Source: an optimization exercise on an open RTL-to-GDS flow (aim: small area, a short achievable clock period and few clock cycles). Production flows keep margins and buffers that such runs may drop. At most, simulation tests tie the RTL to the original design; equivalence was not proved. Some runs may be left out. An edit can pass the tests and still lose a function that they never use. For run 2, only the layout was checked, not whether the RTL still works.

<file path="run.sh">
#!/bin/bash
# synth_recipe.tcl (not shown) runs the flow's synth.tcl, then flattens the netlist and writes it again
# the make line also repeats each setting of config.mk as NAME=value (left out here)
make -C /OpenROAD-flow-scripts/flow DESIGN_CONFIG=/design/flow/config.mk WORK_HOME=/design/flow/orfs CLKGATE_MAP_FILE= SYNTH_SCRIPT=/design/flow/synth_recipe.tcl finish
</file>
<file path="config.mk">
export PLATFORM = sky130hd
export DESIGN_NAME = rv32im_core
export DESIGN_NICKNAME = rv32im_core
export VERILOG_FILES = /design/flow/design.v
export SDC_FILE = /design/flow/constraint.sdc
export NUM_CORES = 8
export LEC_CHECK = 0
export CAP_MARGIN = 20
export CORE_MARGIN = 2
export CORE_UTILIZATION = 40
export SLEW_MARGIN = 20
</file>
<file path="constraint.sdc">
create_clock -name core_clock -period 20.0 [get_ports {clk}]
set_input_delay 4.0000 -clock core_clock [delete_from_list [all_inputs] [get_ports {clk}]]
set_output_delay 4.0000 -clock core_clock [all_outputs]
set_load 0.01 [all_outputs]
</file>
<file path="design.v">
module alu #(parameter WIDTH = 32)(
    input  logic [WIDTH-1:0] inA,
    input  logic [WIDTH-1:0] inB,
    input  logic [3:0]       alu_op,
    output logic             zero,
    output logic [WIDTH-1:0] result
);
    always @(*) begin
        case(alu_op)
            4'b0000: result = inA + inB;
            4'b1000: result = inA - inB;
            4'b0001: result = inA << inB[4:0];  
            4'b0010: result = ($signed(inA) < $signed(inB)) ? {{(WIDTH-1){1'b0}},{1'b1}} : {(WIDTH){1'b0}};    
            4'b0011: result = (inA < inB) ? {{(WIDTH-1){1'b0}},{1'b1}} : {(WIDTH){1'b0}};  
            4'b0100: result = inA ^ inB;
            4'b0101: result = inA >> inB[4:0];  
            4'b1101: result = $signed(inA) >>> inB[4:0];  
            4'b0110: result = inA | inB;
            4'b0111: result = inA & inB;
            4'b1010: result = inA * inB;                                           
            4'b1011: result = 32'((64'(($signed(inA))) * 64'(($signed(inB)))) >> 32);   
            4'b1100: result = 32'((64'(($signed(inA))) * 64'(inB)) >> 32);              
            4'b1001: result = 32'((64'(inA) * 64'(inB)) >> 32);
            default: result = {WIDTH{1'b0}};
        endcase
    end
    assign zero = ~(| result[WIDTH-1:0]);
endmodule
module alu_decoder(
    input  logic [1:0] aluOp,
    input  logic [2:0] funct3,
    input  logic       funct7_5,
    input  logic [6:0] opcode,        
    output logic [3:0] aluControl
);
    always_comb begin
        case (aluOp)
            2'b00: aluControl = 4'b0000;   
            2'b01: begin   
                case (funct3)
                    3'b000, 3'b001: aluControl = 4'b1000;   
                    3'b100, 3'b101: aluControl = 4'b0010;   
                    3'b110, 3'b111: aluControl = 4'b0011;   
                    default: aluControl = 4'b0000;
                endcase
            end
            2'b10: begin   
                case (funct3)
                    3'b000: begin
                        if (opcode == 7'b0110011 && funct7_5)
                            aluControl = 4'b1000;   
                        else
                            aluControl = 4'b0000;   
                    end
                    3'b001: aluControl = 4'b0001;   
                    3'b010: aluControl = 4'b0010;   
                    3'b011: aluControl = 4'b0011;   
                    3'b100: aluControl = 4'b0100;   
                    3'b101: begin
                        if (funct7_5)
                            aluControl = 4'b1101;   
                        else
                            aluControl = 4'b0101;   
                    end
                    3'b110: aluControl = 4'b0110;   
                    3'b111: aluControl = 4'b0111;   
                    default: aluControl = 4'b0000;
                endcase
            end
            2'b11:begin
                case (funct3)
                    3'b000: aluControl = 4'b1010;  
                    3'b001: aluControl = 4'b1011;  
                    3'b010: aluControl = 4'b1100;  
                    3'b011: aluControl = 4'b1001;  
                    3'b100: aluControl = 4'b1110;  
                    3'b101: aluControl = 4'b1111;  
                    3'b110: aluControl = 4'b0110;  
                    3'b111: aluControl = 4'b0111;  
                    default: aluControl = 4'b0000;
                endcase
            end
            default: aluControl = 4'b0000;
        endcase
    end
endmodule
module branch_comparator (
    input  logic        zero,           
    input  logic        alu_result_0,   
    input  logic [2:0]  branchType,
    input  logic        Branch,
    output logic        branch_taken
);
    typedef enum logic [2:0] {
        BEQ  = 3'b000,
        BNE  = 3'b001,
        BLT  = 3'b100,
        BGE  = 3'b101,
        BLTU = 3'b110,
        BGEU = 3'b111
    } branch_t;
    always_comb begin
        branch_taken = 1'b0;
        if (Branch) begin
            case (branchType)
                BEQ:  branch_taken = zero;            
                BNE:  branch_taken = ~zero;           
                BLT:  branch_taken = ~zero;           
                BGE:  branch_taken = zero;            
                BLTU: branch_taken = ~zero;           
                BGEU: branch_taken = zero;            
                default: branch_taken = 1'b0;
            endcase
        end
    end
endmodule
/*verilator lint_off UNUSED*/
module control_unit (
    input  logic [31:0] instr,
    output logic [3:0]  ALUControl,
    output logic        ALUSrcB,
    output logic        ALUSrcA,
    output logic        MemWrite,     
    output logic        RegWrite,     
    output logic [1:0]  ResultSrc,  
    output logic [2:0]  ImmSrc,
    output logic [1:0]  memSize,       
    output logic        mem_signed,    
    output logic        PCTargetSrc,   
    output logic        Branch,      
    output logic        Jump,        
    output logic [2:0]  branchType,   
    output logic        is_div
);
    logic [6:0] opcode;
    logic [2:0] funct3;
    logic       funct7_5;   
    assign opcode   = instr[6:0];
    assign funct3   = instr[14:12];
    assign funct7_5 = instr[30];
    logic [1:0] aluOp;
    logic branch_taken;
    always_comb begin
        RegWrite    = 1'b0;     
        ResultSrc   = 2'b00;    
        ALUSrcA     = 1'b0;      
        ALUSrcB     = 1'b0;     
        MemWrite    = 1'b0;     
        memSize     = 2'b10;    
        mem_signed  = 1'b0;     
        ImmSrc      = 3'b000;   
        Branch      = 1'b0;     
        Jump        = 1'b0;     
        branchType  = 3'b000;   
        aluOp       = 2'b00;    
        PCTargetSrc = 1'b0;     
        is_div      = 1'b0;
        case (opcode)
            7'b0110011: begin   
                RegWrite  = 1'b1;
                ResultSrc = 2'b00;   
                ALUSrcB   = 1'b0;    
                aluOp     = 2'b10;
                if (instr[31:25] == 7'b0000001) begin  
                    aluOp = 2'b11;
                    case (funct3)
                        3'b100, 3'b101, 3'b110, 3'b111: begin
                            is_div = 1'b1;
                        end
                        default: begin
                            is_div = 1'b0;
                        end
                    endcase
                end
            end
            7'b1100011: begin   
                Branch     = 1'b1;       
                ALUSrcB    = 1'b0;      
                ImmSrc     = 3'b010;     
                aluOp      = 2'b01;
                branchType = funct3;     
            end
            7'b0000011: begin  
                RegWrite  = 1'b1;
                ResultSrc = 2'b01;
                ALUSrcB   = 1'b1;
                case(funct3)
                    3'b000: begin
                        memSize    = 2'b00;
                        mem_signed = 1'b1;
                    end
                    3'b001: begin 
                        memSize    = 2'b01;
                        mem_signed = 1'b1;
                    end
                    3'b010: memSize = 2'b10;
                    3'b100: begin  
                        memSize     = 2'b00;
                    end
                    3'b101: begin  
                        memSize     = 2'b01;
                    end
                    default: ;  
                endcase
            end
            7'b0010011: begin  
                RegWrite  = 1'b1;
                ResultSrc = 2'b00;
                ALUSrcB   = 1'b1;
                ImmSrc    = 3'b000;
                aluOp     = 2'b10;
            end
            7'b0100011: begin  
                ImmSrc    = 3'b001;
                MemWrite  = 1'b1;
                ALUSrcB   = 1'b1;
                case(funct3)
                    3'b000: memSize = 2'b00;
                    3'b001: memSize = 2'b01;
                    3'b010: memSize = 2'b10;
                    default: ;  
                endcase
            end
            7'b0010111: begin  
                ImmSrc    = 3'b011;
                RegWrite  = 1'b1;
                ALUSrcA   = 1'b1;
                ALUSrcB   = 1'b1;
            end
            7'b0110111: begin  
                RegWrite  = 1'b1;    
                ResultSrc = 2'b00;   
                ALUSrcB   = 1'b1;    
                ImmSrc    = 3'b011;  
                aluOp     = 2'b00;
            end
            7'b1100111: begin  
                RegWrite    = 1'b1;
                ResultSrc   = 2'b10;
                ALUSrcB     = 1'b1;     
                Jump        = 1'b1;
                PCTargetSrc = 1'b1;  
            end
            7'b1101111: begin  
                RegWrite  = 1'b1;     
                ResultSrc = 2'b10;    
                ImmSrc    = 3'b100;   
                Jump      = 1'b1;   
            end
            default: ;  
        endcase
    end
    alu_decoder alu_dec (
        .aluOp(aluOp),
        .funct3(funct3),
        .funct7_5(funct7_5),
        .opcode(opcode),
        .aluControl(ALUControl)
    );
endmodule
module sign_extend (
    input logic [2:0] immSrc,
    /*verilator lint_off UNUSED*/
    input logic [31:0] instr,
    /*verilator lint_on UNUSED*/
    output logic [31:0] imm_ext
);
always_comb begin
    case (immSrc)
        3'b000: imm_ext = {{20{instr[31]}}, instr[31:20]};        
        3'b001: imm_ext = {{20{instr[31]}}, instr[31:25], instr[11:7]};                                  
        3'b010: imm_ext = {{19{instr[31]}}, instr[31], instr[7], instr[30:25], instr[11:8], 1'b0};                           
        3'b011: imm_ext = {instr[31:12], 12'b0};                        
        3'b100: imm_ext = {{11{instr[31]}}, instr[31], instr[19:12], instr[20], instr[30:21], 1'b0};                           
        default: imm_ext = 32'b0;
    endcase
end
endmodule
module regfile(
    input clk,
    input write_en,
    input rst,
    input logic [4:0] a1,
    input logic [4:0] a2,
    input logic [4:0] a3,
    input logic [31:0] din,
    output logic [31:0] rout1,
    output logic [31:0] rout2,
   output logic [31:0] a0
);
logic [31:0] register [31:0];
assign register[0] = 32'b0;
for (genvar g = 1; g < 32; g++) begin : entry
    always_ff @(posedge clk) begin
        if(rst) begin
            register[g] <= 32'b0;
        end
        else if(write_en && a3 == g) begin
            register[g] <= din;
        end
    end
end
assign rout1 = (a1 == 5'b0) ? 32'b0 : (write_en && a3 == a1) ? din : register[a1];
assign rout2 = (a2 == 5'b0) ? 32'b0 : (write_en && a3 == a2) ? din : register[a2];
assign a0 = register[10];
endmodule
module decode #(
    parameter DATA_WIDTH = 32
) (
    input  logic                   clk,
    input  logic                   rst,
    input  logic [DATA_WIDTH-1:0]  instr,
    input  logic [DATA_WIDTH-1:0]  data_in,
    input  logic                   wb_write_en,
    input  logic [4:0]             wb_rd,
    output logic                   PCTargetSrc,
    output logic                   RegWrite,
    output logic [1:0]             result_src,
    output logic                   mem_write,
    output logic [3:0]             alu_control,
    output logic                   alu_srcA,
    output logic                   alu_srcB,
    output logic                   sign_ext_flag,
    output logic                   Branch,
    output logic                   Jump,
    output logic [2:0]             branchType,
    output logic [DATA_WIDTH-1:0]  imm_ext,
    output logic [DATA_WIDTH-1:0]  r_out1,
    output logic [DATA_WIDTH-1:0]  r_out2,
    output logic [1:0]             type_control,
    output logic [4:0]             rs1,
    output logic [4:0]             rs2,
    output logic [4:0]             rd,
    output logic [6:0]             opcode,
    output logic [DATA_WIDTH-1:0]  a0,
    output logic                   is_div
);
    logic [2:0] imm_src;
    assign rs1 = instr[19:15];
    assign rs2 = instr[24:20];
    assign rd  = instr[11:7];
    assign opcode = instr[6:0];
    control_unit control_unit(
        .instr(instr),
        .ALUControl(alu_control),
        .ALUSrcB(alu_srcB),
        .ALUSrcA(alu_srcA),
        .MemWrite(mem_write),     
        .RegWrite(RegWrite),
        .ResultSrc(result_src),  
        .ImmSrc(imm_src),
        .memSize(type_control),    
        .mem_signed(sign_ext_flag),
        .Branch(Branch),
        .Jump(Jump),
        .branchType(branchType),
        .PCTargetSrc(PCTargetSrc),
        .is_div(is_div)
    );
    logic [4:0] rf_a1;
    assign rf_a1 = (opcode == 7'b0110111) ? 5'b0 : rs1;
    regfile regfile(
        .clk(clk),
        .write_en(wb_write_en),
        .rst(rst),
        .a1(rf_a1),
        .a2(rs2),
        .a3(wb_rd),
        .din(data_in),
        .rout1(r_out1),
        .rout2(r_out2),
        .a0(a0)
    );
    sign_extend sign_extend(
        .immSrc(imm_src),
        .instr(instr),
        .imm_ext(imm_ext)
    );
endmodule
module div #(
    parameter DATA_WIDTH = 32
)(
    input  logic clk,
    input  logic rst,
    input  logic [DATA_WIDTH-1:0] dividend,
    input  logic [DATA_WIDTH-1:0] divisor,
    output logic [DATA_WIDTH-1:0] quotient,
    output logic [DATA_WIDTH-1:0] remainder,
    output logic is_finished,
    input  logic is_unsigned,
    input  logic triggered
);
    logic                     is_running;
    logic [5:0]               cycle;
    logic [DATA_WIDTH-1:0]    dividend_register;
    logic [DATA_WIDTH-1:0]    divider_register;
    logic [DATA_WIDTH-1:0]    quotient_reg;
    logic [DATA_WIDTH-1:0]    remainder_reg;
    logic                     signed_result;
    logic                     signed_remainder;
    logic [DATA_WIDTH-1:0]    possible_remainder;
    assign possible_remainder = {remainder_reg[DATA_WIDTH-2:0], dividend_register[DATA_WIDTH-1]};
    always_ff @(posedge clk) begin
        if (rst) begin
            is_running  <= 0;
            is_finished <= 0;
        end
        else if (triggered && !is_running && !is_finished) begin
            if (divisor == 0) begin
                is_finished     <= 1;
                is_running   <= 0;
                quotient  <= 32'hFFFFFFFF;
                remainder <= dividend;
            end 
            else begin
                is_running <= 1;
                is_finished   <= 0;
                cycle <= 0;
                if (!is_unsigned) begin
                    signed_remainder    <= dividend[DATA_WIDTH-1];
                    signed_result <= dividend[DATA_WIDTH-1] ^ divisor[DATA_WIDTH-1];
                    dividend_register <= dividend[DATA_WIDTH-1] ? -dividend : dividend;
                    divider_register  <= divisor[DATA_WIDTH-1]  ? -divisor  : divisor;
                end 
                else begin
                    dividend_register <= dividend;
                    divider_register  <= divisor;
                    signed_remainder       <= 0;
                    signed_result    <= 0;
                end
                quotient_reg <= '0;
                remainder_reg <= '0;
            end
        end
        else if (is_running) begin
            if (cycle < 32) begin
                dividend_register <= {dividend_register[DATA_WIDTH-2:0], 1'b0};
                if (possible_remainder >= divider_register) begin
                    remainder_reg <= possible_remainder - divider_register;
                    quotient_reg <= {quotient_reg[DATA_WIDTH-2:0], 1'b1};
                end
                else begin
                    remainder_reg <= possible_remainder;
                    quotient_reg <= {quotient_reg[DATA_WIDTH-2:0], 1'b0};
                end
                cycle <= cycle + 1;
            end
            else begin
                is_running <= 0;
                is_finished   <= 1;
                if (!is_unsigned) begin
                    quotient  <= signed_result ? -quotient_reg : quotient_reg;
                    remainder <= signed_remainder    ? -remainder_reg : remainder_reg;
                end 
                else begin
                    quotient  <= quotient_reg;
                    remainder <= remainder_reg;
                end
            end
        end
        else if (is_finished) begin
            is_finished <= 0;
        end
    end
endmodule
module execute #(
    parameter DATA_WIDTH = 32
) (
    input  logic clk,
    input  logic rst,
    input  logic [3:0]            alu_control,
    input  logic                  ALUSrcA,
    input  logic                  ALUSrcB,
    input  logic                  PCTargetSrc,
    input  logic                  Branch,
    input  logic [2:0]            branchType,
    input  logic [DATA_WIDTH-1:0] PC,
    input  logic [DATA_WIDTH-1:0] rs1,
    input  logic [DATA_WIDTH-1:0] rs2,
    input  logic [DATA_WIDTH-1:0] imm_ext,
    input  logic                  is_div,
    output logic [DATA_WIDTH-1:0] ALUResult,
    output logic [DATA_WIDTH-1:0] PCTarget,
    output logic                  branch_taken,
    output logic                  div_stall_flag
);
    logic [DATA_WIDTH-1:0] op1;
    logic [DATA_WIDTH-1:0] op2;
    logic [DATA_WIDTH-1:0] PCoperand;
    logic                  ALUlsb;
    logic                  zero;
    logic [DATA_WIDTH-1:0] alu_out;
    logic [DATA_WIDTH-1:0] quotient;
    logic [DATA_WIDTH-1:0] remainder; 
    logic div_done;
    logic div_unsigned;
    always_comb begin : ALU_Operand_select
        op1 = ALUSrcA ? PC : rs1;
        op2 = ALUSrcB ? imm_ext : rs2;    
    end 
    alu alu(
        .inA(op1),
        .inB(op2),
        .alu_op(alu_control),
        .zero(zero),
        .result(alu_out)
    );
    assign ALUlsb = ALUResult[0];
    assign div_unsigned = alu_control[0];
    div div(
        .clk(clk),
        .rst(rst),
        .triggered(is_div),
        .dividend(op1),
        .divisor(op2),
        .is_unsigned(div_unsigned),
        .quotient(quotient),
        .remainder(remainder),
        .is_finished(div_done)
    );
    assign div_stall_flag = (is_div) && !div_done;
    always_comb begin
        ALUResult = alu_out;
        if (is_div) begin
            if (div_done) begin
                if (alu_control[3] == 1'b0) 
                    ALUResult = remainder;
                else
                    ALUResult = quotient;
            end
        end
    end
    branch_comparator branchComparator (
        .zero(zero),
        .alu_result_0(ALUlsb),
        .branchType(branchType),
        .Branch(Branch),
        .branch_taken(branch_taken)
    );
    always_comb begin : PC_target_adder
        PCoperand = PCTargetSrc ? rs1 : PC;
        PCTarget  = PCoperand + imm_ext;
    end
endmodule
module pc_reg #(
    parameter DATA_WIDTH = 32
) (
    input logic clk,
    input logic rst,
    input logic PC_en,
    input logic [DATA_WIDTH-1: 0] pc_next,
    output logic [DATA_WIDTH-1: 0] pc_out
);
    logic [DATA_WIDTH-1:0] PC; 
    always_ff @(posedge clk) begin
        if (rst) begin
            PC <= 32'b0;
        end
        else if(PC_en)begin
            PC <= pc_next;
        end
    end
    assign pc_out = PC;
endmodule
module fetch #(
    parameter DATA_WIDTH = 32
) (
    input logic clk,
    /*verilator lint_off UNUSED*/
    input logic rst,
    /*verilator lint_on UNUSED*/
    input logic                  PCSrc,
    input logic                  PC_en,
    input logic                  predict_taken,
    input logic [DATA_WIDTH-1:0] predict_target,
    input logic                  predict_valid,
    input logic [DATA_WIDTH-1:0] Hazard_target,
    input logic [DATA_WIDTH-1:0] imem_rdata,
    output logic [DATA_WIDTH-1:0] Instr,
    output logic [DATA_WIDTH-1:0] pc_out4,
    output logic [DATA_WIDTH-1:0] pc_out
);
    logic [DATA_WIDTH-1:0] PC_next;
    pc_reg PC_REG(
        .clk(clk),
        .rst(rst),
        .PC_en(PC_en),
        .pc_next(PC_next),
        .pc_out(pc_out)
    );
    always_comb begin
        pc_out4 = pc_out + 32'b100;
    end
    always_comb begin
        if (PCSrc)
            PC_next = Hazard_target;
        else if (predict_taken && predict_valid)
            PC_next = predict_target;
        else
            PC_next = pc_out4;
    end
    assign Instr = imem_rdata;
endmodule
module F_D_reg #(
    parameter DATA_WIDTH = 32
) (
    input  logic clk,
    input  logic rst,
    input  logic F_D_en,
    input  logic CTRL_Flush,
    input  logic [DATA_WIDTH-1:0] F_instr,
    input  logic [DATA_WIDTH-1:0] F_pc_out,
    input  logic [DATA_WIDTH-1:0] F_pc_out4,
    output logic [DATA_WIDTH-1:0] D_instr,
    output logic [DATA_WIDTH-1:0] D_pc_out,
    output logic [DATA_WIDTH-1:0] D_pc_out4,
    input   logic                  F_prediction_made,
    input   logic                  F_predicted_taken,
    input   logic [DATA_WIDTH-1:0] F_btb_PCtarget,
    output  logic                  D_prediction_made,
    output  logic                  D_predicted_taken,
    output  logic [DATA_WIDTH-1:0] D_btb_PCtarget
);
    always_ff @(posedge clk) begin
        if (rst || CTRL_Flush) begin
            D_instr <= 32'b0;
            D_pc_out <= 32'b0;
            D_pc_out4 <= 32'b0;
            D_predicted_taken <= 1'b0;
            D_prediction_made <= 1'b0;
            D_btb_PCtarget <= 32'b0;
        end else if (F_D_en) begin
            D_instr <= F_instr;
            D_pc_out <= F_pc_out;
            D_pc_out4 <= F_pc_out4;
            D_predicted_taken <= F_predicted_taken;
            D_prediction_made <= F_prediction_made;
            D_btb_PCtarget <= F_btb_PCtarget;
        end
    end
endmodule
module D_E_reg #(
    parameter DATA_WIDTH = 32
) (
    input  logic clk,
    input  logic rst,
    input  logic no_op,
    input  logic CTRL_Flush,
    input  logic D_E_en,
    input  logic D_RegWrite,
    input  logic D_PCTargetSrc,
    input  logic [1:0] D_result_src,
    input  logic D_mem_write,
    input  logic [3:0] D_alu_control,
    input  logic D_alu_srcA,
    input  logic D_alu_srcB,
    input  logic D_sign_ext_flag,
    input  logic D_Branch,
    input  logic D_Jump,
    input  logic [2:0] D_branchType,
    input  logic [DATA_WIDTH-1:0] D_pc_out,
    input  logic [DATA_WIDTH-1:0] D_pc_out4,
    input  logic [DATA_WIDTH-1:0] D_imm_ext,
    input  logic [DATA_WIDTH-1:0] D_r_out1,
    input  logic [DATA_WIDTH-1:0] D_r_out2,
    input  logic [1:0] D_type_control,
    input  logic [6:0] D_opcode,
    input  logic [4:0] D_rd,
    input  logic D_is_div,
    input  logic [4:0] D_ra,
    input  logic [4:0] D_rb,
    output logic E_RegWrite,
    output logic E_PCTargetSrc,
    output logic [1:0] E_result_src,
    output logic E_mem_write,
    output logic [3:0] E_alu_control,
    output logic E_alu_srcA,
    output logic E_alu_srcB,
    output logic E_sign_ext_flag,
    output logic E_Branch,
    output logic E_Jump,
    output logic [2:0] E_branchType,
    output logic [DATA_WIDTH-1:0] E_pc_out,
    output logic [DATA_WIDTH-1:0] E_pc_out4,
    output logic [DATA_WIDTH-1:0] E_imm_ext,
    output logic [DATA_WIDTH-1:0] E_r_out1,
    output logic [DATA_WIDTH-1:0] E_r_out2,
    output logic [1:0] E_type_control,
    output logic [6:0] E_opcode,
    output logic [4:0] E_rd,
    output logic E_is_div,
    output logic [4:0] E_ra,
    output logic [4:0] E_rb,
    input  logic                  D_prediction_made,
    input  logic                  D_predicted_taken,
    input  logic [DATA_WIDTH-1:0] D_btb_PCtarget,
    output logic                  E_prediction_made,
    output logic                  E_predicted_taken,
    output logic [DATA_WIDTH-1:0] E_btb_PCtarget
);
    always_ff @(posedge clk) begin
        if (rst) begin
            E_RegWrite <= 0;
            E_PCTargetSrc <= 0;
            E_result_src <= 0;
            E_mem_write <= 0;
            E_alu_control <= 0;
            E_alu_srcA <= 0;
            E_alu_srcB <= 0;
            E_sign_ext_flag <= 0;
            E_Branch <= 0;
            E_Jump <= 0;
            E_branchType <= 0;
            E_pc_out <= 0;
            E_pc_out4 <= 0;
            E_imm_ext <= 0;
            E_r_out1 <= 0;
            E_r_out2 <= 0;
            E_type_control <= 0;
            E_rd <= 0;
            E_ra <= 0;
            E_rb <= 0;
            E_opcode <= 0;
            E_predicted_taken <= 0;
            E_prediction_made <= 0;
            E_btb_PCtarget <= 0;
            E_is_div <= 0;
        end 
        else if (CTRL_Flush || no_op) begin
            E_RegWrite <= 0;
            E_PCTargetSrc <= 0;
            E_result_src <= 0;
            E_mem_write <= 0;
            E_alu_control <= 0;
            E_alu_srcA <= 0;
            E_alu_srcB <= 0;
            E_sign_ext_flag <= 0;
            E_Branch <= 0;
            E_Jump <= 0;
            E_branchType <= 0;
            E_pc_out <= 0;
            E_pc_out4 <= 0;
            E_imm_ext <= 0;
            E_r_out1 <= 0;
            E_r_out2 <= 0;
            E_type_control <= 0;
            E_rd <= 0;
            E_ra <= 0;
            E_rb <= 0;
            E_opcode <= 0;
            E_predicted_taken <= 0;
            E_prediction_made <= 0;
            E_btb_PCtarget <= 0;
            E_is_div <= 0;
        end
        else if (D_E_en)
        begin
            E_RegWrite <= D_RegWrite;
            E_PCTargetSrc <= D_PCTargetSrc;
            E_result_src <= D_result_src;
            E_mem_write <= D_mem_write;
            E_alu_control <= D_alu_control;
            E_alu_srcA <= D_alu_srcA;
            E_alu_srcB <= D_alu_srcB;
            E_sign_ext_flag <= D_sign_ext_flag;
            E_Branch <= D_Branch;
            E_Jump <= D_Jump;
            E_branchType <= D_branchType;
            E_pc_out <= D_pc_out;
            E_pc_out4 <= D_pc_out4;
            E_imm_ext <= D_imm_ext;
            E_r_out1 <= D_r_out1;
            E_r_out2 <= D_r_out2;
            E_type_control <= D_type_control;
            E_rd <= D_rd;
            E_ra <= D_ra;
            E_rb <= D_rb;
            E_opcode <= D_opcode;
            E_predicted_taken <= D_predicted_taken;
            E_prediction_made <= D_prediction_made;
            E_btb_PCtarget <= D_btb_PCtarget;
            E_is_div <= D_is_div;
        end
    end
endmodule
module E_M_reg #(
    parameter DATA_WIDTH = 32
) (
    input  logic clk,
    input  logic rst,
    input  logic E_M_en,
    input  logic E_RegWrite,
    input  logic E_mem_write,
    input  logic [1:0] E_type_control,
    input  logic E_sign_ext_flag,
    input  logic [1:0] E_result_src,
    input  logic [DATA_WIDTH-1:0] E_alu_result,
    input  logic [DATA_WIDTH-1:0] E_r_out2,
    input  logic [DATA_WIDTH-1:0] E_pc_out4,
    input  logic [4:0] E_rd,
    input  logic [6:0] E_opcode,
    output logic M_RegWrite,
    output logic M_mem_write,
    output logic [1:0] M_type_control,
    output logic M_sign_ext_flag,
    output logic [1:0] M_result_src,
    output logic [DATA_WIDTH-1:0] M_alu_result,
    output logic [DATA_WIDTH-1:0] M_write_data,
    output logic [DATA_WIDTH-1:0] M_pc_out4,
    output logic [4:0] M_rd,
    output logic [6:0] M_opcode
);
    always_ff @(posedge clk) begin
        if (rst) begin
            M_RegWrite <= 0;
            M_mem_write <= 0;
            M_type_control <= 0;
            M_sign_ext_flag <= 0;
            M_result_src <= 0;
            M_alu_result <= 0;
            M_write_data <= 0;
            M_pc_out4 <= 0;
            M_rd <= 0;
            M_opcode <= 0;
        end
        else if (E_M_en)
        begin
            M_RegWrite <= E_RegWrite;
            M_mem_write <= E_mem_write;
            M_type_control <= E_type_control;
            M_sign_ext_flag <= E_sign_ext_flag;
            M_result_src <= E_result_src;
            M_alu_result <= E_alu_result;
            M_write_data <= E_r_out2;
            M_pc_out4 <= E_pc_out4;
            M_rd <= E_rd;
            M_opcode <= E_opcode;
        end
    end
endmodule
module M_W_reg #(
    parameter DATA_WIDTH = 32
) (
    input  logic clk,
    input  logic rst,
    input  logic M_W_en,
    input  logic M_RegWrite,
    input  logic [1:0] M_result_src,
    input  logic [DATA_WIDTH-1:0] M_alu_result,
    input  logic [DATA_WIDTH-1:0] M_mem_data,
    input  logic [DATA_WIDTH-1:0] M_pc_out4,
    input  logic [4:0] M_rd,
    input  logic [6:0] M_opcode,
    output logic W_RegWrite,
    output logic [1:0] W_result_src,
    output logic [DATA_WIDTH-1:0] W_alu_result,
    output logic [DATA_WIDTH-1:0] W_mem_data,
    output logic [DATA_WIDTH-1:0] W_pc_out4,
    output logic [4:0] W_rd,
    output logic [6:0] W_opcode
);
    always_ff @(posedge clk) begin
        if (rst) begin
            W_RegWrite <= 0;
            W_result_src <= 0;
            W_alu_result <= 0;
            W_mem_data <= 0;
            W_pc_out4 <= 0;
            W_rd <= 0;
            W_opcode <= 0;
        end
        else if (M_W_en)
        begin
            W_RegWrite <= M_RegWrite;
            W_result_src <= M_result_src;
            W_alu_result <= M_alu_result;
            W_mem_data <= M_mem_data;
            W_pc_out4 <= M_pc_out4;
            W_rd <= M_rd;
            W_opcode <= M_opcode;
        end
    end
endmodule
typedef enum logic [1:0]{
    none = 2'b00,
    mem  = 2'b01,
    writeback = 2'b10
} forward_type;
module hazard_unit(
    input  logic    [4:0] d_reg_a,
    input  logic    [4:0] d_reg_b,
    input  logic    [6:0] d_opcode,
    input   logic   [4:0] ex_reg_a,
    input   logic   [4:0] ex_reg_b,
    input   logic   [4:0] ex_reg_d,
    input   logic   [6:0] E_opcode,
    input   logic   datamem_reg_write_enable,
    input   logic   [4:0] datamem_reg_write_addr,
    input   logic   [6:0] M_opcode,
    input   logic   wb_reg_write_enable,
    input   logic   [4:0] wb_reg_write_addr,
    input   logic   [6:0] W_opcode,
    input   logic   div_stall,    
    input   logic   cache_stall,  
    output  forward_type    reg_a,
    output  forward_type    reg_b,
    output logic            PC_en,
    output logic            F_D_en,
    output logic            D_E_en,
    output logic            E_M_en,
    output logic            M_W_en,
    output logic            no_op,
    input  logic            Branch,
    input  logic            branch_taken,
    input  logic            Jump,
    output logic            PCSrc,
    output logic            Flush,
    input  logic            E_prediction_made,
    input  logic            E_predicted_taken,
    input  logic   [31:0]   E_btb_PCtarget,
    input  logic   [31:0]   PCTarget,
    input  logic   [31:0]   E_pc_out4,
    output logic   [31:0]   Hazard_target
);
logic E_reg_1_valid;
logic E_reg_2_valid;
logic M_reg_c_valid;
logic W_reg_c_valid;
logic d_reg_1_valid;
logic d_reg_2_valid;
logic reg_en;
logic branch_mispredict;
logic target_mismatch;
logic M_rd_nz;
logic W_rd_nz;
assign M_rd_nz = (datamem_reg_write_addr != 5'b0);
assign W_rd_nz = (wb_reg_write_addr != 5'b0);
assign target_mismatch = (E_btb_PCtarget != PCTarget);
always_comb begin : opcode_check
    d_reg_1_valid = ~(d_opcode == 7'b0010111 | d_opcode == 7'b0110111 | d_opcode == 7'b1101111);
    d_reg_2_valid = ~(d_opcode == 7'b0010111 | d_opcode == 7'b0110111 | d_opcode == 7'b1100111 | d_opcode == 7'b1101111 | d_opcode == 7'b0000011 | d_opcode == 7'b0010011);
    E_reg_1_valid = ~(E_opcode == 7'b0010111 | E_opcode == 7'b0110111 | E_opcode == 7'b1101111 | E_opcode == 7'b0000000);
    E_reg_2_valid = ~(E_opcode == 7'b0010111 | E_opcode == 7'b0110111 | E_opcode == 7'b1100111 | E_opcode == 7'b1101111 | E_opcode == 7'b0000011 | E_opcode == 7'b0010011 | E_opcode == 7'b0000000);
    W_reg_c_valid = ~(W_opcode == 7'b0100011 | W_opcode == 7'b1100011 | ~wb_reg_write_enable);
    M_reg_c_valid = ~(M_opcode == 7'b0100011 | M_opcode == 7'b1100011 | ~datamem_reg_write_enable);
end
always_comb begin : reg_enables
    if (cache_stall) begin
        PC_en  = 1'b0;
        F_D_en = 1'b0;
        D_E_en = 1'b0;
        E_M_en = 1'b1;   
        M_W_en = 1'b1;   
        no_op  = 1'b1;
    end else if (branch_mispredict) begin
        PC_en  = 1'b1;
        F_D_en = 1'b1;
        D_E_en = 1'b1;
        E_M_en = 1'b1;
        M_W_en = 1'b1;
        no_op  = 1'b0;
    end else begin
        PC_en  = reg_en && !div_stall;
        F_D_en = reg_en && !div_stall;
        D_E_en = reg_en && !div_stall;
        E_M_en = 1'b1;
        M_W_en = 1'b1;
        no_op  = ~reg_en;
    end
end
logic A_L_haz;
assign A_L_haz = (E_opcode == 7'b0000011 && (((d_reg_a == ex_reg_d) && d_reg_1_valid) || ((d_reg_b == ex_reg_d) && d_reg_2_valid)));
assign reg_en = ~(A_L_haz || cache_stall);
always_comb begin
    reg_a = none;
    reg_b = none;
    if((ex_reg_a == datamem_reg_write_addr) && datamem_reg_write_enable && M_rd_nz && E_reg_1_valid && M_reg_c_valid && (M_opcode != 7'b0000011)) begin
        reg_a = mem;
    end
    else if((ex_reg_a == wb_reg_write_addr) && wb_reg_write_enable && W_rd_nz && E_reg_1_valid && W_reg_c_valid) begin
        reg_a = writeback;
    end
    if((ex_reg_b == datamem_reg_write_addr) && datamem_reg_write_enable && M_rd_nz && E_reg_2_valid && M_reg_c_valid && (M_opcode != 7'b0000011)) begin
        reg_b = mem;
    end
    else if((ex_reg_b == wb_reg_write_addr) && wb_reg_write_enable && W_rd_nz && E_reg_2_valid && W_reg_c_valid) begin
        reg_b = writeback;
    end
end
logic mispred_take;
logic mispred_not_take;
always_comb begin
    if (Branch) begin
        if (E_prediction_made) begin
            if (branch_taken) begin
                branch_mispredict = (~E_predicted_taken) || target_mismatch;
            end else begin
                branch_mispredict = E_predicted_taken;
            end
        end else begin
            branch_mispredict = branch_taken;
        end
    end
    else if (Jump) begin
        if (E_opcode == 7'b1100111) begin
            branch_mispredict = 1'b1;
        end else begin
            if (E_prediction_made) begin
                if (E_predicted_taken) begin
                    branch_mispredict = target_mismatch;
                end else begin
                    branch_mispredict = 1'b1;
                end
            end else begin
                branch_mispredict = 1'b1;
            end
        end
    end
    else begin
        branch_mispredict = 1'b0;
    end
    mispred_take     = Branch && branch_taken && !E_predicted_taken;
    mispred_not_take = Branch && !branch_taken && E_predicted_taken;
    if (Jump)
        Hazard_target = PCTarget;
    else if (mispred_take)
        Hazard_target = PCTarget;
    else if (mispred_not_take)
        Hazard_target = E_pc_out4;
    else if (Branch && branch_taken)
        Hazard_target = PCTarget;     
    else
        Hazard_target = E_pc_out4;
    PCSrc = Jump || mispred_take || mispred_not_take || (Branch && branch_taken && ~E_prediction_made);
    Flush = PCSrc;
end
endmodule
module writeback #(
    parameter DATA_WIDTH = 32
) (
    input  logic [1:0]            result_src,
    input  logic [DATA_WIDTH-1:0] alu_result,
    input  logic [DATA_WIDTH-1:0] mem_data,
    input  logic [DATA_WIDTH-1:0] pc4,
    output logic [DATA_WIDTH-1:0] result
);
    always_comb begin
        case(result_src)
            2'b00: result = alu_result;
            2'b01: result = mem_data;
            2'b10: result = pc4;
            default: result = alu_result;
        endcase
    end
endmodule
module rv32im_core #(
    parameter DATA_WIDTH = 32
) (
    input   logic clk,
    input   logic rst,
    output  logic [DATA_WIDTH-1:0] imem_addr,
    input   logic [DATA_WIDTH-1:0] imem_rdata,
    output  logic [DATA_WIDTH-1:0] dmem_addr,
    output  logic                  dmem_we,
    output  logic [1:0]            dmem_size,
    output  logic [DATA_WIDTH-1:0] dmem_wdata,
    input   logic [DATA_WIDTH-1:0] dmem_rdata,
    output  logic [DATA_WIDTH-1:0] a0
);
    logic PCSrc;
    logic [DATA_WIDTH-1:0] PCTarget;
    logic [DATA_WIDTH-1:0] F_instr;
    logic [DATA_WIDTH-1:0] F_pc_out;
    logic [DATA_WIDTH-1:0] F_pc_out4;
    logic [DATA_WIDTH-1:0] D_instr;
    logic [DATA_WIDTH-1:0] D_pc_out;
    logic [DATA_WIDTH-1:0] D_pc_out4;
    logic D_PCTargetSrc;
    logic D_RegWrite;
    logic [1:0] D_result_src;
    logic D_mem_write;
    logic [3:0] D_alu_control;
    logic D_alu_srcA;
    logic D_alu_srcB;
    logic D_sign_ext_flag;
    logic D_Branch;
    logic D_Jump;
    logic [2:0] D_branchType;
    logic [DATA_WIDTH-1:0] D_imm_ext;
    logic [DATA_WIDTH-1:0] D_r_out1;
    logic [DATA_WIDTH-1:0] D_r_out2;
    logic [1:0] D_type_control;
    logic [4:0] D_rs1;
    logic [4:0] D_rs2;
    logic [4:0] D_rd;
    logic D_is_div;
    logic E_PCTargetSrc;
    logic E_RegWrite;
    logic [1:0] E_result_src;
    logic E_mem_write;
    logic [3:0] E_alu_control;
    logic E_alu_srcA;
    logic E_alu_srcB;
    logic E_sign_ext_flag;
    logic E_Branch;
    logic E_Jump;
    logic [2:0] E_branchType;
    logic [DATA_WIDTH-1:0] E_pc_out;
    logic [DATA_WIDTH-1:0] E_pc_out4;
    logic [DATA_WIDTH-1:0] E_imm_ext;
    logic [DATA_WIDTH-1:0] E_r_out1;
    logic [DATA_WIDTH-1:0] E_r_out2;
    logic [DATA_WIDTH-1:0] E_forwarded_1;
    logic [DATA_WIDTH-1:0] E_forwarded_2;
    logic [1:0] E_type_control;
    logic [4:0] E_rd;
    logic [4:0] E_ra;
    logic [4:0] E_rb;
    logic E_is_div;
    logic [DATA_WIDTH-1:0] E_ALUResult;
    logic M_mem_write;
    logic M_RegWrite;
    logic [1:0] M_type_control;
    logic M_sign_ext_flag;
    logic [1:0] M_result_src;
    logic [DATA_WIDTH-1:0] M_alu_result;
    logic [DATA_WIDTH-1:0] M_write_data;
    logic [DATA_WIDTH-1:0] M_pc_out4;
    logic [4:0] M_rd;
    logic [DATA_WIDTH-1:0] M_mem_read_data;
    logic [DATA_WIDTH-1:0] M_alu_result_out;
    logic cache_stall;
    logic W_RegWrite;
    logic [1:0] W_result_src;
    logic [DATA_WIDTH-1:0] W_alu_result;
    logic [DATA_WIDTH-1:0] W_mem_data;
    logic [DATA_WIDTH-1:0] W_pc_out4;
    logic [4:0] W_rd;
    logic [DATA_WIDTH-1:0] W_result;
    logic [1:0] forwarding_sel_a;
    logic [1:0] forwarding_sel_b;
    logic [6:0] D_opcode;
    logic [6:0] E_opcode;
    logic [6:0] M_opcode;
    logic [6:0] W_opcode;
    logic F_D_en;
    logic D_E_en;
    logic E_M_en;
    logic M_W_en;
    logic PC_en;
    logic no_op;
    logic CTRL_Flush;
    logic branch_taken;
    logic div_stall_flag;
    logic bp_predict_taken;
    logic [DATA_WIDTH-1:0] bp_predict_target;
    logic bp_predict_valid;
    logic F_prediction_made;
    logic F_predicted_taken;
    logic D_prediction_made;
    logic D_predicted_taken;
    logic E_prediction_made;
    logic E_predicted_taken;
    logic [DATA_WIDTH-1:0] F_btb_PCtarget;
    logic [DATA_WIDTH-1:0] D_btb_PCtarget;
    logic [DATA_WIDTH-1:0] E_btb_PCtarget;
    assign F_prediction_made = bp_predict_valid;
    assign F_predicted_taken = bp_predict_taken;
    assign F_btb_PCtarget    = bp_predict_target;
    logic [DATA_WIDTH-1:0] Hazard_target;
    assign bp_predict_taken  = 1'b0;
    assign bp_predict_target = '0;
    assign bp_predict_valid  = 1'b0;
    fetch fetch_stage (
        .clk(clk),
        .rst(rst),
        .PCSrc(PCSrc),
        .imem_rdata(imem_rdata),
        .Instr(F_instr),
        .pc_out4(F_pc_out4),
        .pc_out(F_pc_out),
        .PC_en(PC_en),
        .predict_taken(bp_predict_taken),
        .predict_target(bp_predict_target),
        .predict_valid(bp_predict_valid),
        .Hazard_target(Hazard_target)
    );
    F_D_reg F_D (
        .clk(clk),
        .rst(rst),
        .CTRL_Flush(CTRL_Flush),
        .F_D_en(F_D_en),
        .F_instr(F_instr),
        .F_pc_out(F_pc_out),
        .F_pc_out4(F_pc_out4),
        .D_instr(D_instr),
        .D_pc_out(D_pc_out),
        .D_pc_out4(D_pc_out4),
        .F_prediction_made(F_prediction_made),
        .F_predicted_taken(F_predicted_taken),
        .D_prediction_made(D_prediction_made),
        .D_predicted_taken(D_predicted_taken),
        .F_btb_PCtarget(F_btb_PCtarget),
        .D_btb_PCtarget(D_btb_PCtarget)
    );
    decode decode_stage (
        .clk(clk),
        .rst(rst),
        .instr(D_instr),
        .data_in(W_result),
        .wb_write_en(W_RegWrite),
        .wb_rd(W_rd),
        .PCTargetSrc(D_PCTargetSrc),
        .RegWrite(D_RegWrite),
        .result_src(D_result_src),
        .mem_write(D_mem_write),
        .alu_control(D_alu_control),
        .alu_srcA(D_alu_srcA),
        .alu_srcB(D_alu_srcB),
        .sign_ext_flag(D_sign_ext_flag),
        .Branch(D_Branch),
        .Jump(D_Jump),
        .branchType(D_branchType),
        .imm_ext(D_imm_ext),
        .r_out1(D_r_out1),
        .r_out2(D_r_out2),
        .type_control(D_type_control),
        .rs1(D_rs1),
        .rs2(D_rs2),
        .rd(D_rd),
        .a0(a0),
        .opcode(D_opcode),
        .is_div(D_is_div)
    );
    D_E_reg D_E (
        .clk(clk),
        .rst(rst),
        .no_op(no_op),
        .D_E_en(D_E_en),
        .CTRL_Flush(CTRL_Flush),
        .D_RegWrite(D_RegWrite),
        .D_PCTargetSrc(D_PCTargetSrc),
        .D_result_src(D_result_src),
        .D_mem_write(D_mem_write),
        .D_alu_control(D_alu_control),
        .D_alu_srcA(D_alu_srcA),
        .D_alu_srcB(D_alu_srcB),
        .D_sign_ext_flag(D_sign_ext_flag),
        .D_Branch(D_Branch),
        .D_Jump(D_Jump),
        .D_branchType(D_branchType),
        .D_pc_out(D_pc_out),
        .D_pc_out4(D_pc_out4),
        .D_imm_ext(D_imm_ext),
        .D_r_out1(D_r_out1),
        .D_r_out2(D_r_out2),
        .D_type_control(D_type_control),
        .D_rd(D_rd),
        .D_ra(D_rs1),
        .D_rb(D_rs2),
        .D_opcode(D_opcode),
        .D_prediction_made(D_prediction_made),
        .D_predicted_taken(D_predicted_taken),
        .D_is_div(D_is_div),
        .E_RegWrite(E_RegWrite),
        .E_PCTargetSrc(E_PCTargetSrc),
        .E_result_src(E_result_src),
        .E_mem_write(E_mem_write),
        .E_alu_control(E_alu_control),
        .E_alu_srcA(E_alu_srcA),
        .E_alu_srcB(E_alu_srcB),
        .E_sign_ext_flag(E_sign_ext_flag),
        .E_Branch(E_Branch),
        .E_Jump(E_Jump),
        .E_branchType(E_branchType),
        .E_pc_out(E_pc_out),
        .E_pc_out4(E_pc_out4),
        .E_imm_ext(E_imm_ext),
        .E_r_out1(E_r_out1),
        .E_r_out2(E_r_out2),
        .E_type_control(E_type_control),
        .E_rd(E_rd),
        .E_ra(E_ra),
        .E_rb(E_rb),
        .E_opcode(E_opcode),
        .E_is_div(E_is_div),
        .E_prediction_made(E_prediction_made),
        .E_predicted_taken(E_predicted_taken),
        .D_btb_PCtarget(D_btb_PCtarget),
        .E_btb_PCtarget(E_btb_PCtarget)
    );
    always_comb begin
        case (forwarding_sel_a)
            2'b00: E_forwarded_1 = E_r_out1;
            2'b01: E_forwarded_1 = M_alu_result;
            2'b10: E_forwarded_1 = W_result;
            default: E_forwarded_1 = 32'b0;        
        endcase
        case (forwarding_sel_b)
            2'b00: E_forwarded_2 = E_r_out2;
            2'b01: E_forwarded_2 = M_alu_result;
            2'b10: E_forwarded_2 = W_result;
            default: E_forwarded_2 = 32'b0;        
        endcase
    end
    execute execute_stage (
        .clk(clk),
        .rst(rst),
        .is_div(E_is_div),
        .alu_control(E_alu_control),
        .ALUSrcA(E_alu_srcA),
        .ALUSrcB(E_alu_srcB),
        .PCTargetSrc(E_PCTargetSrc),
        .Branch(E_Branch),
        .branch_taken(branch_taken),
        .branchType(E_branchType),
        .PC(E_pc_out),
        .rs1(E_forwarded_1),
        .rs2(E_forwarded_2),
        .imm_ext(E_imm_ext),
        .ALUResult(E_ALUResult),
        .PCTarget(PCTarget),
        .div_stall_flag(div_stall_flag)
    );
    E_M_reg E_M (
        .clk(clk),
        .rst(rst),
        .E_M_en(E_M_en),
        .E_RegWrite(div_stall_flag ? 1'b0 : E_RegWrite),
        .E_mem_write(div_stall_flag ? 1'b0 : E_mem_write),
        .E_type_control(E_type_control),
        .E_sign_ext_flag(E_sign_ext_flag),
        .E_result_src(E_result_src),
        .E_alu_result(E_ALUResult),
        .E_r_out2(E_forwarded_2),
        .E_pc_out4(E_pc_out4),
        .E_rd(E_rd),
        .E_opcode(E_opcode),
        .M_RegWrite(M_RegWrite),
        .M_mem_write(M_mem_write),
        .M_type_control(M_type_control),
        .M_sign_ext_flag(M_sign_ext_flag),
        .M_result_src(M_result_src),
        .M_alu_result(M_alu_result),
        .M_write_data(M_write_data),
        .M_pc_out4(M_pc_out4),
        .M_rd(M_rd),
        .M_opcode(M_opcode)
    );
    assign imem_addr        = F_pc_out;
    assign dmem_addr        = M_alu_result;
    assign dmem_we          = M_mem_write;
    assign dmem_size        = M_type_control;
    assign dmem_wdata       = M_write_data;
    assign M_alu_result_out = M_alu_result;
    assign cache_stall      = 1'b0;
    always_comb begin
        case (M_type_control)
            2'b00:   M_mem_read_data = {{24{M_sign_ext_flag & dmem_rdata[7]}}, dmem_rdata[7:0]};
            2'b01:   M_mem_read_data = {{16{M_sign_ext_flag & dmem_rdata[15]}}, dmem_rdata[15:0]};
            2'b10:   M_mem_read_data = dmem_rdata;
            default: M_mem_read_data = 32'b0;
        endcase
    end
    M_W_reg M_W (
        .clk(clk),
        .rst(rst),
        .M_W_en(M_W_en),
        .M_RegWrite(M_RegWrite),
        .M_result_src(M_result_src),
        .M_alu_result(M_alu_result_out),
        .M_mem_data(M_mem_read_data),
        .M_pc_out4(M_pc_out4),
        .M_rd(M_rd),
        .M_opcode(M_opcode),
        .W_RegWrite(W_RegWrite),
        .W_result_src(W_result_src),
        .W_alu_result(W_alu_result),
        .W_mem_data(W_mem_data),
        .W_pc_out4(W_pc_out4),
        .W_rd(W_rd),
        .W_opcode(W_opcode)
    );
    writeback writeback_stage (
        .result_src(W_result_src),
        .alu_result(W_alu_result),
        .mem_data(W_mem_data),
        .pc4(W_pc_out4),
        .result(W_result)
    );
    hazard_unit h_u(
        .PC_en(PC_en),
        .F_D_en(F_D_en),
        .D_E_en(D_E_en),
        .E_M_en(E_M_en),
        .M_W_en(M_W_en),
        .E_opcode(E_opcode),
        .M_opcode(M_opcode),
        .W_opcode(W_opcode),
        .d_reg_a(D_rs1),
        .d_reg_b(D_rs2),
        .d_opcode(D_opcode),
        .ex_reg_a(E_ra),
        .ex_reg_b(E_rb),
        .ex_reg_d(E_rd),
        .datamem_reg_write_enable(M_RegWrite),
        .datamem_reg_write_addr(M_rd),
        .wb_reg_write_enable(W_RegWrite),
        .wb_reg_write_addr(W_rd),
        .reg_a(forwarding_sel_a),
        .reg_b(forwarding_sel_b),
        .no_op(no_op),
        .Branch(E_Branch),
        .Jump(E_Jump),
        .branch_taken(branch_taken),
        .Flush(CTRL_Flush),
        .E_prediction_made(E_prediction_made),
        .E_predicted_taken(E_predicted_taken),
        .PCSrc(PCSrc),
        .E_btb_PCtarget(E_btb_PCtarget),
        .PCTarget(PCTarget),
        .E_pc_out4(E_pc_out4),
        .Hazard_target(Hazard_target),
        .div_stall(div_stall_flag),
        .cache_stall(cache_stall)
    );
endmodule
</file>
==> impl_metrics.ini, run 1 <==
[status]
status = finished clean

[cts]
ctsLongestPathBuffers = 4
hold_buffers = 0
cts_setup_buffers = 0
post_cts_resized = 0
clkTransAtPathRegs_ps = 60

[critical_path]
startpoint = M_W.W_rd[0]
path_buf_inv = 9
critical_path_arrival_ps = 19580

[final_layout]
layout.buffer.nonclock.area_share_pct = 3.13
clkCellAreaFrac_pct = 3.69
layout.nets = 22386
stdcell_area_um2 = 184000
largest_register_ffs = 992
inv_count = 3011
n_all_buffers = 677

[timing]
fin_crit_sh_pct = 93.9
tns_ps = 0
count_of_endpoints_failing_setup_in_the_final_report = 0
max_transition_margin_pct = 3.57
hold_violations = 0

[placement]
placement.cell_area_um2 = 177000

[die]
row_count = 237

[logic_synthesis]
netlist.top_cell.by_area = fa_1
ys_seq_elements = 1749
synth-compound-area-share_pct = 15.8
yosys-top-cells-count = nand2_1 (3029), inv_1 (2985), fa_1 (2284)

[detailed_routing]
avgViaCountPerCell = 6.31
ant_nets = 0
first_pass_iters = 12
met3_length_um = 121000
detail_route.drc_violations = 0

[global_route]
grt.met1_usage_pct = 47.4

[min_path]
hold_start = E_M.M_rd[0]
min_to = M_W.W_rd[0]
Testbench counts for the RTL of run 1, summed over its fixed seeds: cycles 53,399.
Fig. 1: run 1, floorplan with the power grid
Drawn at 0.5 px/um. Pins as bars on the die edge. Tap cells in gray.
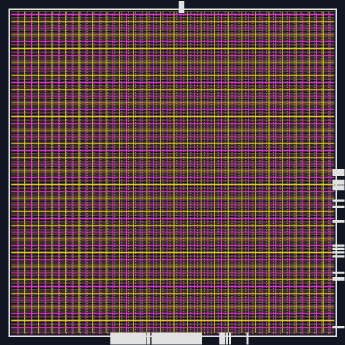
VDD: in yellow. VSS: in magenta.
47 straps on met4. 197 signal pins sit on the boundary. 238 met1 rails follow the rows. 5497 tap cells.

Fig. 2: run 1, clock routing
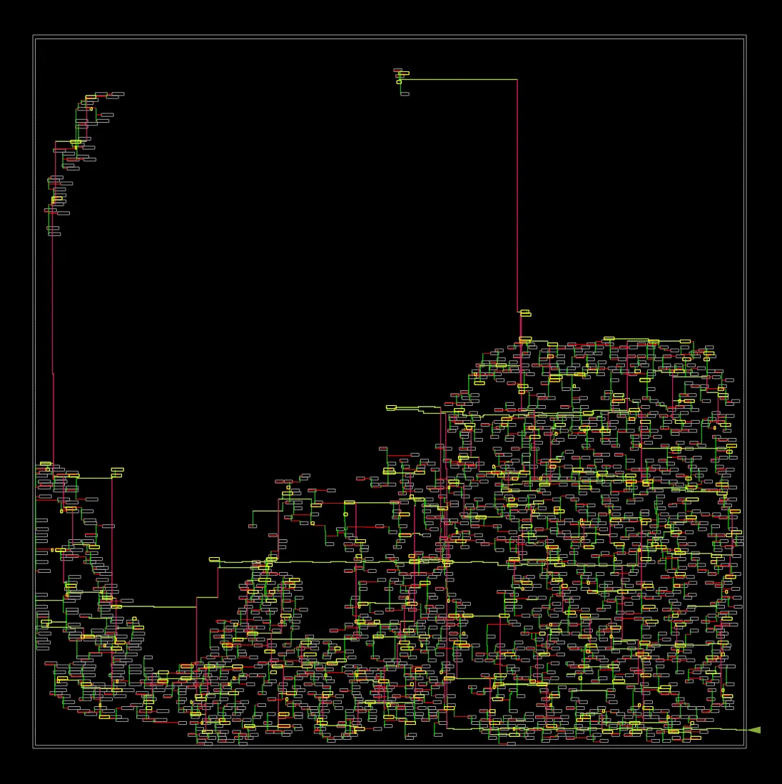
total of clock buffers placed in the layout: 265
sequential cell count of the final layout: 1749

Fig. 3: run 1, I/O nets highlighted
Drawn at 1 px/um.
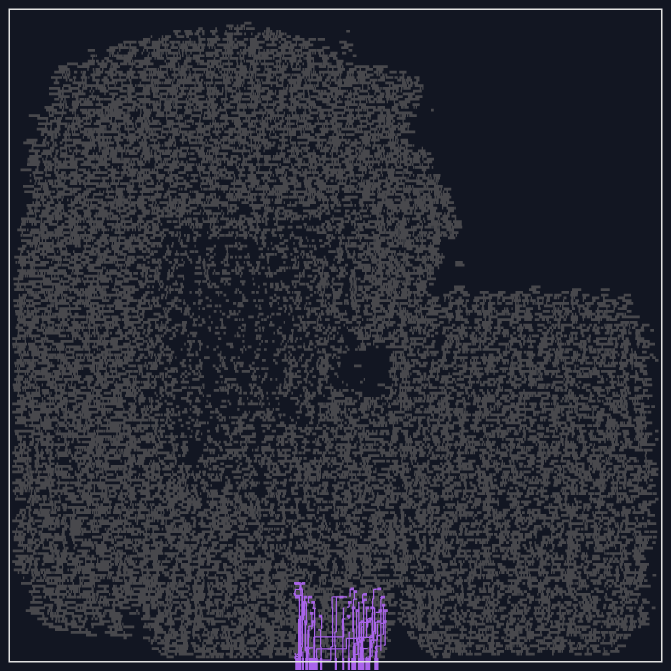
imem_rdata: in purple, direction input, edge bottom, end cells 36, buffers 32, wire 2070 um.

Fig. 4: run 1, cells colored by class
Drawn at 1 px/um. Fill, decap, tap and diode cells in gray.
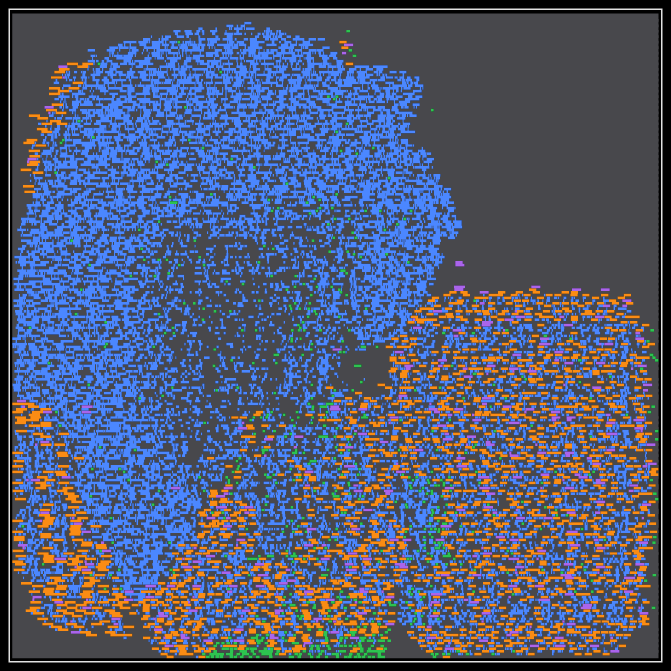

==> run 2: a larger rewrite; changed files in full <==
==> design.v <==
module regfile (
    input  logic        clk,
    input  logic        rst,
    input  logic        we,       
    input  logic [4:0]  wa,
    input  logic [31:0] wd,
    input  logic [4:0]  ra1,
    input  logic [4:0]  ra2,
    output logic [31:0] rd1,
    output logic [31:0] rd2,
    output logic [31:0] x10
);
    logic [31:0] r [0:31];
    logic [31:0] v;
    assign r[0] = 32'b0;
    for (genvar g = 1; g < 32; g++) begin : entry
        always_ff @(posedge clk) begin
            if (we && wa == g) r[g] <= wd;
        end
        always_ff @(posedge clk) begin
            if (rst) v[g] <= 1'b0;
            else if (we && wa == g) v[g] <= 1'b1;
        end
    end
    assign v[0] = 1'b0;
    assign rd1 = (we && wa == ra1) ? wd : (v[ra1] ? r[ra1] : 32'b0);
    assign rd2 = (we && wa == ra2) ? wd : (v[ra2] ? r[ra2] : 32'b0);
    assign x10 = v[10] ? r[10] : 32'b0;
endmodule
module muldiv (
    input  logic        clk,
    input  logic        rst,
    input  logic        start,
    input  logic [2:0]  f3,
    input  logic [31:0] a,
    input  logic [31:0] b,
    input  logic [4:0]  rd,
    input  logic        ack,      
    output logic        busy,
    output logic        done,
    output logic [4:0]  prd,
    output logic [31:0] result
);
    localparam logic [1:0] IDLE = 2'd0, NORM = 2'd1, RUN = 2'd2, DONE = 2'd3;
    logic [1:0]  state;
    logic [31:0] r1, r2, r3;    
    logic [4:0]  cnt;
    logic        is_div, sel_hi, neg;
    assign busy = (state != IDLE);
    assign done = (state == DONE);
    logic sa, sb;
    assign sa = a[31] & ((f3 == 3'd1) | (f3 == 3'd2) | (f3 == 3'd4) | (f3 == 3'd6));
    assign sb = b[31] & ((f3 == 3'd1) | (f3 == 3'd4) | (f3 == 3'd6));
    logic [31:0] ma, mb;
    assign ma = sa ? -a : a;
    assign mb = sb ? -b : b;
    function automatic logic [5:0] clz32(input logic [31:0] x);
        clz32 = 6'd32;
        for (int i = 0; i < 32; i++) if (x[i]) clz32 = 6'd31 - i[5:0];
    endfunction
    logic [5:0] z1, z3;
    logic [5:0] kdiff;
    assign z1 = clz32(r1);
    assign z3 = clz32(r3);
    assign kdiff = z3 - z1;
    logic [39:0] msum;
    assign msum = {8'b0, r1} + r3 * r2[7:0];
    logic [32:0] dsub;
    assign dsub = {1'b0, r1} - {1'b0, r3};
    logic [31:0] x;
    logic        cin;
    assign x = sel_hi ? r1 : r2;
    assign cin = (sel_hi & ~is_div) ? (r2 == 32'b0) : 1'b1;
    assign result = neg ? (~x + {31'b0, cin}) : x;
    always_ff @(posedge clk) begin
        if (rst) begin
            state <= IDLE;
        end else begin
            case (state)
                IDLE: if (start) begin
                    prd    <= rd;
                    is_div <= f3[2];
                    if (f3[2]) begin
                        r1     <= ma;
                        r2     <= 32'b0;
                        r3     <= mb;
                        sel_hi <= f3[1];
                        neg    <= f3[1] ? sa : (sa ^ sb);
                        state  <= NORM;
                    end else begin
                        r1     <= 32'b0;
                        r2     <= mb;
                        r3     <= ma;
                        sel_hi <= (f3[1:0] != 2'd0);
                        neg    <= sa ^ sb;
                        cnt    <= 5'd3;
                        state  <= RUN;
                    end
                end
                NORM: begin
                    if (r3 == 32'b0) begin
                        r2    <= 32'hFFFF_FFFF;
                        neg   <= neg & sel_hi;
                        state <= DONE;
                    end else if (z3 < z1) begin
                        state <= DONE;
                    end else begin
                        r3    <= r3 << kdiff[4:0];
                        cnt   <= kdiff[4:0];
                        state <= RUN;
                    end
                end
                RUN: begin
                    if (is_div) begin
                        if (!dsub[32]) r1 <= dsub[31:0];
                        r2 <= {r2[30:0], ~dsub[32]};
                        r3 <= {1'b0, r3[31:1]};
                    end else begin
                        r1 <= msum[39:8];
                        r2 <= {msum[7:0], r2[31:8]};
                    end
                    cnt <= cnt - 5'd1;
                    if (cnt == 5'd0) state <= DONE;
                end
                DONE: if (ack) state <= IDLE;
            endcase
        end
    end
endmodule
module rv32im_core #(
    parameter DATA_WIDTH = 32
) (
    input   logic clk,
    input   logic rst,
    output  logic [DATA_WIDTH-1:0] imem_addr,
    input   logic [DATA_WIDTH-1:0] imem_rdata,
    output  logic [DATA_WIDTH-1:0] dmem_addr,
    output  logic                  dmem_we,
    output  logic [1:0]            dmem_size,
    output  logic [DATA_WIDTH-1:0] dmem_wdata,
    input   logic [DATA_WIDTH-1:0] dmem_rdata,
    output  logic [DATA_WIDTH-1:0] a0
);
    logic [9:0]  pc_f;
    logic [31:0] ins_d;
    logic [9:0]  pc_d;
    logic        v_d;
    logic        we_e, ld_e, st_e, br_e, jalr_e, md_e, pred_e;
    logic [31:0] rv1_e, rv2_e, imm_e;
    logic [10:0] alt_e;
    logic [2:0]  f3_e;
    logic [4:0]  rd_e;
    logic        useimm_e, sub_e, sadd_e, sslt_e, ssltu_e, sxor_e, sor_e, sand_e, ssh_e, slink_e;
    logic        shl_e, sha_e;
    logic        fm1_e, fw1_e, fm2_e, fw2_e;
    logic        we_m, ld_m, st_m;
    logic [31:0] res_m, sd_m;
    logic [4:0]  rd_m;
    logic [2:0]  f3_m;
    logic        we_w, ld_w;
    logic [31:0] res_w;
    logic [4:0]  rd_w;
    logic [2:0]  f3_w;
    logic [31:0] wd_w;
    logic        redir_e;
    logic [9:0]  tgt_e;
    logic        stall_d;
    logic        u_busy, u_done;
    logic [4:0]  u_rd;
    logic [31:0] u_res;
    assign imem_addr = {20'b0, pc_f, 2'b00};
    logic [4:0] op;
    logic [2:0] f3;
    logic is_lui, is_auipc, is_jal, is_jalr, is_br, is_ld, is_st, is_opi, is_op;
    assign op  = ins_d[6:2];
    assign f3  = ins_d[14:12];
    assign is_lui   = (op == 5'b01101);
    assign is_auipc = (op == 5'b00101);
    assign is_jal   = (op == 5'b11011);
    assign is_jalr  = (op == 5'b11001);
    assign is_br    = (op == 5'b11000);
    assign is_ld    = (op == 5'b00000);
    assign is_st    = (op == 5'b01000);
    assign is_opi   = (op == 5'b00100);
    assign is_op    = (op == 5'b01100);
    logic [4:0] rs1, rs2, rd;
    assign rs1 = (is_lui | is_auipc | is_jal) ? 5'd0 : ins_d[19:15];
    assign rs2 = ins_d[24:20];
    assign rd  = ins_d[11:7];
    logic rd_nz, use2, wr_d, ld_d, md_d;
    assign rd_nz = (rd != 5'd0);
    assign use2  = is_br | is_st | is_op;
    assign md_d  = is_op & ins_d[25] & rd_nz;
    assign ld_d  = is_ld & rd_nz;
    assign wr_d  = (is_lui | is_auipc | is_jal | is_jalr | is_ld | is_opi | (is_op & ~ins_d[25])) & rd_nz;
    logic [31:0] rv1, rv2;
    regfile rf (
        .clk(clk), .rst(rst),
        .we(we_w), .wa(rd_w), .wd(wd_w),
        .ra1(rs1), .ra2(rs2),
        .rd1(rv1), .rd2(rv2),
        .x10(a0)
    );
    logic [10:0] pc1_d;
    logic [9:0]  off_d, tgt_d;
    logic        pred_d;
    assign pc1_d  = {1'b0, pc_d} + 11'd1;
    assign off_d  = is_jal ? {ins_d[20], ins_d[30:22]} : {ins_d[7], ins_d[30:25], ins_d[11:9]};
    assign tgt_d  = pc_d + off_d;
    assign pred_d = is_jal | (is_br & ins_d[31]);
    logic hz_late, hz_waw, hz_unit, hz_busy;
    assign hz_late = (ld_e | md_e) & ((rs1 == rd_e) | (use2 & (rs2 == rd_e)));
    assign hz_waw  = md_e & (wr_d | md_d) & (rd == rd_e);
    logic u_wait;     
    assign u_wait  = u_busy & ~(u_done & ~we_m);
    assign hz_busy = u_wait & ((rs1 == u_rd) | (use2 & (rs2 == u_rd)) | ((wr_d | md_d) & (rd == u_rd)));
    assign hz_unit = md_d & (u_wait | md_e);
    assign stall_d = v_d & (hz_late | hz_waw | hz_busy | hz_unit);
    logic go_d;       
    assign go_d = v_d & ~stall_d & ~redir_e;
    logic [31:0] imm_d;
    always_comb begin
        if (is_st)         imm_d = {{20{ins_d[31]}}, ins_d[31:25], ins_d[11:7]};
        else if (is_lui)   imm_d = {ins_d[31:12], 12'b0};
        else if (is_auipc) imm_d = {ins_d[31:12], pc_d, 2'b00};
        else if (is_jal)   imm_d = {19'b0, pc1_d, 2'b00};
        else               imm_d = {{20{ins_d[31]}}, ins_d[31:20]};
    end
    logic alu_rr, alu_ri;
    assign alu_rr = is_op & ~ins_d[25];
    assign alu_ri = is_opi;
    always_ff @(posedge clk) begin
        if (rst) begin
            pc_f <= 10'd0;
        end else if (redir_e) begin
            pc_f <= tgt_e;
        end else if (!stall_d) begin
            pc_f <= (v_d & pred_d) ? tgt_d : pc_f + 10'd1;
        end
    end
    always_ff @(posedge clk) begin
        if (rst | redir_e) v_d <= 1'b0;
        else if (!stall_d) v_d <= ~(v_d & pred_d);
        if (!stall_d) begin
            ins_d <= imem_rdata;
            pc_d  <= pc_f;
        end
    end
    always_ff @(posedge clk) begin
        if (rst | ~go_d) begin
            we_e <= 1'b0; ld_e <= 1'b0; st_e <= 1'b0; br_e <= 1'b0; jalr_e <= 1'b0; md_e <= 1'b0;
        end else begin
            we_e   <= wr_d;
            ld_e   <= ld_d;
            st_e   <= is_st;
            br_e   <= is_br;
            jalr_e <= is_jalr;
            md_e   <= md_d;
        end
        pred_e   <= pred_d;
        rv1_e    <= rv1;
        rv2_e    <= rv2;
        imm_e    <= imm_d;
        alt_e    <= (is_jalr | pred_d) ? pc1_d : {1'b0, tgt_d};
        f3_e     <= f3;
        rd_e     <= rd;
        useimm_e <= ~(is_op | is_br);
        sub_e    <= is_br | ((alu_rr | alu_ri) & ((f3 == 3'd2) | (f3 == 3'd3))) | (alu_rr & (f3 == 3'd0) & ins_d[30]);
        sadd_e   <= ~(alu_rr | alu_ri | is_jalr) | ((alu_rr | alu_ri) & (f3 == 3'd0));
        sslt_e   <= (alu_rr | alu_ri) & (f3 == 3'd2);
        ssltu_e  <= (alu_rr | alu_ri) & (f3 == 3'd3);
        sxor_e   <= (alu_rr | alu_ri) & (f3 == 3'd4);
        sor_e    <= (alu_rr | alu_ri) & (f3 == 3'd6);
        sand_e   <= (alu_rr | alu_ri) & (f3 == 3'd7);
        ssh_e    <= (alu_rr | alu_ri) & ((f3 == 3'd1) | (f3 == 3'd5));
        slink_e  <= is_jalr;
        shl_e    <= ~f3[2];
        sha_e    <= ins_d[30];
        fm1_e    <= we_e & (rs1 == rd_e);
        fw1_e    <= (we_m & (rs1 == rd_m)) | (u_done & ~we_m & (rs1 == u_rd));
        fm2_e    <= we_e & (rs2 == rd_e);
        fw2_e    <= (we_m & (rs2 == rd_m)) | (u_done & ~we_m & (rs2 == u_rd));
    end
    logic [31:0] a, b2, b;
    assign a  = fm1_e ? res_m : (fw1_e ? wd_w : rv1_e);
    assign b2 = fm2_e ? res_m : (fw2_e ? wd_w : rv2_e);
    assign b  = useimm_e ? imm_e : b2;
    logic [32:0] sum;
    assign sum = {1'b0, a} + {1'b0, sub_e ? ~b : b} + {32'b0, sub_e};
    logic eq, lt, ltu;
    assign eq  = (a == b2);
    assign ltu = ~sum[32];
    assign lt  = (a[31] ^ b[31]) ? a[31] : sum[31];
    logic [31:0] sh_in, sh_out, sh_rev;
    logic [4:0]  shamt;
    assign shamt = b[4:0];
    always_comb begin
        for (int i = 0; i < 32; i++) sh_in[i] = shl_e ? a[31 - i] : a[i];
    end
    assign sh_out = 32'($signed({sha_e & ~shl_e & a[31], sh_in}) >>> shamt);
    always_comb begin
        for (int i = 0; i < 32; i++) sh_rev[i] = shl_e ? sh_out[31 - i] : sh_out[i];
    end
    logic [31:0] res_e;
    assign res_e = ({32{sadd_e}}  & sum[31:0])
                 | ({32{sslt_e}}  & {31'b0, lt})
                 | ({32{ssltu_e}} & {31'b0, ltu})
                 | ({32{sxor_e}}  & (a ^ b))
                 | ({32{sor_e}}   & (a | b))
                 | ({32{sand_e}}  & (a & b))
                 | ({32{ssh_e}}   & sh_rev)
                 | ({32{slink_e}} & {19'b0, alt_e, 2'b00});
    logic taken;
    assign taken   = (f3_e[2] ? (f3_e[1] ? ltu : lt) : eq) ^ f3_e[0];
    assign redir_e = (br_e & (taken ^ pred_e)) | jalr_e;
    assign tgt_e   = jalr_e ? sum[11:2] : alt_e[9:0];
    muldiv mdu (
        .clk(clk), .rst(rst),
        .start(md_e), .f3(f3_e), .a(a), .b(b2), .rd(rd_e),
        .ack(u_done & ~we_m),
        .busy(u_busy), .done(u_done), .prd(u_rd), .result(u_res)
    );
    always_ff @(posedge clk) begin
        if (rst) begin
            we_m <= 1'b0; ld_m <= 1'b0; st_m <= 1'b0;
        end else begin
            we_m <= we_e; ld_m <= ld_e; st_m <= st_e;
        end
        res_m <= res_e;
        sd_m  <= b2;
        rd_m  <= rd_e;
        f3_m  <= f3_e;
    end
    assign dmem_addr  = res_m;
    assign dmem_we    = st_m;
    assign dmem_size  = f3_m[1:0];
    assign dmem_wdata = sd_m;
    logic inj;
    assign inj = u_done & ~we_m;
    always_ff @(posedge clk) begin
        if (rst) begin
            we_w <= 1'b0;
        end else begin
            we_w <= we_m | inj;
        end
        ld_w  <= ld_m & ~inj;
        res_w <= inj ? u_res : (ld_m ? dmem_rdata : res_m);
        rd_w  <= inj ? u_rd : rd_m;
        f3_w  <= f3_m;
    end
    always_comb begin
        wd_w = res_w;
        if (ld_w) begin
            case (f3_w)
                3'd0: wd_w = {{24{res_w[7]}}, res_w[7:0]};
                3'd1: wd_w = {{16{res_w[15]}}, res_w[15:0]};
                3'd4: wd_w = {24'b0, res_w[7:0]};
                3'd5: wd_w = {16'b0, res_w[15:0]};
                default: wd_w = res_w;
            endcase
        end
    end
endmodule
Fig. 5: run 2, cells colored by class
Drawn at 1 px/um. Fill, decap, tap and diode cells in gray.
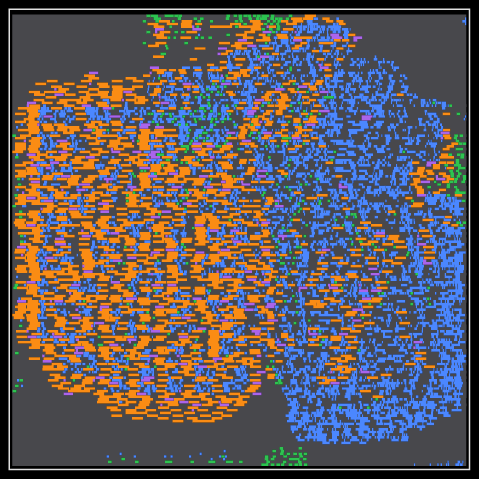
flip-flops: in orange, cells 1440, share of their area 45%. clock drivers and dummy loads: in purple, cells 284, share of their area 5.7%. all other logic: in blue, cells 5594, share of their area 45%. other buffers and delay cells: in green, cells 454, share of their area 4.3%.

Fig. 6: run 2, clock routing
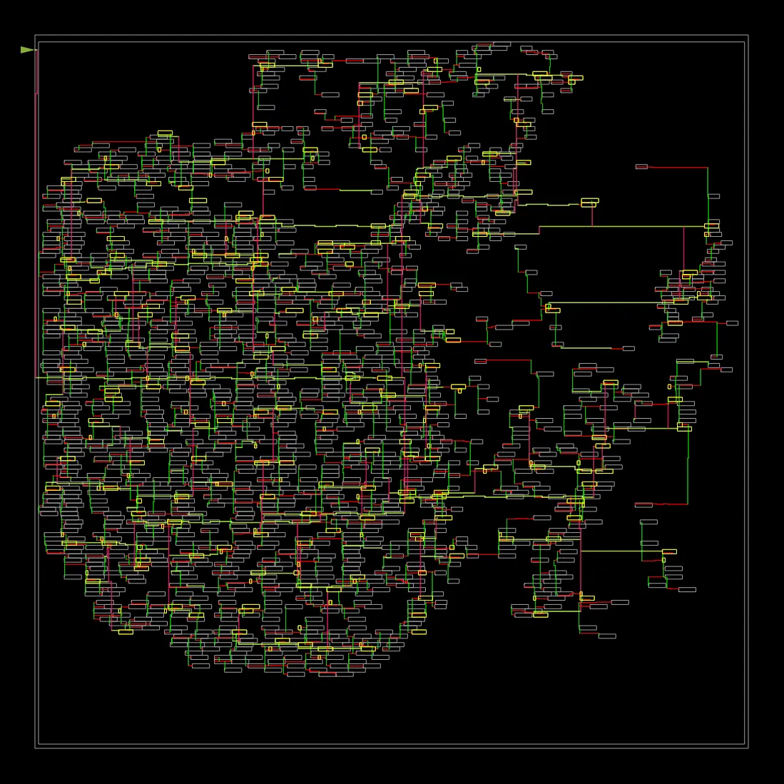
sequential cell count of the final layout: 1440

Fig. 7: run 2, signal wires on met4
Drawn at 1 px/um.
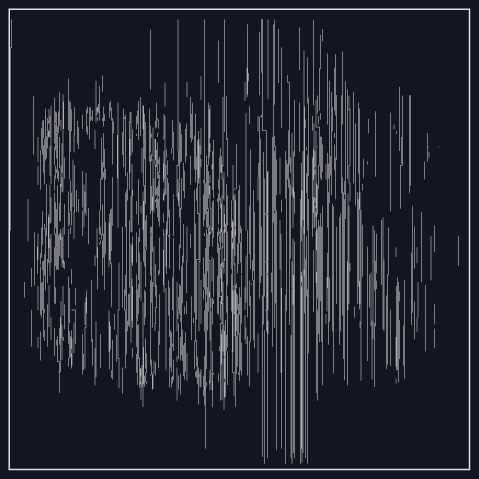
The longest straight run is 265 um. The layer holds 9.1% of the routed length. The layer carries 36.8 mm of wire. 404 nets have wire on it.

==> impl_metrics.ini, run 2 <==
[status]
status = finished clean

[cts]
ctsLongestPathBuffers = 3
post_cts_resized = 0
cts_setup_buffers = 0
clkTransAtPathRegs_ps = 70
hold_buffers = 0

[timing]
max_transition_margin_pct = 10.1
fin_crit_sh_pct = 36.8
tns_ps = 0
timing.hold.ws_ps = 327
rsz0062_at_grt = no
hold_violations = 0

[final_layout]
clock_buffers = 194
clkCellAreaFrac_pct = 5.48
layout.nets = 8141
nMultiInputCombCells = 5175
stdcell_area_um2 = 93800
n_all_buffers = 454
layout.buffer.nonclock.area_share_pct = 4.15
inv_count = 419
largest_register_ffs = 992

[detailed_routing]
detail_route.drc_violations = 0
first_pass_iters = 13
avgViaCountPerCell = 7.01
ant_nets = 0
met3_length_um = 58500

[logic_synthesis]
synth.most_common_cell = edfxtp_1
most_used_dff_post_synth = edfxtp_1
netlist.top_cell.by_area = edfxtp_1
yosys-top-cells-count = edfxtp_1 (1141), nand2_1 (644), nor2_1 (477)
ys_seq_elements = 1440
synth-compound-area-share_pct = 20.0

[critical_path]
cpMaxStageDelayCell = edfxtp_1
path_buf_inv = 3
worstPathCellList = buf_4, nand2_1, fa_1, fa_1, fa_1, inv_1, fa_1, ha_1, a21o_1, a21o_1, a21oi_1, o31ai_1, buf_4, a2111oi_1, o41a_1, o31a_1, o2111ai_1, mux2i_1, nor2_1, a211o_1
startpoint = mdu.r2[5]

[min_path]
hold_start = f3_m[2]
min_to = f3_w[2]

[die]
area_inside_the_core_boundary_um2 = 205000
row_count = 166

[placement]
placement.cell_area_um2 = 88500

[global_route]
grt.met1_usage_pct = 44.5
Fig. 8: run 2, I/O nets highlighted
Drawn at 1 px/um.
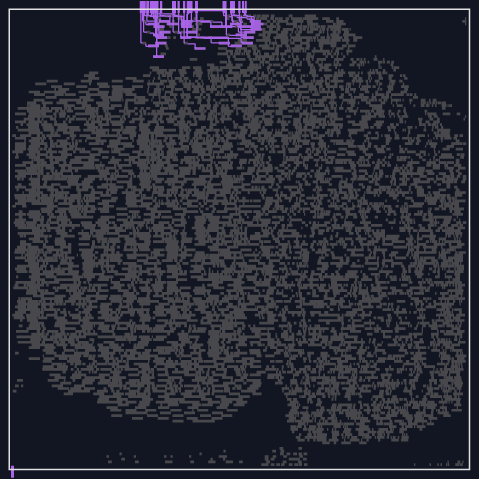

--- run 3 (changed files replaced; the others as in run 2) ---
removed: run.sh
==> design.v <==
module regfile (
    input  logic        clk,
    input  logic        rst,
    input  logic        we,       
    input  logic [4:0]  wa,
    input  logic [31:0] wd,
    input  logic [4:0]  ra1,
    input  logic [4:0]  ra2,
    output logic [31:0] rd1,
    output logic [31:0] rd2,
    output logic [31:0] x10
);
    logic [31:0] r [0:31];
    logic [31:0] v;
    assign r[0] = 32'b0;
    assign v[0] = 1'b0;
    assign v[10] = 1'b1;
    for (genvar g = 1; g < 32; g++) begin : entry
        if (g == 10) begin : a0reg
            always_ff @(posedge clk) begin
                if (rst) r[g] <= 32'b0;
                else if (we && wa == g) r[g] <= wd;
            end
        end else begin : plain
            always_ff @(posedge clk) begin
                if (we && wa == g) r[g] <= wd;
            end
            always_ff @(posedge clk) begin
                if (rst) v[g] <= 1'b0;
                else if (we && wa == g) v[g] <= 1'b1;
            end
        end
    end
    logic [31:0] o1, o2;
    always_comb begin
        o1 = 32'b0;
        o2 = 32'b0;
        for (int i = 1; i < 32; i++) begin
            o1 = o1 | (r[i] & {32{ra1 == i && v[i]}});
            o2 = o2 | (r[i] & {32{ra2 == i && v[i]}});
        end
    end
    assign rd1 = o1;
    assign rd2 = o2;
    assign x10 = r[10];
endmodule
module muldiv (
    input  logic        clk,
    input  logic        rst,
    input  logic        start,
    input  logic [2:0]  f3,
    input  logic [31:0] a,
    input  logic [31:0] b,
    input  logic [4:0]  rd,
    input  logic        slot,     
    output logic        busy,
    output logic        inj,      
    output logic        inj_r,    
    output logic [4:0]  prd,
    output logic [31:0] result
);
    localparam logic [1:0] IDLE = 2'd0, NORM = 2'd1, RUN = 2'd2, DONE = 2'd3;
    logic [1:0]  state;
    logic [31:0] r1;    
    logic [31:0] r4;    
    logic        ci;    
    logic [31:0] r2;    
    logic [31:0] r3;    
    logic [4:0]  cnt;
    logic        is_div, sel_hi, neg;
    assign busy = (state != IDLE);
    logic sa, sb;
    assign sa = a[31] & ((f3 == 3'd1) | (f3 == 3'd2) | (f3 == 3'd4) | (f3 == 3'd6));
    assign sb = b[31] & ((f3 == 3'd1) | (f3 == 3'd4) | (f3 == 3'd6));
    logic [32:0] ma_x, mb_x;
    assign ma_x = {a ^ {32{sa}}, 1'b1} + {32'b0, sa};
    assign mb_x = {b ^ {32{sb}}, 1'b1} + {32'b0, sb};
    logic [31:0] ma, mb;
    assign ma = ma_x[32:1];
    assign mb = mb_x[32:1];
    logic [5:0] za, zb, z1, z3;
    logic [5:0] kdiff;
    lzc32 lza (.x(ma), .z(za));
    lzc32 lzb (.x(mb), .z(zb));
    assign kdiff = z3 - z1;
    logic [39:0] pp [0:9];
    assign pp[0] = {8'b0, r1};
    assign pp[1] = {8'b0, r4};
    for (genvar i = 0; i < 8; i++) begin : g_pp
        assign pp[i + 2] = {8'b0, r3 & {32{r2[i]}}} << i;
    end
    function automatic logic [39:0] fa_s(input logic [39:0] x, input logic [39:0] y, input logic [39:0] z);
        fa_s = x ^ y ^ z;
    endfunction
    function automatic logic [39:0] fa_c(input logic [39:0] x, input logic [39:0] y, input logic [39:0] z);
        fa_c = {(x[38:0] & y[38:0]) | (x[38:0] & z[38:0]) | (y[38:0] & z[38:0]), 1'b0};
    endfunction
    logic [39:0] s1a, c1a, s1b, c1b, s1c, c1c, s2a, c2a, s2b, c2b, s3a, c3a, s4a, c4a, cx, cy;
    assign s1a = fa_s(pp[2], pp[3], pp[4]);  assign c1a = fa_c(pp[2], pp[3], pp[4]);
    assign s1b = fa_s(pp[5], pp[6], pp[7]);  assign c1b = fa_c(pp[5], pp[6], pp[7]);
    assign s1c = fa_s(pp[8], pp[9], pp[0]);  assign c1c = fa_c(pp[8], pp[9], pp[0]);
    assign s2a = fa_s(s1a, c1a, s1b);        assign c2a = fa_c(s1a, c1a, s1b);
    assign s2b = fa_s(c1b, s1c, c1c);        assign c2b = fa_c(c1b, s1c, c1c);
    assign s3a = fa_s(s2a, c2a, s2b);        assign c3a = fa_c(s2a, c2a, s2b);
    assign s4a = fa_s(s3a, c3a, c2b);        assign c4a = fa_c(s3a, c3a, c2b);
    assign cx  = fa_s(s4a, c4a, pp[1]);      assign cy  = fa_c(s4a, c4a, pp[1]);
    logic [9:0] lsum;       
    assign lsum = {1'b0, cx[7:0], 1'b1} + {1'b0, cy[7:0], ci};
    logic [33:0] dsub;
    assign dsub = {1'b0, r1, 1'b1} + {1'b0, ~r3, 1'b1};
    logic ge;               
    assign ge = dsub[33];
    logic direct, early;
    assign direct = (state == RUN) & ~is_div & ~sel_hi & (cnt == 5'd0);    
    assign early  = (state == NORM) & (z3[5] | (z3 < z1));                  
    assign inj    = slot & ((state == DONE) | direct | early);
    assign inj_r  = slot & ((state == DONE) | direct);      
    logic        mhi;
    logic [31:0] nmask, ra, rb;
    logic [1:0]  rk;
    assign mhi   = sel_hi & ~is_div;
    assign nmask = {32{neg}};
    assign ra    = (mhi ? r1 : (sel_hi ? r1 : r2)) ^ nmask;
    assign rb    = mhi ? (r4 ^ nmask) : 32'b0;
    assign rk    = mhi ? (neg ? {1'b0, ~ci} + {1'b0, r2 == 32'b0} : {1'b0, ci}) : {1'b0, neg};
    logic [31:0] rsum;
    assign rsum  = ra + rb + {30'b0, rk};
    always_comb begin
        if (state == DONE)      result = rsum;
        else if (state == NORM) result = sel_hi ? rsum : {32{z3[5]}};
        else                    result = {lsum[8:1], r2[31:8]};
    end
    always_ff @(posedge clk) begin
        if (rst) begin
            state <= IDLE;
        end else begin
            case (state)
                IDLE: if (start) begin
                    prd    <= rd;
                    is_div <= f3[2];
                    if (f3[2]) begin
                        r1     <= ma;
                        r2     <= 32'b0;
                        r3     <= mb;
                        z1     <= za;
                        z3     <= zb;
                        sel_hi <= f3[1];
                        neg    <= f3[1] ? sa : (sa ^ sb);
                        state  <= NORM;
                    end else begin
                        r1     <= 32'b0;
                        r4     <= 32'b0;
                        ci     <= 1'b0;
                        r2     <= mb;
                        r3     <= ma;
                        sel_hi <= (f3[1:0] != 2'd0);
                        neg    <= sa ^ sb;
                        cnt    <= 5'd3;
                        state  <= RUN;
                    end
                end
                NORM: begin
                    if (z3[5]) begin
                        r2    <= 32'hFFFF_FFFF;
                        neg   <= neg & sel_hi;
                        state <= slot ? IDLE : DONE;
                    end else if (z3 < z1) begin
                        state <= slot ? IDLE : DONE;
                    end else begin
                        r3    <= r3 << kdiff[4:0];
                        cnt   <= kdiff[4:0];
                        state <= RUN;
                    end
                end
                RUN: begin
                    if (is_div) begin
                        if (ge) r1 <= dsub[32:1];
                        r2 <= {r2[30:0], ge};
                        r3 <= {1'b0, r3[31:1]};
                    end else begin
                        r1 <= cx[39:8];
                        r4 <= cy[39:8];
                        ci <= lsum[9];
                        r2 <= {lsum[8:1], r2[31:8]};
                    end
                    cnt <= cnt - 5'd1;
                    if (cnt == 5'd0) state <= (direct & slot) ? IDLE : DONE;
                end
                DONE: if (slot) state <= IDLE;
            endcase
        end
    end
endmodule
module lzc32 (
    input  logic [31:0] x,
    output logic [5:0]  z
);
    logic [15:0] v1;  logic [0:0] c1 [0:15];
    logic [7:0]  v2;  logic [1:0] c2 [0:7];
    logic [3:0]  v3;  logic [2:0] c3 [0:3];
    logic [1:0]  v4;  logic [3:0] c4 [0:1];
    for (genvar i = 0; i < 16; i++) begin : l1
        assign v1[i] = x[2*i+1] | x[2*i];
        assign c1[i] = ~x[2*i+1];
    end
    for (genvar i = 0; i < 8; i++) begin : l2
        assign v2[i] = v1[2*i+1] | v1[2*i];
        assign c2[i] = v1[2*i+1] ? {1'b0, c1[2*i+1]} : {1'b1, c1[2*i]};
    end
    for (genvar i = 0; i < 4; i++) begin : l3
        assign v3[i] = v2[2*i+1] | v2[2*i];
        assign c3[i] = v2[2*i+1] ? {1'b0, c2[2*i+1]} : {1'b1, c2[2*i]};
    end
    for (genvar i = 0; i < 2; i++) begin : l4
        assign v4[i] = v3[2*i+1] | v3[2*i];
        assign c4[i] = v3[2*i+1] ? {1'b0, c3[2*i+1]} : {1'b1, c3[2*i]};
    end
    assign z = (v4[1] | v4[0]) ? {1'b0, v4[1] ? {1'b0, c4[1]} : {1'b1, c4[0]}} : 6'd32;
endmodule
module rv32im_core #(
    parameter DATA_WIDTH = 32
) (
    input   logic clk,
    input   logic rst,
    output  logic [DATA_WIDTH-1:0] imem_addr,
    input   logic [DATA_WIDTH-1:0] imem_rdata,
    output  logic [DATA_WIDTH-1:0] dmem_addr,
    output  logic                  dmem_we,
    output  logic [1:0]            dmem_size,
    output  logic [DATA_WIDTH-1:0] dmem_wdata,
    input   logic [DATA_WIDTH-1:0] dmem_rdata,
    output  logic [DATA_WIDTH-1:0] a0
);
    logic [9:0]  pc_f;
    logic [31:0] ins_d;
    logic [9:0]  pc_d;
    logic        v_d, pred_d;
    logic        v_e, we_e, ld_e, st_e, br_e, jalr_e, md_e;
    logic        c_eq_e, c_lt_e, c_ltu_e, c_inv_e;
    logic [4:0]  shamt_e;
    logic        we_ev, ld_ev, md_ev;       
    logic [31:0] rv1_e, rv2_e, bop_e;
    logic [10:0] alt_e;
    logic [2:0]  f3_e;
    logic [4:0]  rd_e;
    logic        sub_e, sadd_e, sslt_e, ssltu_e, sxor_e, sor_e, sand_e, ssh_e, slink_e;
    logic        shl_e, sha_e;
    logic        we_m, ld_m, st_m;
    logic [31:0] res_m, sd_m;
    logic [4:0]  rd_m;
    logic [2:0]  f3_m;
    logic [1:0]  sz_m;
    logic        we_rf;
    logic [31:0] wd_rf;
    logic [4:0]  wa_rf;
    logic        redir_e;
    logic [9:0]  tgt_e;
    logic        stall_d;
    logic [31:0] res_e, mres;
    logic        u_busy, u_inj, u_injr;
    logic [4:0]  u_rd;
    logic [31:0] u_res;
    assign imem_addr = {20'b0, pc_f, 2'b00};
    logic       f_jal, f_bb, f_pred;
    logic [9:0] f_tj, f_tb, f_inc, f_next;
    assign f_jal  = (imem_rdata[6:2] == 5'b11011);
    assign f_bb   = (imem_rdata[6:2] == 5'b11000) & imem_rdata[31];
    assign f_pred = f_jal | f_bb;
    add10 f_addj (.a(pc_f), .b({imem_rdata[20], imem_rdata[30:22]}), .s(f_tj));
    add10 f_addb (.a(pc_f), .b({imem_rdata[7], imem_rdata[30:25], imem_rdata[11:9]}), .s(f_tb));
    assign f_inc  = pc_f + 10'd1;
    assign f_next = f_jal ? f_tj : (f_bb ? f_tb : f_inc);
    always_ff @(posedge clk) begin
        if (rst) begin
            pc_f <= 10'd0;
        end else if (redir_e) begin
            pc_f <= tgt_e;
        end else if (!stall_d) begin
            pc_f <= f_next;
        end
    end
    always_ff @(posedge clk) begin
        if (rst | redir_e) v_d <= 1'b0;
        else if (!stall_d) v_d <= 1'b1;
        if (!stall_d) begin
            ins_d  <= imem_rdata;
            pc_d   <= pc_f;
            pred_d <= f_pred;
        end
    end
    logic [4:0] op;
    logic [2:0] f3;
    logic is_lui, is_auipc, is_jal, is_jalr, is_br, is_ld, is_st, is_opi, is_op;
    assign op  = ins_d[6:2];
    assign f3  = ins_d[14:12];
    assign is_lui   = (op == 5'b01101);
    assign is_auipc = (op == 5'b00101);
    assign is_jal   = (op == 5'b11011);
    assign is_jalr  = (op == 5'b11001);
    assign is_br    = (op == 5'b11000);
    assign is_ld    = (op == 5'b00000);
    assign is_st    = (op == 5'b01000);
    assign is_opi   = (op == 5'b00100);
    assign is_op    = (op == 5'b01100);
    logic [4:0] rs1, rs2, rd;
    assign rs1 = (is_lui | is_auipc | is_jal) ? 5'd0 : ins_d[19:15];
    assign rs2 = ins_d[24:20];
    assign rd  = ins_d[11:7];
    logic rd_nz, use2, wr_d, ld_d, md_d;
    assign rd_nz = (rd != 5'd0);
    assign use2  = is_br | is_st | is_op;
    assign md_d  = is_op & ins_d[25] & rd_nz;
    assign ld_d  = is_ld & rd_nz;
    assign wr_d  = (is_lui | is_auipc | is_jal | is_jalr | is_ld | is_opi | (is_op & ~ins_d[25])) & rd_nz;
    logic [31:0] rv1, rv2;
    regfile rf (
        .clk(clk), .rst(rst),
        .we(we_rf), .wa(wa_rf), .wd(wd_rf),
        .ra1(rs1), .ra2(rs2),
        .rd1(rv1), .rd2(rv2),
        .x10(a0)
    );
    logic fe1, fm1, fe2, fm2, fu1, fu2;
    assign we_ev = we_e & v_e;
    assign ld_ev = ld_e & v_e;
    assign md_ev = md_e & v_e;
    assign fe1 = we_ev & (rs1 == rd_e);
    assign fm1 = we_m & (rs1 == rd_m);
    assign fe2 = we_ev & (rs2 == rd_e);
    assign fm2 = we_m & (rs2 == rd_m);
    assign fu1 = u_inj & (rs1 == u_rd);
    assign fu2 = u_inj & (rs2 == u_rd);
    logic [31:0] o1, o2;
    assign o1 = fe1 ? res_e : (fm1 ? mres : (fu1 ? u_res : rv1));
    assign o2 = fe2 ? res_e : (fm2 ? mres : (fu2 ? u_res : rv2));
    logic hz_late, hz_waw, hz_unit, hz_busy;
    assign hz_late = (ld_ev | md_ev) & ((rs1 == rd_e) | (use2 & (rs2 == rd_e)));
    assign hz_waw  = md_ev & (wr_d | md_d) & (rd == rd_e);
    assign hz_busy = u_busy & ~u_injr & ((rs1 == u_rd) | (use2 & (rs2 == u_rd)) | ((wr_d | md_d) & (rd == u_rd)));
    assign hz_unit = md_d & ((u_busy & ~u_injr) | md_ev);
    assign stall_d = v_d & (hz_late | hz_waw | hz_busy | hz_unit);
    logic go_d;       
    assign go_d = v_d & ~stall_d & ~redir_e;
    logic [10:0] pc1_d;
    logic [9:0]  btgt_d;
    assign pc1_d  = {1'b0, pc_d} + 11'd1;
    assign btgt_d = pc_d + {ins_d[7], ins_d[30:25], ins_d[11:9]};
    logic [31:0] imm_d;
    always_comb begin
        if (is_st)         imm_d = {{20{ins_d[31]}}, ins_d[31:25], ins_d[11:7]};
        else if (is_lui)   imm_d = {ins_d[31:12], 12'b0};
        else if (is_auipc) imm_d = {ins_d[31:12], pc_d, 2'b00};
        else if (is_jal)   imm_d = {19'b0, pc1_d, 2'b00};
        else               imm_d = {{20{ins_d[31]}}, ins_d[31:20]};
    end
    logic alu_rr, alu_ri, alu, sub_d;
    assign alu_rr = is_op & ~ins_d[25];
    assign alu_ri = is_opi;
    assign alu    = alu_rr | alu_ri;
    assign sub_d  = is_br | (alu & ((f3 == 3'd2) | (f3 == 3'd3))) | (alu_rr & (f3 == 3'd0) & ins_d[30]);
    logic [31:0] b_d;
    assign b_d = (is_op | is_br) ? o2 : imm_d;
    always_ff @(posedge clk) begin
        if (rst) v_e <= 1'b0;
        else     v_e <= go_d;
        we_e    <= wr_d;
        ld_e    <= ld_d;
        st_e    <= is_st;
        br_e    <= is_br;
        jalr_e  <= is_jalr;
        md_e    <= md_d;
        c_eq_e  <= ~f3[2];
        c_lt_e  <= f3[2] & ~f3[1];
        c_ltu_e <= f3[2] & f3[1];
        c_inv_e <= f3[0] ^ pred_d;
        shamt_e <= b_d[4:0];
        rv1_e   <= o1;
        rv2_e   <= o2;
        bop_e   <= sub_d ? ~b_d : b_d;
        alt_e   <= (is_jalr | pred_d) ? pc1_d : {1'b0, btgt_d};
        f3_e    <= f3;
        rd_e    <= rd;
        sub_e   <= sub_d;
        sadd_e  <= ~(alu | is_jalr) | (alu & (f3 == 3'd0));
        sslt_e  <= alu & (f3 == 3'd2);
        ssltu_e <= alu & (f3 == 3'd3);
        sxor_e  <= alu & (f3 == 3'd4);
        sor_e   <= alu & (f3 == 3'd6);
        sand_e  <= alu & (f3 == 3'd7);
        ssh_e   <= alu & ((f3 == 3'd1) | (f3 == 3'd5));
        slink_e <= is_jalr;
        shl_e   <= ~f3[2];
        sha_e   <= ins_d[30];
    end
    logic [31:0] a, b;
    assign a = rv1_e;
    assign b = bop_e;
    logic [33:0] sumx;
    logic [32:0] sum;
    assign sumx = {1'b0, a, 1'b1} + {1'b0, b, sub_e};
    assign sum  = sumx[33:1];
    logic eq, lt, ltu;
    assign eq  = (rv1_e == rv2_e);
    assign ltu = ~sum[32];
    assign lt  = (a[31] ^ ~b[31]) ? a[31] : sum[31];
    logic [31:0] sh_in, sh_out, sh_rev;
    logic [4:0]  shamt;
    assign shamt = shamt_e;
    always_comb begin
        for (int i = 0; i < 32; i++) sh_in[i] = shl_e ? a[31 - i] : a[i];
    end
    assign sh_out = 32'($signed({sha_e & ~shl_e & a[31], sh_in}) >>> shamt);
    always_comb begin
        for (int i = 0; i < 32; i++) sh_rev[i] = shl_e ? sh_out[31 - i] : sh_out[i];
    end
    assign res_e = ({32{sadd_e}}  & sum[31:0])
                 | ({32{sslt_e}}  & {31'b0, lt})
                 | ({32{ssltu_e}} & {31'b0, ltu})
                 | ({32{sxor_e}}  & (a ^ b))
                 | ({32{sor_e}}   & (a | b))
                 | ({32{sand_e}}  & (a & b))
                 | ({32{ssh_e}}   & sh_rev)
                 | ({32{slink_e}} & {19'b0, alt_e, 2'b00});
    logic taken;
    assign taken   = (c_eq_e & eq) | (c_lt_e & lt) | (c_ltu_e & ltu);
    assign redir_e = v_e & ((br_e & (taken ^ c_inv_e)) | jalr_e);
    assign tgt_e   = jalr_e ? sum[11:2] : alt_e[9:0];
    muldiv mdu (
        .clk(clk), .rst(rst),
        .start(md_ev), .f3(f3_e), .a(rv1_e), .b(rv2_e), .rd(rd_e),
        .slot(~we_m),
        .busy(u_busy), .inj(u_inj), .inj_r(u_injr), .prd(u_rd), .result(u_res)
    );
    always_ff @(posedge clk) begin
        if (rst) begin
            we_m <= 1'b0; ld_m <= 1'b0; st_m <= 1'b0;
        end else begin
            we_m <= we_ev; ld_m <= ld_ev; st_m <= st_e & v_e;
        end
        res_m <= res_e;
        sd_m  <= rv2_e;
        rd_m  <= rd_e;
        f3_m  <= f3_e;
        sz_m  <= f3_e[1:0];
    end
    assign dmem_addr  = res_m;
    assign dmem_we    = st_m;
    assign dmem_size  = sz_m;
    assign dmem_wdata = sd_m;
    always_comb begin
        mres = res_m;
        if (ld_m) begin
            case (f3_m)
                3'd0: mres = {{24{dmem_rdata[7]}}, dmem_rdata[7:0]};
                3'd1: mres = {{16{dmem_rdata[15]}}, dmem_rdata[15:0]};
                3'd4: mres = {24'b0, dmem_rdata[7:0]};
                3'd5: mres = {16'b0, dmem_rdata[15:0]};
                default: mres = dmem_rdata;
            endcase
        end
    end
    assign we_rf = we_m | u_inj;
    assign wa_rf = u_inj ? u_rd : rd_m;
    assign wd_rf = u_inj ? u_res : mres;
endmodule
module add10 (
    input  logic [9:0] a,
    input  logic [9:0] b,
    output logic [9:0] s
);
    logic [9:0] g0, p0, g1, p1, g2, p2, g3, p3, g4;
    assign g0 = a & b;
    assign p0 = a ^ b;
    assign g1 = g0 | (p0 & {g0[8:0], 1'b0});
    assign p1 = p0 & {p0[8:0], 1'b0};
    assign g2 = g1 | (p1 & {g1[7:0], 2'b0});
    assign p2 = p1 & {p1[7:0], 2'b0};
    assign g3 = g2 | (p2 & {g2[5:0], 4'b0});
    assign p3 = p2 & {p2[5:0], 4'b0};
    assign g4 = g3 | (p3 & {g3[1:0], 8'b0});
    assign s  = p0 ^ {g4[8:0], 1'b0};
endmodule
==> flow/run.sh <==
#!/bin/bash
# Layout flow: the standard layout (standard.sh, every ORFS step unchanged)
# with two settings changed:
#  * BUFFER_PORTS_ARGS: the buffers that global placement puts on every input
#    and output port are sky130_fd_sc_hd__buf_4 instead of the default choice
#    (a clkdlybuf4s50 delay cell).
# ORFS writes each step's full log under orfs/logs/; make's own output goes to
# standard.log in this folder.
set -euo pipefail
bash standard.sh SETUP_SLACK_MARGIN=14.6 "BUFFER_PORTS_ARGS=-buffer_cell sky130_fd_sc_hd__buf_4" finish > standard.log 2>&1
==> standard.sh <==
#!/bin/bash
# synth_recipe.tcl (not shown) runs the flow's synth.tcl, then flattens the netlist and writes it again
# the make line also repeats each setting of config.mk as NAME=value (left out here)
make -C /OpenROAD-flow-scripts/flow DESIGN_CONFIG=/design/flow/config.mk WORK_HOME=/design/flow/orfs CLKGATE_MAP_FILE= SYNTH_SCRIPT=/design/flow/synth_recipe.tcl "${@:-finish}"
Fig. 9: run 3, I/O nets highlighted
Drawn at 1 px/um.
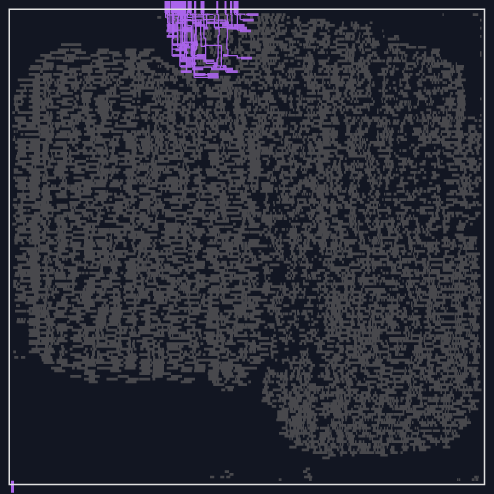
boundary pin count: 197
port bufs: 172

Fig. 10: run 3, signal routing as the flow saved it
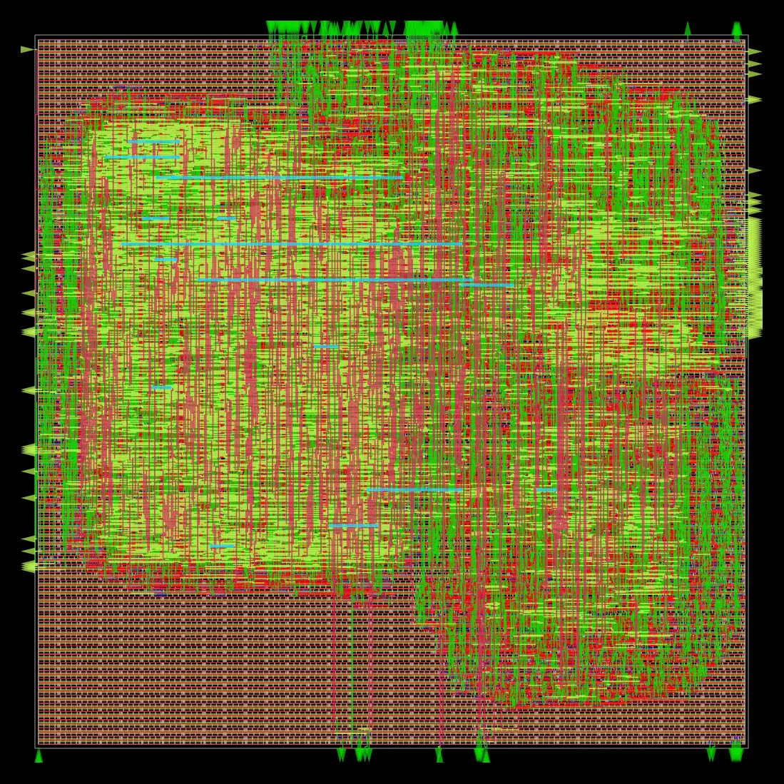
routed length on met3: 71600 um
DR WL/cell: 38.2 um
metal2 WL: 179000 um
vias: 82.5k
total length of routed wires: 448000 um

==> impl_metrics.ini, run 3 <==
[status]
status = finished clean

[timing]
hold_violations = 0
tns_ps = 0
max_transition_margin_pct = 8.29
fin_crit_sh_pct = 28.6

[die]
area_inside_the_core_boundary_um2 = 220000

[logic_synthesis]
most_used_dff_post_synth = edfxtp_1

[detailed_routing]
detail_route.drc_violations = 0
first_pass_iters = 12
avgViaCountPerCell = 7.04

[critical_path]
path_buf_inv = 3
startpoint = ins_d[19]
worstPathCellList = buf_4, clkinv_1, nor2_1, nor4_2, buf_4, a221oi_1, and3_1, nand4_1, a2111oi_2, o22ai_1, nand2_1, o21ai_0

[final_layout]
layout.nets = 9244
clkCellAreaFrac_pct = 5.29
stdcell_area_um2 = 103000
layout.sequential_cells = 1445
nMultiInputCombCells = 5839
clock_buffers = 206
inv_count = 621

[cts]
clkTransAtPathRegs_ps = 60

[min_path]
hold_start = rd_e[1]

[pwr]
Testbench counts for the RTL of run 3, summed over its fixed seeds: cycles 39,946.
Fig. 11: run 3, signal wires on met4
Drawn at 1 px/um.
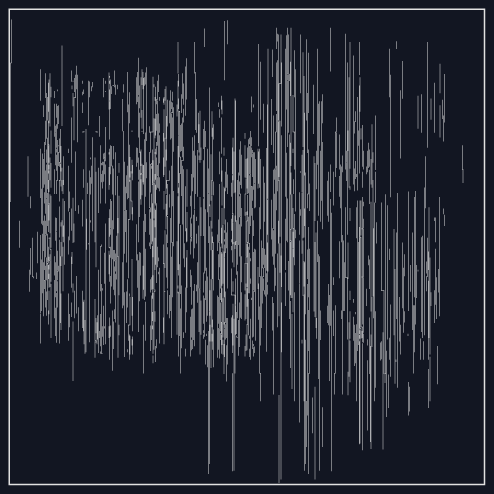
The layer carries 43.0 mm of wire. 507 nets have wire on it.

Fig. 12: run 3, cells colored by class
Drawn at 1 px/um. Fill, decap, tap and diode cells in gray.
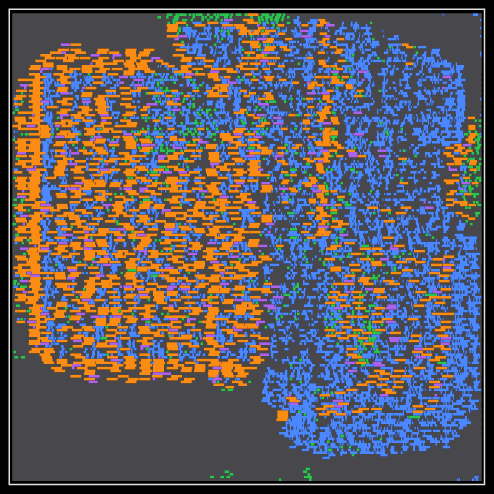

==> run 3 -> run 4 <==
--- a/design.v
+++ b/design.v
@@ -33,12 +33,6 @@
     end
     logic [31:0] o1, o2;
-    always_comb begin
-        o1 = 32'b0;
-        o2 = 32'b0;
-        for (int i = 1; i < 32; i++) begin
-            o1 = o1 | (r[i] & {32{ra1 == i && v[i]}});
-            o2 = o2 | (r[i] & {32{ra2 == i && v[i]}});
-        end
-    end
+    assign o1 = r[ra1] & {32{v[ra1]}};
+    assign o2 = r[ra2] & {32{v[ra2]}};
     assign rd1 = o1;
     assign rd2 = o2;
@@ -84,4 +78,10 @@
     lzc32 lzb (.x(mb), .z(zb));
     assign kdiff = z3 - z1;
+    logic [6:0] zsum;
+    logic       mfirst, mhe, mnz;
+    assign zsum   = {1'b0, z1} + {1'b0, z3};
+    assign mfirst = (state == RUN) & ~is_div & (cnt == 5'd3);
+    assign mhe    = mfirst & sel_hi & (zsum[6] | zsum[5]);
+    assign mnz    = ~z1[5] & ~z3[5];       
     logic [39:0] pp [0:9];
     assign pp[0] = {8'b0, r1};
@@ -107,13 +107,9 @@
     logic [9:0] lsum;       
     assign lsum = {1'b0, cx[7:0], 1'b1} + {1'b0, cy[7:0], ci};
-    logic [33:0] dsub;
-    assign dsub = {1'b0, r1, 1'b1} + {1'b0, ~r3, 1'b1};
-    logic ge;               
-    assign ge = dsub[33];
     logic direct, early;
-    assign direct = (state == RUN) & ~is_div & ~sel_hi & (cnt == 5'd0);    
+    assign direct = 1'b0;    
     assign early  = (state == NORM) & (z3[5] | (z3 < z1));                  
-    assign inj    = slot & ((state == DONE) | direct | early);
-    assign inj_r  = slot & ((state == DONE) | direct);      
+    assign inj    = slot & ((state == DONE) | direct | early | mhe);
+    assign inj_r  = slot & ((state == DONE) | direct | mhe);      
     logic        mhi;
     logic [31:0] nmask, ra, rb;
@@ -124,10 +120,14 @@
     assign rb    = mhi ? (r4 ^ nmask) : 32'b0;
     assign rk    = mhi ? (neg ? {1'b0, ~ci} + {1'b0, r2 == 32'b0} : {1'b0, ci}) : {1'b0, neg};
-    logic [31:0] rsum;
-    assign rsum  = ra + rb + {30'b0, rk};
+    logic        divrun;
+    logic [32:0] rsum;
+    assign divrun = is_div & (state == RUN);
+    assign rsum   = {1'b0, divrun ? r1 : ra} + {1'b0, divrun ? ~r3 : rb} + {31'b0, divrun ? 2'd1 : rk};
+    logic ge;               
+    assign ge = rsum[32];
     always_comb begin
-        if (state == DONE)      result = rsum;
-        else if (state == NORM) result = sel_hi ? rsum : {32{z3[5]}};
-        else                    result = {lsum[8:1], r2[31:8]};
+        if (state == DONE)      result = rsum[31:0];
+        else if (state == NORM) result = sel_hi ? rsum[31:0] : {32{z3[5]}};
+        else                    result = {32{neg & mnz}};      
     end
     always_ff @(posedge clk) begin
@@ -154,4 +154,6 @@
                         r2     <= mb;
                         r3     <= ma;
+                        z1     <= za;
+                        z3     <= zb;
                         sel_hi <= (f3[1:0] != 2'd0);
                         neg    <= sa ^ sb;
@@ -175,7 +177,9 @@
                 RUN: begin
                     if (is_div) begin
-                        if (ge) r1 <= dsub[32:1];
+                        if (ge) r1 <= rsum[31:0];
                         r2 <= {r2[30:0], ge};
                         r3 <= {1'b0, r3[31:1]};
+                    end else if (mhe) begin
+                        r2 <= {31'b0, mnz};      
                     end else begin
                         r1 <= cx[39:8];
@@ -185,5 +189,6 @@
                     end
                     cnt <= cnt - 5'd1;
-                    if (cnt == 5'd0) state <= (direct & slot) ? IDLE : DONE;
+                    if (mhe) state <= slot ? IDLE : DONE;
+                    else if (cnt == 5'd0) state <= (direct & slot) ? IDLE : DONE;
                 end
                 DONE: if (slot) state <= IDLE;
--- a/flow/run.sh
+++ b/flow/run.sh
@@ -8,3 +8,3 @@
 # standard.log in this folder.
 set -euo pipefail
-bash standard.sh SETUP_SLACK_MARGIN=14.6 "BUFFER_PORTS_ARGS=-buffer_cell sky130_fd_sc_hd__buf_4" finish > standard.log 2>&1
+bash standard.sh SETUP_SLACK_MARGIN=14.8 "BUFFER_PORTS_ARGS=-buffer_cell sky130_fd_sc_hd__buf_4" finish > standard.log 2>&1
--- a/config.mk
+++ b/config.mk
@@ -8,4 +8,6 @@
 export CAP_MARGIN = 20
 export CORE_MARGIN = 2
-export CORE_UTILIZATION = 40
+export CORE_UTILIZATION = 50
+export CTS_CLUSTER_DIAMETER = 60
+export CTS_CLUSTER_SIZE = 20
 export SLEW_MARGIN = 20
Fig. 13: run 4, cells colored by class
Drawn at 1 px/um. Fill, decap, tap and diode cells in gray.
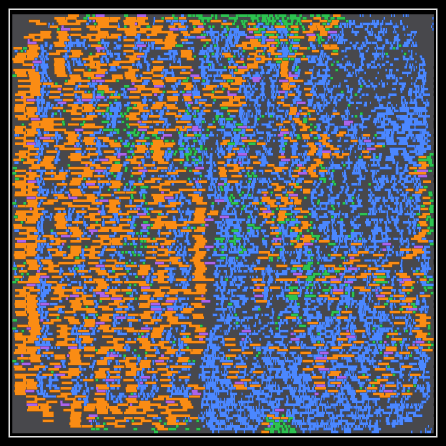
other buffers and delay cells: in green, cells 719, share of their area 6.5%. all other logic: in blue, cells 6457, share of their area 49%. flip-flops: in orange, cells 1445, share of their area 41%. clock drivers and dummy loads: in purple, cells 224, share of their area 4.1%.
area inside the core boundary: 176000 um2
number of rows in the core area: 154
sequential share of cell area: 39.5%

Fig. 14: run 4, I/O nets highlighted
Drawn at 1 px/um.
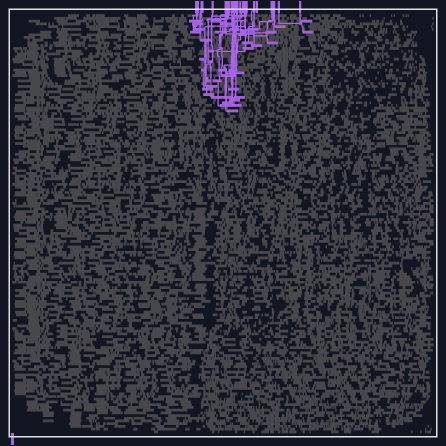
imem_rdata: in purple, direction input, edge 30 top, 2 bottom, end cells 53, buffers 31, wire 2150 um.

Fig. 15: run 4, floorplan with the power grid
Drawn at 1 px/um. Pins as bars on the die edge. Tap cells in gray.
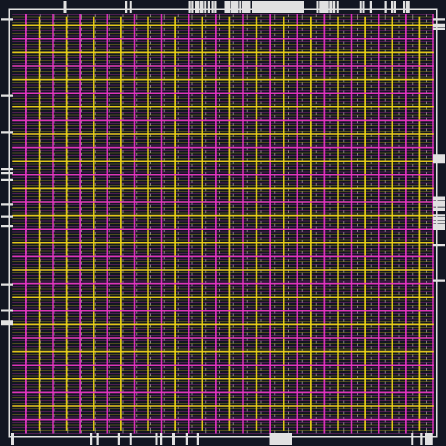
VDD: in yellow. VSS: in magenta.
155 met1 rails follow the rows. 197 signal pins sit on the boundary. 2340 tap cells.
width of the die: 426 um
Die Ht: 426 um

==> impl_metrics.ini, run 4 <==
[final_layout]
layout.nets = 9270
clkCellAreaFrac_pct = 3.95
inv_count = 585
layout.sequential_cells = 1445
clock_buffers = 150
stdcell_area_um2 = 103000
nMultiInputCombCells = 5872

[timing]
tns_ps = 0
max_transition_margin_pct = 11.9
hold_violations = 0
fin_crit_sh_pct = 27.8
timing.hold.ws_ps = 427

[detailed_routing]
detail_route.drc_violations = 0
routed_wirelength_um = 468000
met3_length_um = 74600
first_pass_iters = 13
routed_wire_length_per_instance_um = 41.7
avgViaCountPerCell = 7.56
vias = 84783
ant_nets = 0
met2WireLength_um = 190000

[placement]
placement.setup.worst_slack_ps = 12760
place.port_buffers = 172

[logic_synthesis]
most_used_dff_post_synth = edfxtp_1
synth_enable_flop_cells = 1155

[global_route]
grt_use_total_pct = 49.6

[flow_run]
maxCapViolations = 0

[critical_path]
path_buf_inv = 2
critical_path_arrival_ps = 6320
worstSetupStartpointType = flip-flop
worstPathCellList = and4b_1, o21ai_2, buf_4, nand3_2, nor2_4, buf_4, a221o_1, nor2_1, a31oi_1, o22ai_1, o21ai_0
crit_path_max_fanout = 20
startpoint = ins_d[5]

[cts]
clkTransAtPathRegs_ps = 80
ctsLongestPathBuffers = 3

[min_path]
worstHoldPathType = flip-flop to flip-flop
hold_start = st_e

[die]
tapCellCount = 2340
io-pin-count = 197

[status]
status = finished clean
Testbench counts for the RTL of run 4, summed over its fixed seeds: cycles 38,201.
Fig. 16: run 4, clock routing
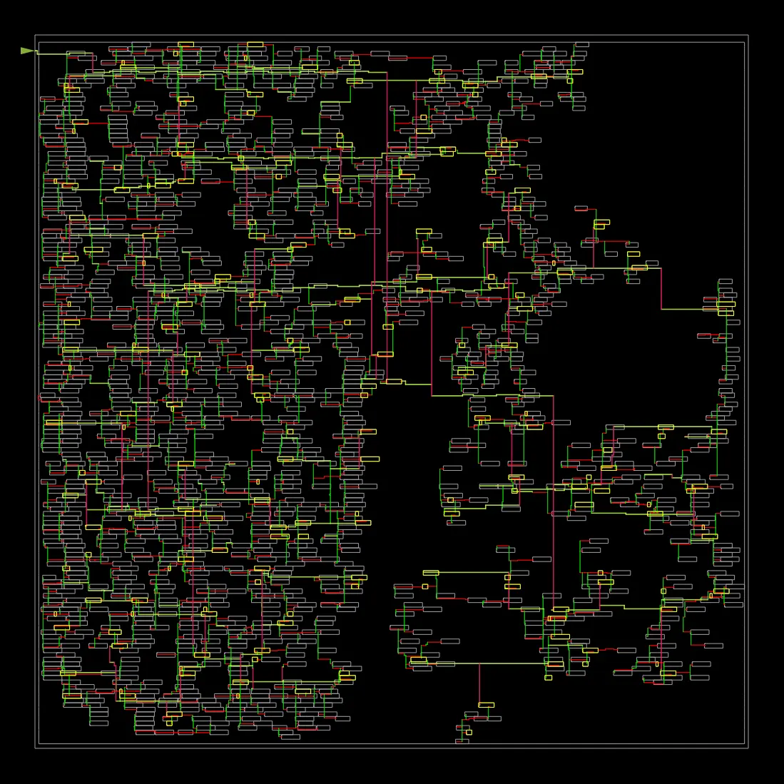

==> run 4 -> run 5 <==
--- a/design.v
+++ b/design.v
@@ -5,6 +5,8 @@
     input  logic [4:0]  wa,
     input  logic [31:0] wd,
-    input  logic [4:0]  ra1,
-    input  logic [4:0]  ra2,
+    input  logic [3:0]  ra1_lo,
+    input  logic [7:0]  ra1_hi,
+    input  logic [3:0]  ra2_lo,
+    input  logic [7:0]  ra2_hi,
     output logic [31:0] rd1,
     output logic [31:0] rd2,
@@ -33,6 +35,12 @@
     end
     logic [31:0] o1, o2;
-    assign o1 = r[ra1] & {32{v[ra1]}};
-    assign o2 = r[ra2] & {32{v[ra2]}};
+    always_comb begin
+        o1 = 32'b0;
+        o2 = 32'b0;
+        for (int i = 1; i < 32; i++) begin
+            o1 = o1 | (r[i] & {32{ra1_lo[i % 4] & ra1_hi[i / 4] & v[i]}});
+            o2 = o2 | (r[i] & {32{ra2_lo[i % 4] & ra2_hi[i / 4] & v[i]}});
+        end
+    end
     assign rd1 = o1;
     assign rd2 = o2;
@@ -43,4 +51,6 @@
     input  logic        rst,
     input  logic        start,
+    input  logic        sga,      
+    input  logic        sgb,      
     input  logic [2:0]  f3,
     input  logic [31:0] a,
@@ -65,6 +75,6 @@
     assign busy = (state != IDLE);
     logic sa, sb;
-    assign sa = a[31] & ((f3 == 3'd1) | (f3 == 3'd2) | (f3 == 3'd4) | (f3 == 3'd6));
-    assign sb = b[31] & ((f3 == 3'd1) | (f3 == 3'd4) | (f3 == 3'd6));
+    assign sa = a[31] & sga;
+    assign sb = b[31] & sgb;
     logic [32:0] ma_x, mb_x;
     assign ma_x = {a ^ {32{sa}}, 1'b1} + {32'b0, sa};
@@ -242,4 +252,5 @@
     logic        v_d, pred_d;
     logic        v_e, we_e, ld_e, st_e, br_e, jalr_e, md_e;
+    logic        sga_e, sgb_e;      
     logic        c_eq_e, c_lt_e, c_ltu_e, c_inv_e;
     logic [4:0]  shamt_e;
@@ -276,13 +287,21 @@
     assign f_inc  = pc_f + 10'd1;
     assign f_next = f_jal ? f_tj : (f_bb ? f_tb : f_inc);
+    logic       pc_keep;
+    logic [9:0] pc_alt, next_d;
+    assign pc_keep = rst | redir_e | stall_d;
+    assign pc_alt  = rst ? 10'd0 : (redir_e ? tgt_e : next_d);
     always_ff @(posedge clk) begin
-        if (rst) begin
-            pc_f <= 10'd0;
-        end else if (redir_e) begin
-            pc_f <= tgt_e;
-        end else if (!stall_d) begin
-            pc_f <= f_next;
-        end
+        pc_f <= pc_keep ? pc_alt : f_next;
     end
+    logic       f_nors1;
+    logic [4:0] f_rs1;
+    logic [3:0] f_r1lo, f_r2lo, r1lo_d, r2lo_d;
+    logic [7:0] f_r1hi, f_r2hi, r1hi_d, r2hi_d;
+    assign f_nors1 = (imem_rdata[6:2] == 5'b01101) | (imem_rdata[6:2] == 5'b00101) | (imem_rdata[6:2] == 5'b11011);
+    assign f_rs1   = f_nors1 ? 5'd0 : imem_rdata[19:15];
+    assign f_r1lo  = 4'b0001 << f_rs1[1:0];
+    assign f_r1hi  = 8'b0000_0001 << f_rs1[4:2];
+    assign f_r2lo  = 4'b0001 << imem_rdata[21:20];
+    assign f_r2hi  = 8'b0000_0001 << imem_rdata[24:22];
     always_ff @(posedge clk) begin
         if (rst | redir_e) v_d <= 1'b0;
@@ -292,4 +311,8 @@
             pc_d   <= pc_f;
             pred_d <= f_pred;
+            r1lo_d <= f_r1lo;
+            r1hi_d <= f_r1hi;
+            r2lo_d <= f_r2lo;
+            r2hi_d <= f_r2hi;
         end
     end
@@ -322,5 +345,5 @@
         .clk(clk), .rst(rst),
         .we(we_rf), .wa(wa_rf), .wd(wd_rf),
-        .ra1(rs1), .ra2(rs2),
+        .ra1_lo(r1lo_d), .ra1_hi(r1hi_d), .ra2_lo(r2lo_d), .ra2_hi(r2hi_d),
         .rd1(rv1), .rd2(rv2),
         .x10(a0)
@@ -348,7 +371,9 @@
     assign go_d = v_d & ~stall_d & ~redir_e;
     logic [10:0] pc1_d;
-    logic [9:0]  btgt_d;
+    logic [9:0]  btgt_d, jtgt_d;
     assign pc1_d  = {1'b0, pc_d} + 11'd1;
     assign btgt_d = pc_d + {ins_d[7], ins_d[30:25], ins_d[11:9]};
+    assign jtgt_d = pc_d + {ins_d[20], ins_d[30:22]};
+    assign next_d = pred_d ? (is_jal ? jtgt_d : btgt_d) : pc1_d[9:0];
     logic [31:0] imm_d;
     always_comb begin
@@ -375,4 +400,6 @@
         jalr_e  <= is_jalr;
         md_e    <= md_d;
+        sga_e   <= (f3 == 3'd1) | (f3 == 3'd2) | (f3 == 3'd4) | (f3 == 3'd6);
+        sgb_e   <= (f3 == 3'd1) | (f3 == 3'd4) | (f3 == 3'd6);
         c_eq_e  <= ~f3[2];
         c_lt_e  <= f3[2] & ~f3[1];
@@ -433,5 +460,5 @@
     muldiv mdu (
         .clk(clk), .rst(rst),
-        .start(md_ev), .f3(f3_e), .a(rv1_e), .b(rv2_e), .rd(rd_e),
+        .start(md_ev), .sga(sga_e), .sgb(sgb_e), .f3(f3_e), .a(rv1_e), .b(rv2_e), .rd(rd_e),
         .slot(~we_m),
         .busy(u_busy), .inj(u_inj), .inj_r(u_injr), .prd(u_rd), .result(u_res)
@@ -447,5 +474,5 @@
         rd_m  <= rd_e;
         f3_m  <= f3_e;
-        sz_m  <= f3_e[1:0];
+        sz_m  <= f3_e[1:0] & {2{st_e}};     
     end
     assign dmem_addr  = res_m;
--- a/config.mk
+++ b/config.mk
@@ -8,5 +8,5 @@
 export CAP_MARGIN = 20
 export CORE_MARGIN = 2
-export CORE_UTILIZATION = 50
+export CORE_UTILIZATION = 55
 export CTS_CLUSTER_DIAMETER = 60
 export CTS_CLUSTER_SIZE = 20
Fig. 17: run 5, clock routing
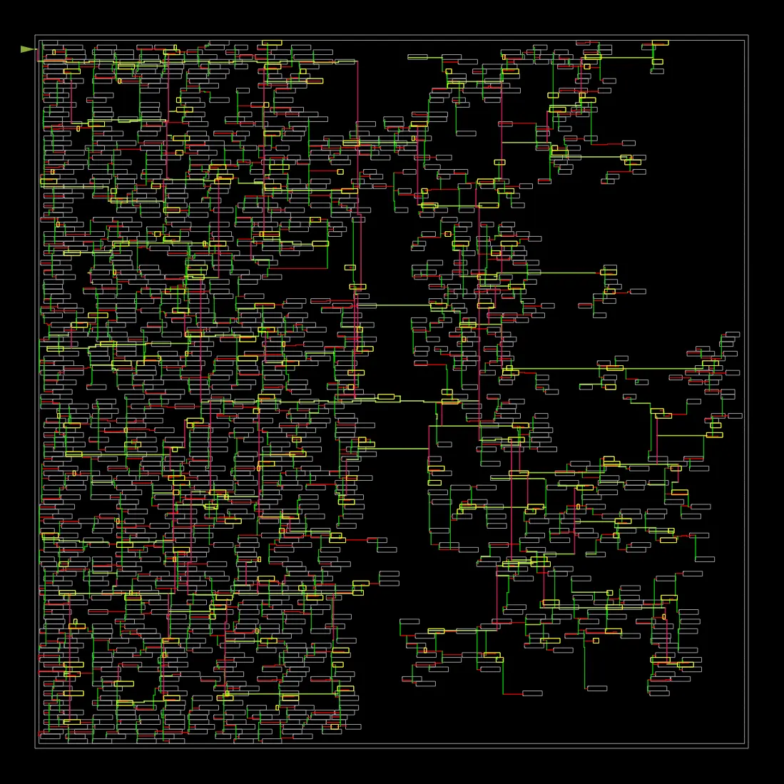
sequential cell count of the final layout: 1473
worst skew pair latency: 850 ps
total of clock buffers placed in the layout: 146
setup clock skew after layout: 102 ps

Fig. 18: run 5, signal routing as the flow saved it
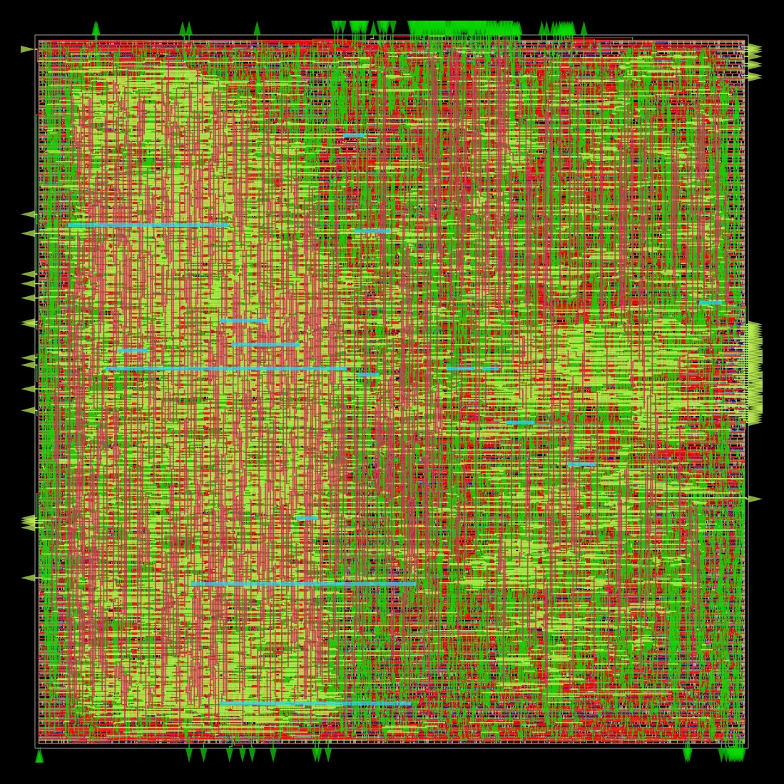
GRT Overall Usage: 51.3%
routed length on met3: 72500 um

Fig. 19: run 5, signal wires on met4
Drawn at 1 px/um.
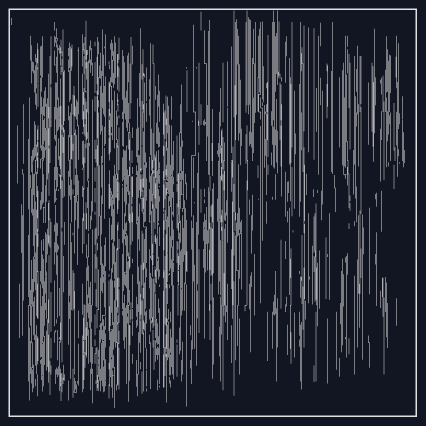
The layer carries 45.3 mm of wire. The longest straight run is 234 um. The wires run mostly vertical. The layer holds 10% of the routed length. 554 nets have wire on it.
total length of routed wires: 435000 um
vias: 82.9k

==> impl_metrics.ini, run 5 <==
[timing]
max_transition_margin_pct = 10.9
fin_crit_sh_pct = 26.9
hold_violations = 0
worst_slack_ps = 14620
timing.hold.ws_ps = 465
timing.fmax_mhz = 186
tns_ps = 0

[detailed_routing]
met2WireLength_um = 174000
first_pass_iters = 13
detail_route.drc_violations = 0
ant_nets = 0
drt_first_iter_violations = 17671
avgViaCountPerCell = 7.75
routed_wire_length_per_instance_um = 40.7

[final_layout]
clkCellAreaFrac_pct = 4.18
inv_count = 593
sh_seq_area_pct = 40.8
regMostFlops = rf.r
antenna-diode-count = 25
stdcell_area_um2 = 102000
layout.nets = 8949
nMultiInputCombCells = 5613

[die]
dieHeight_um = 406
io-pin-count = 197
area_inside_the_core_boundary_um2 = 160000
floorplan.die_area_um2 = 164000
tapCellCount = 2160
floorplan.die.width_um = 406
row_count = 147

[placement]
placement.setup.worst_slack_ps = 12650
place.port_buffers = 172
placement.cell_area_um2 = 93100

[min_path]
worstHoldPathType = flip-flop to flip-flop
hold_start = rd_e[2]

[critical_path]
worstPathCellList = buf_6
critical_path_arrival_ps = 1380
crit_path_max_fanout = 2
path_buf_inv = 1
worstSetupStartpointType = flip-flop
startpoint = rf.r[10][28]

[global_route]
first_global_vias = 75690
grt_start_max_net_pins = 68

[flow_run]
maxCapViolations = 0

[cts]
clkTransAtPathRegs_ps = 80
ctsLongestPathBuffers = 3
post_cts_resized = 487

[status]
status = finished clean

[logic_synthesis]
most_used_dff_post_synth = edfxtp_1
synth_enable_flop_cells = 1179
Testbench counts for the RTL of run 5, summed over its fixed seeds: cycles 38,201.

==> notes/layouts.md <==
Pictures saved along the way, in no particular order.

Floorplan with the power grid.
(a)
Pins as bars on the die edge. Tap cells in gray.
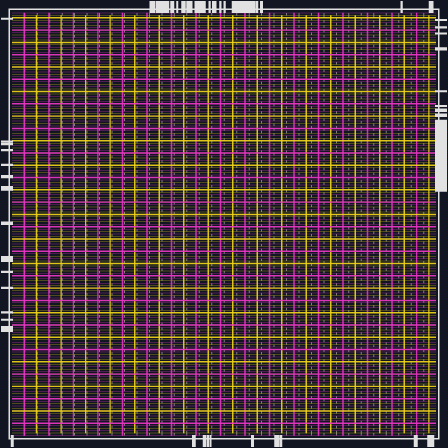
(b)
Drawn at 1 px/um. Pins as bars on the die edge. Tap cells in gray.
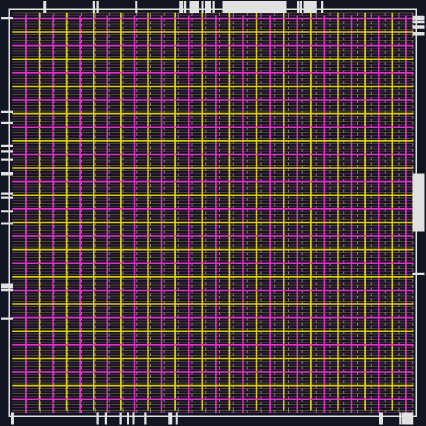
| picture | from |
|---|---|
| (a) | run 3 |
| (b) | run 5 |
The one with the largest die is (a).

Key to (b):
VSS: in magenta. VDD: in yellow.
197 signal pins sit on the boundary. The core has 147 rows. 29 straps on met4.


==> screenshots <==
Signal routing as the flow saved it.
image #1
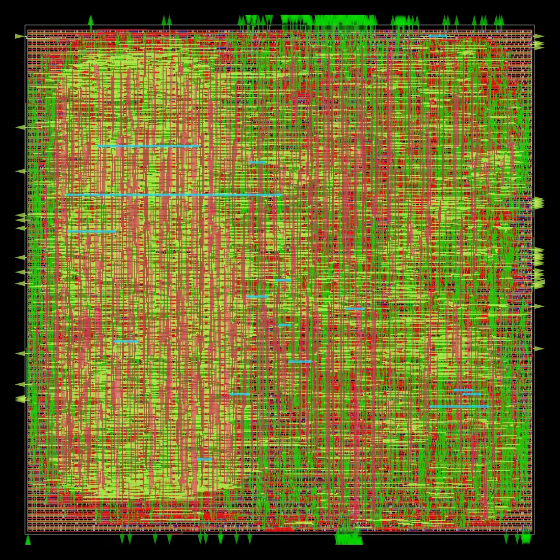
image #2
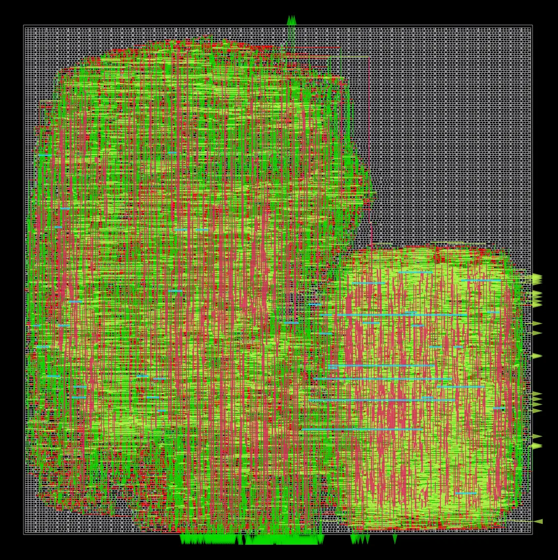
image #3
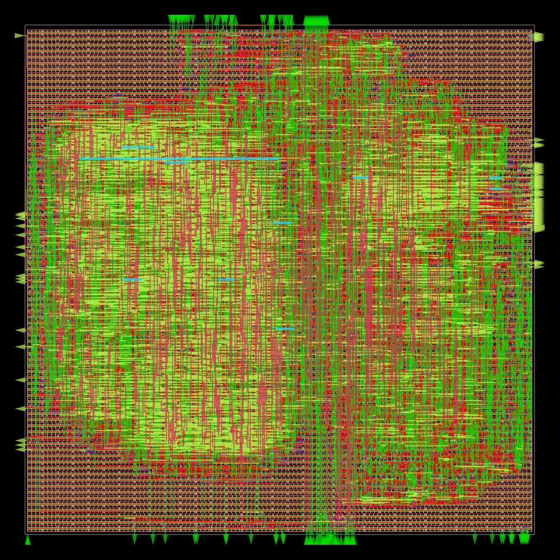
The one with the highest track usage is image #1.
The one with the most wire is image #2.
Run 1 is image #2.
Run 4 is image #1.
Run 2 is image #3.

[afterwards: timing with drivers on the ports]
How much do the figures lean on ideal ports? The routed layouts below were timed once more, with nothing changed but the port constraints. Step 1, drivers: a clkbuf_16 drives clk and a buf_2 each remaining input, both assumed. Step 2 times the ports against the registers' clock, not the clock port: input delays grow and output delays shrink by t, the midpoint of the rising clock arrivals with the driver on. Slacks: no drivers / after step 1 / after step 2; pairs: no drivers / after step 1.
| run | t (ns) | setup WS [ns] | latest minus earliest clock arrival (ns) | worst register clock-pin slew, ns | worst slew at a driven data input, ns |
|---|---|---|---|---|---|
| run 1 | 1.097 | 1.218 / 1.218 / 1.218 | 0.204 / 0.205 | 0.07 / 0.07 | 0.10 |
| run 2 | 0.914 | 12.632 / 12.632 / 12.632 | 0.059 / 0.059 | 0.08 / 0.08 | 0.10 |
| run 3 | 0.951 | 14.274 / 14.274 / 13.642 | 0.088 / 0.088 | 0.07 / 0.07 | 0.04 |
| run 4 | 0.934 | 14.449 / 14.449 / 13.600 | 0.079 / 0.079 | 0.09 / 0.09 | 0.06 |
| run 5 | 0.896 | 14.624 / 14.528 / 13.788 | 0.102 / 0.102 | 0.09 / 0.09 | 0.07 |
After both steps setup and hold are still met in every run listed. The setup slack of run 4, which loses most, moves by 0.000 ns with the drivers and by -0.849 ns with both steps.
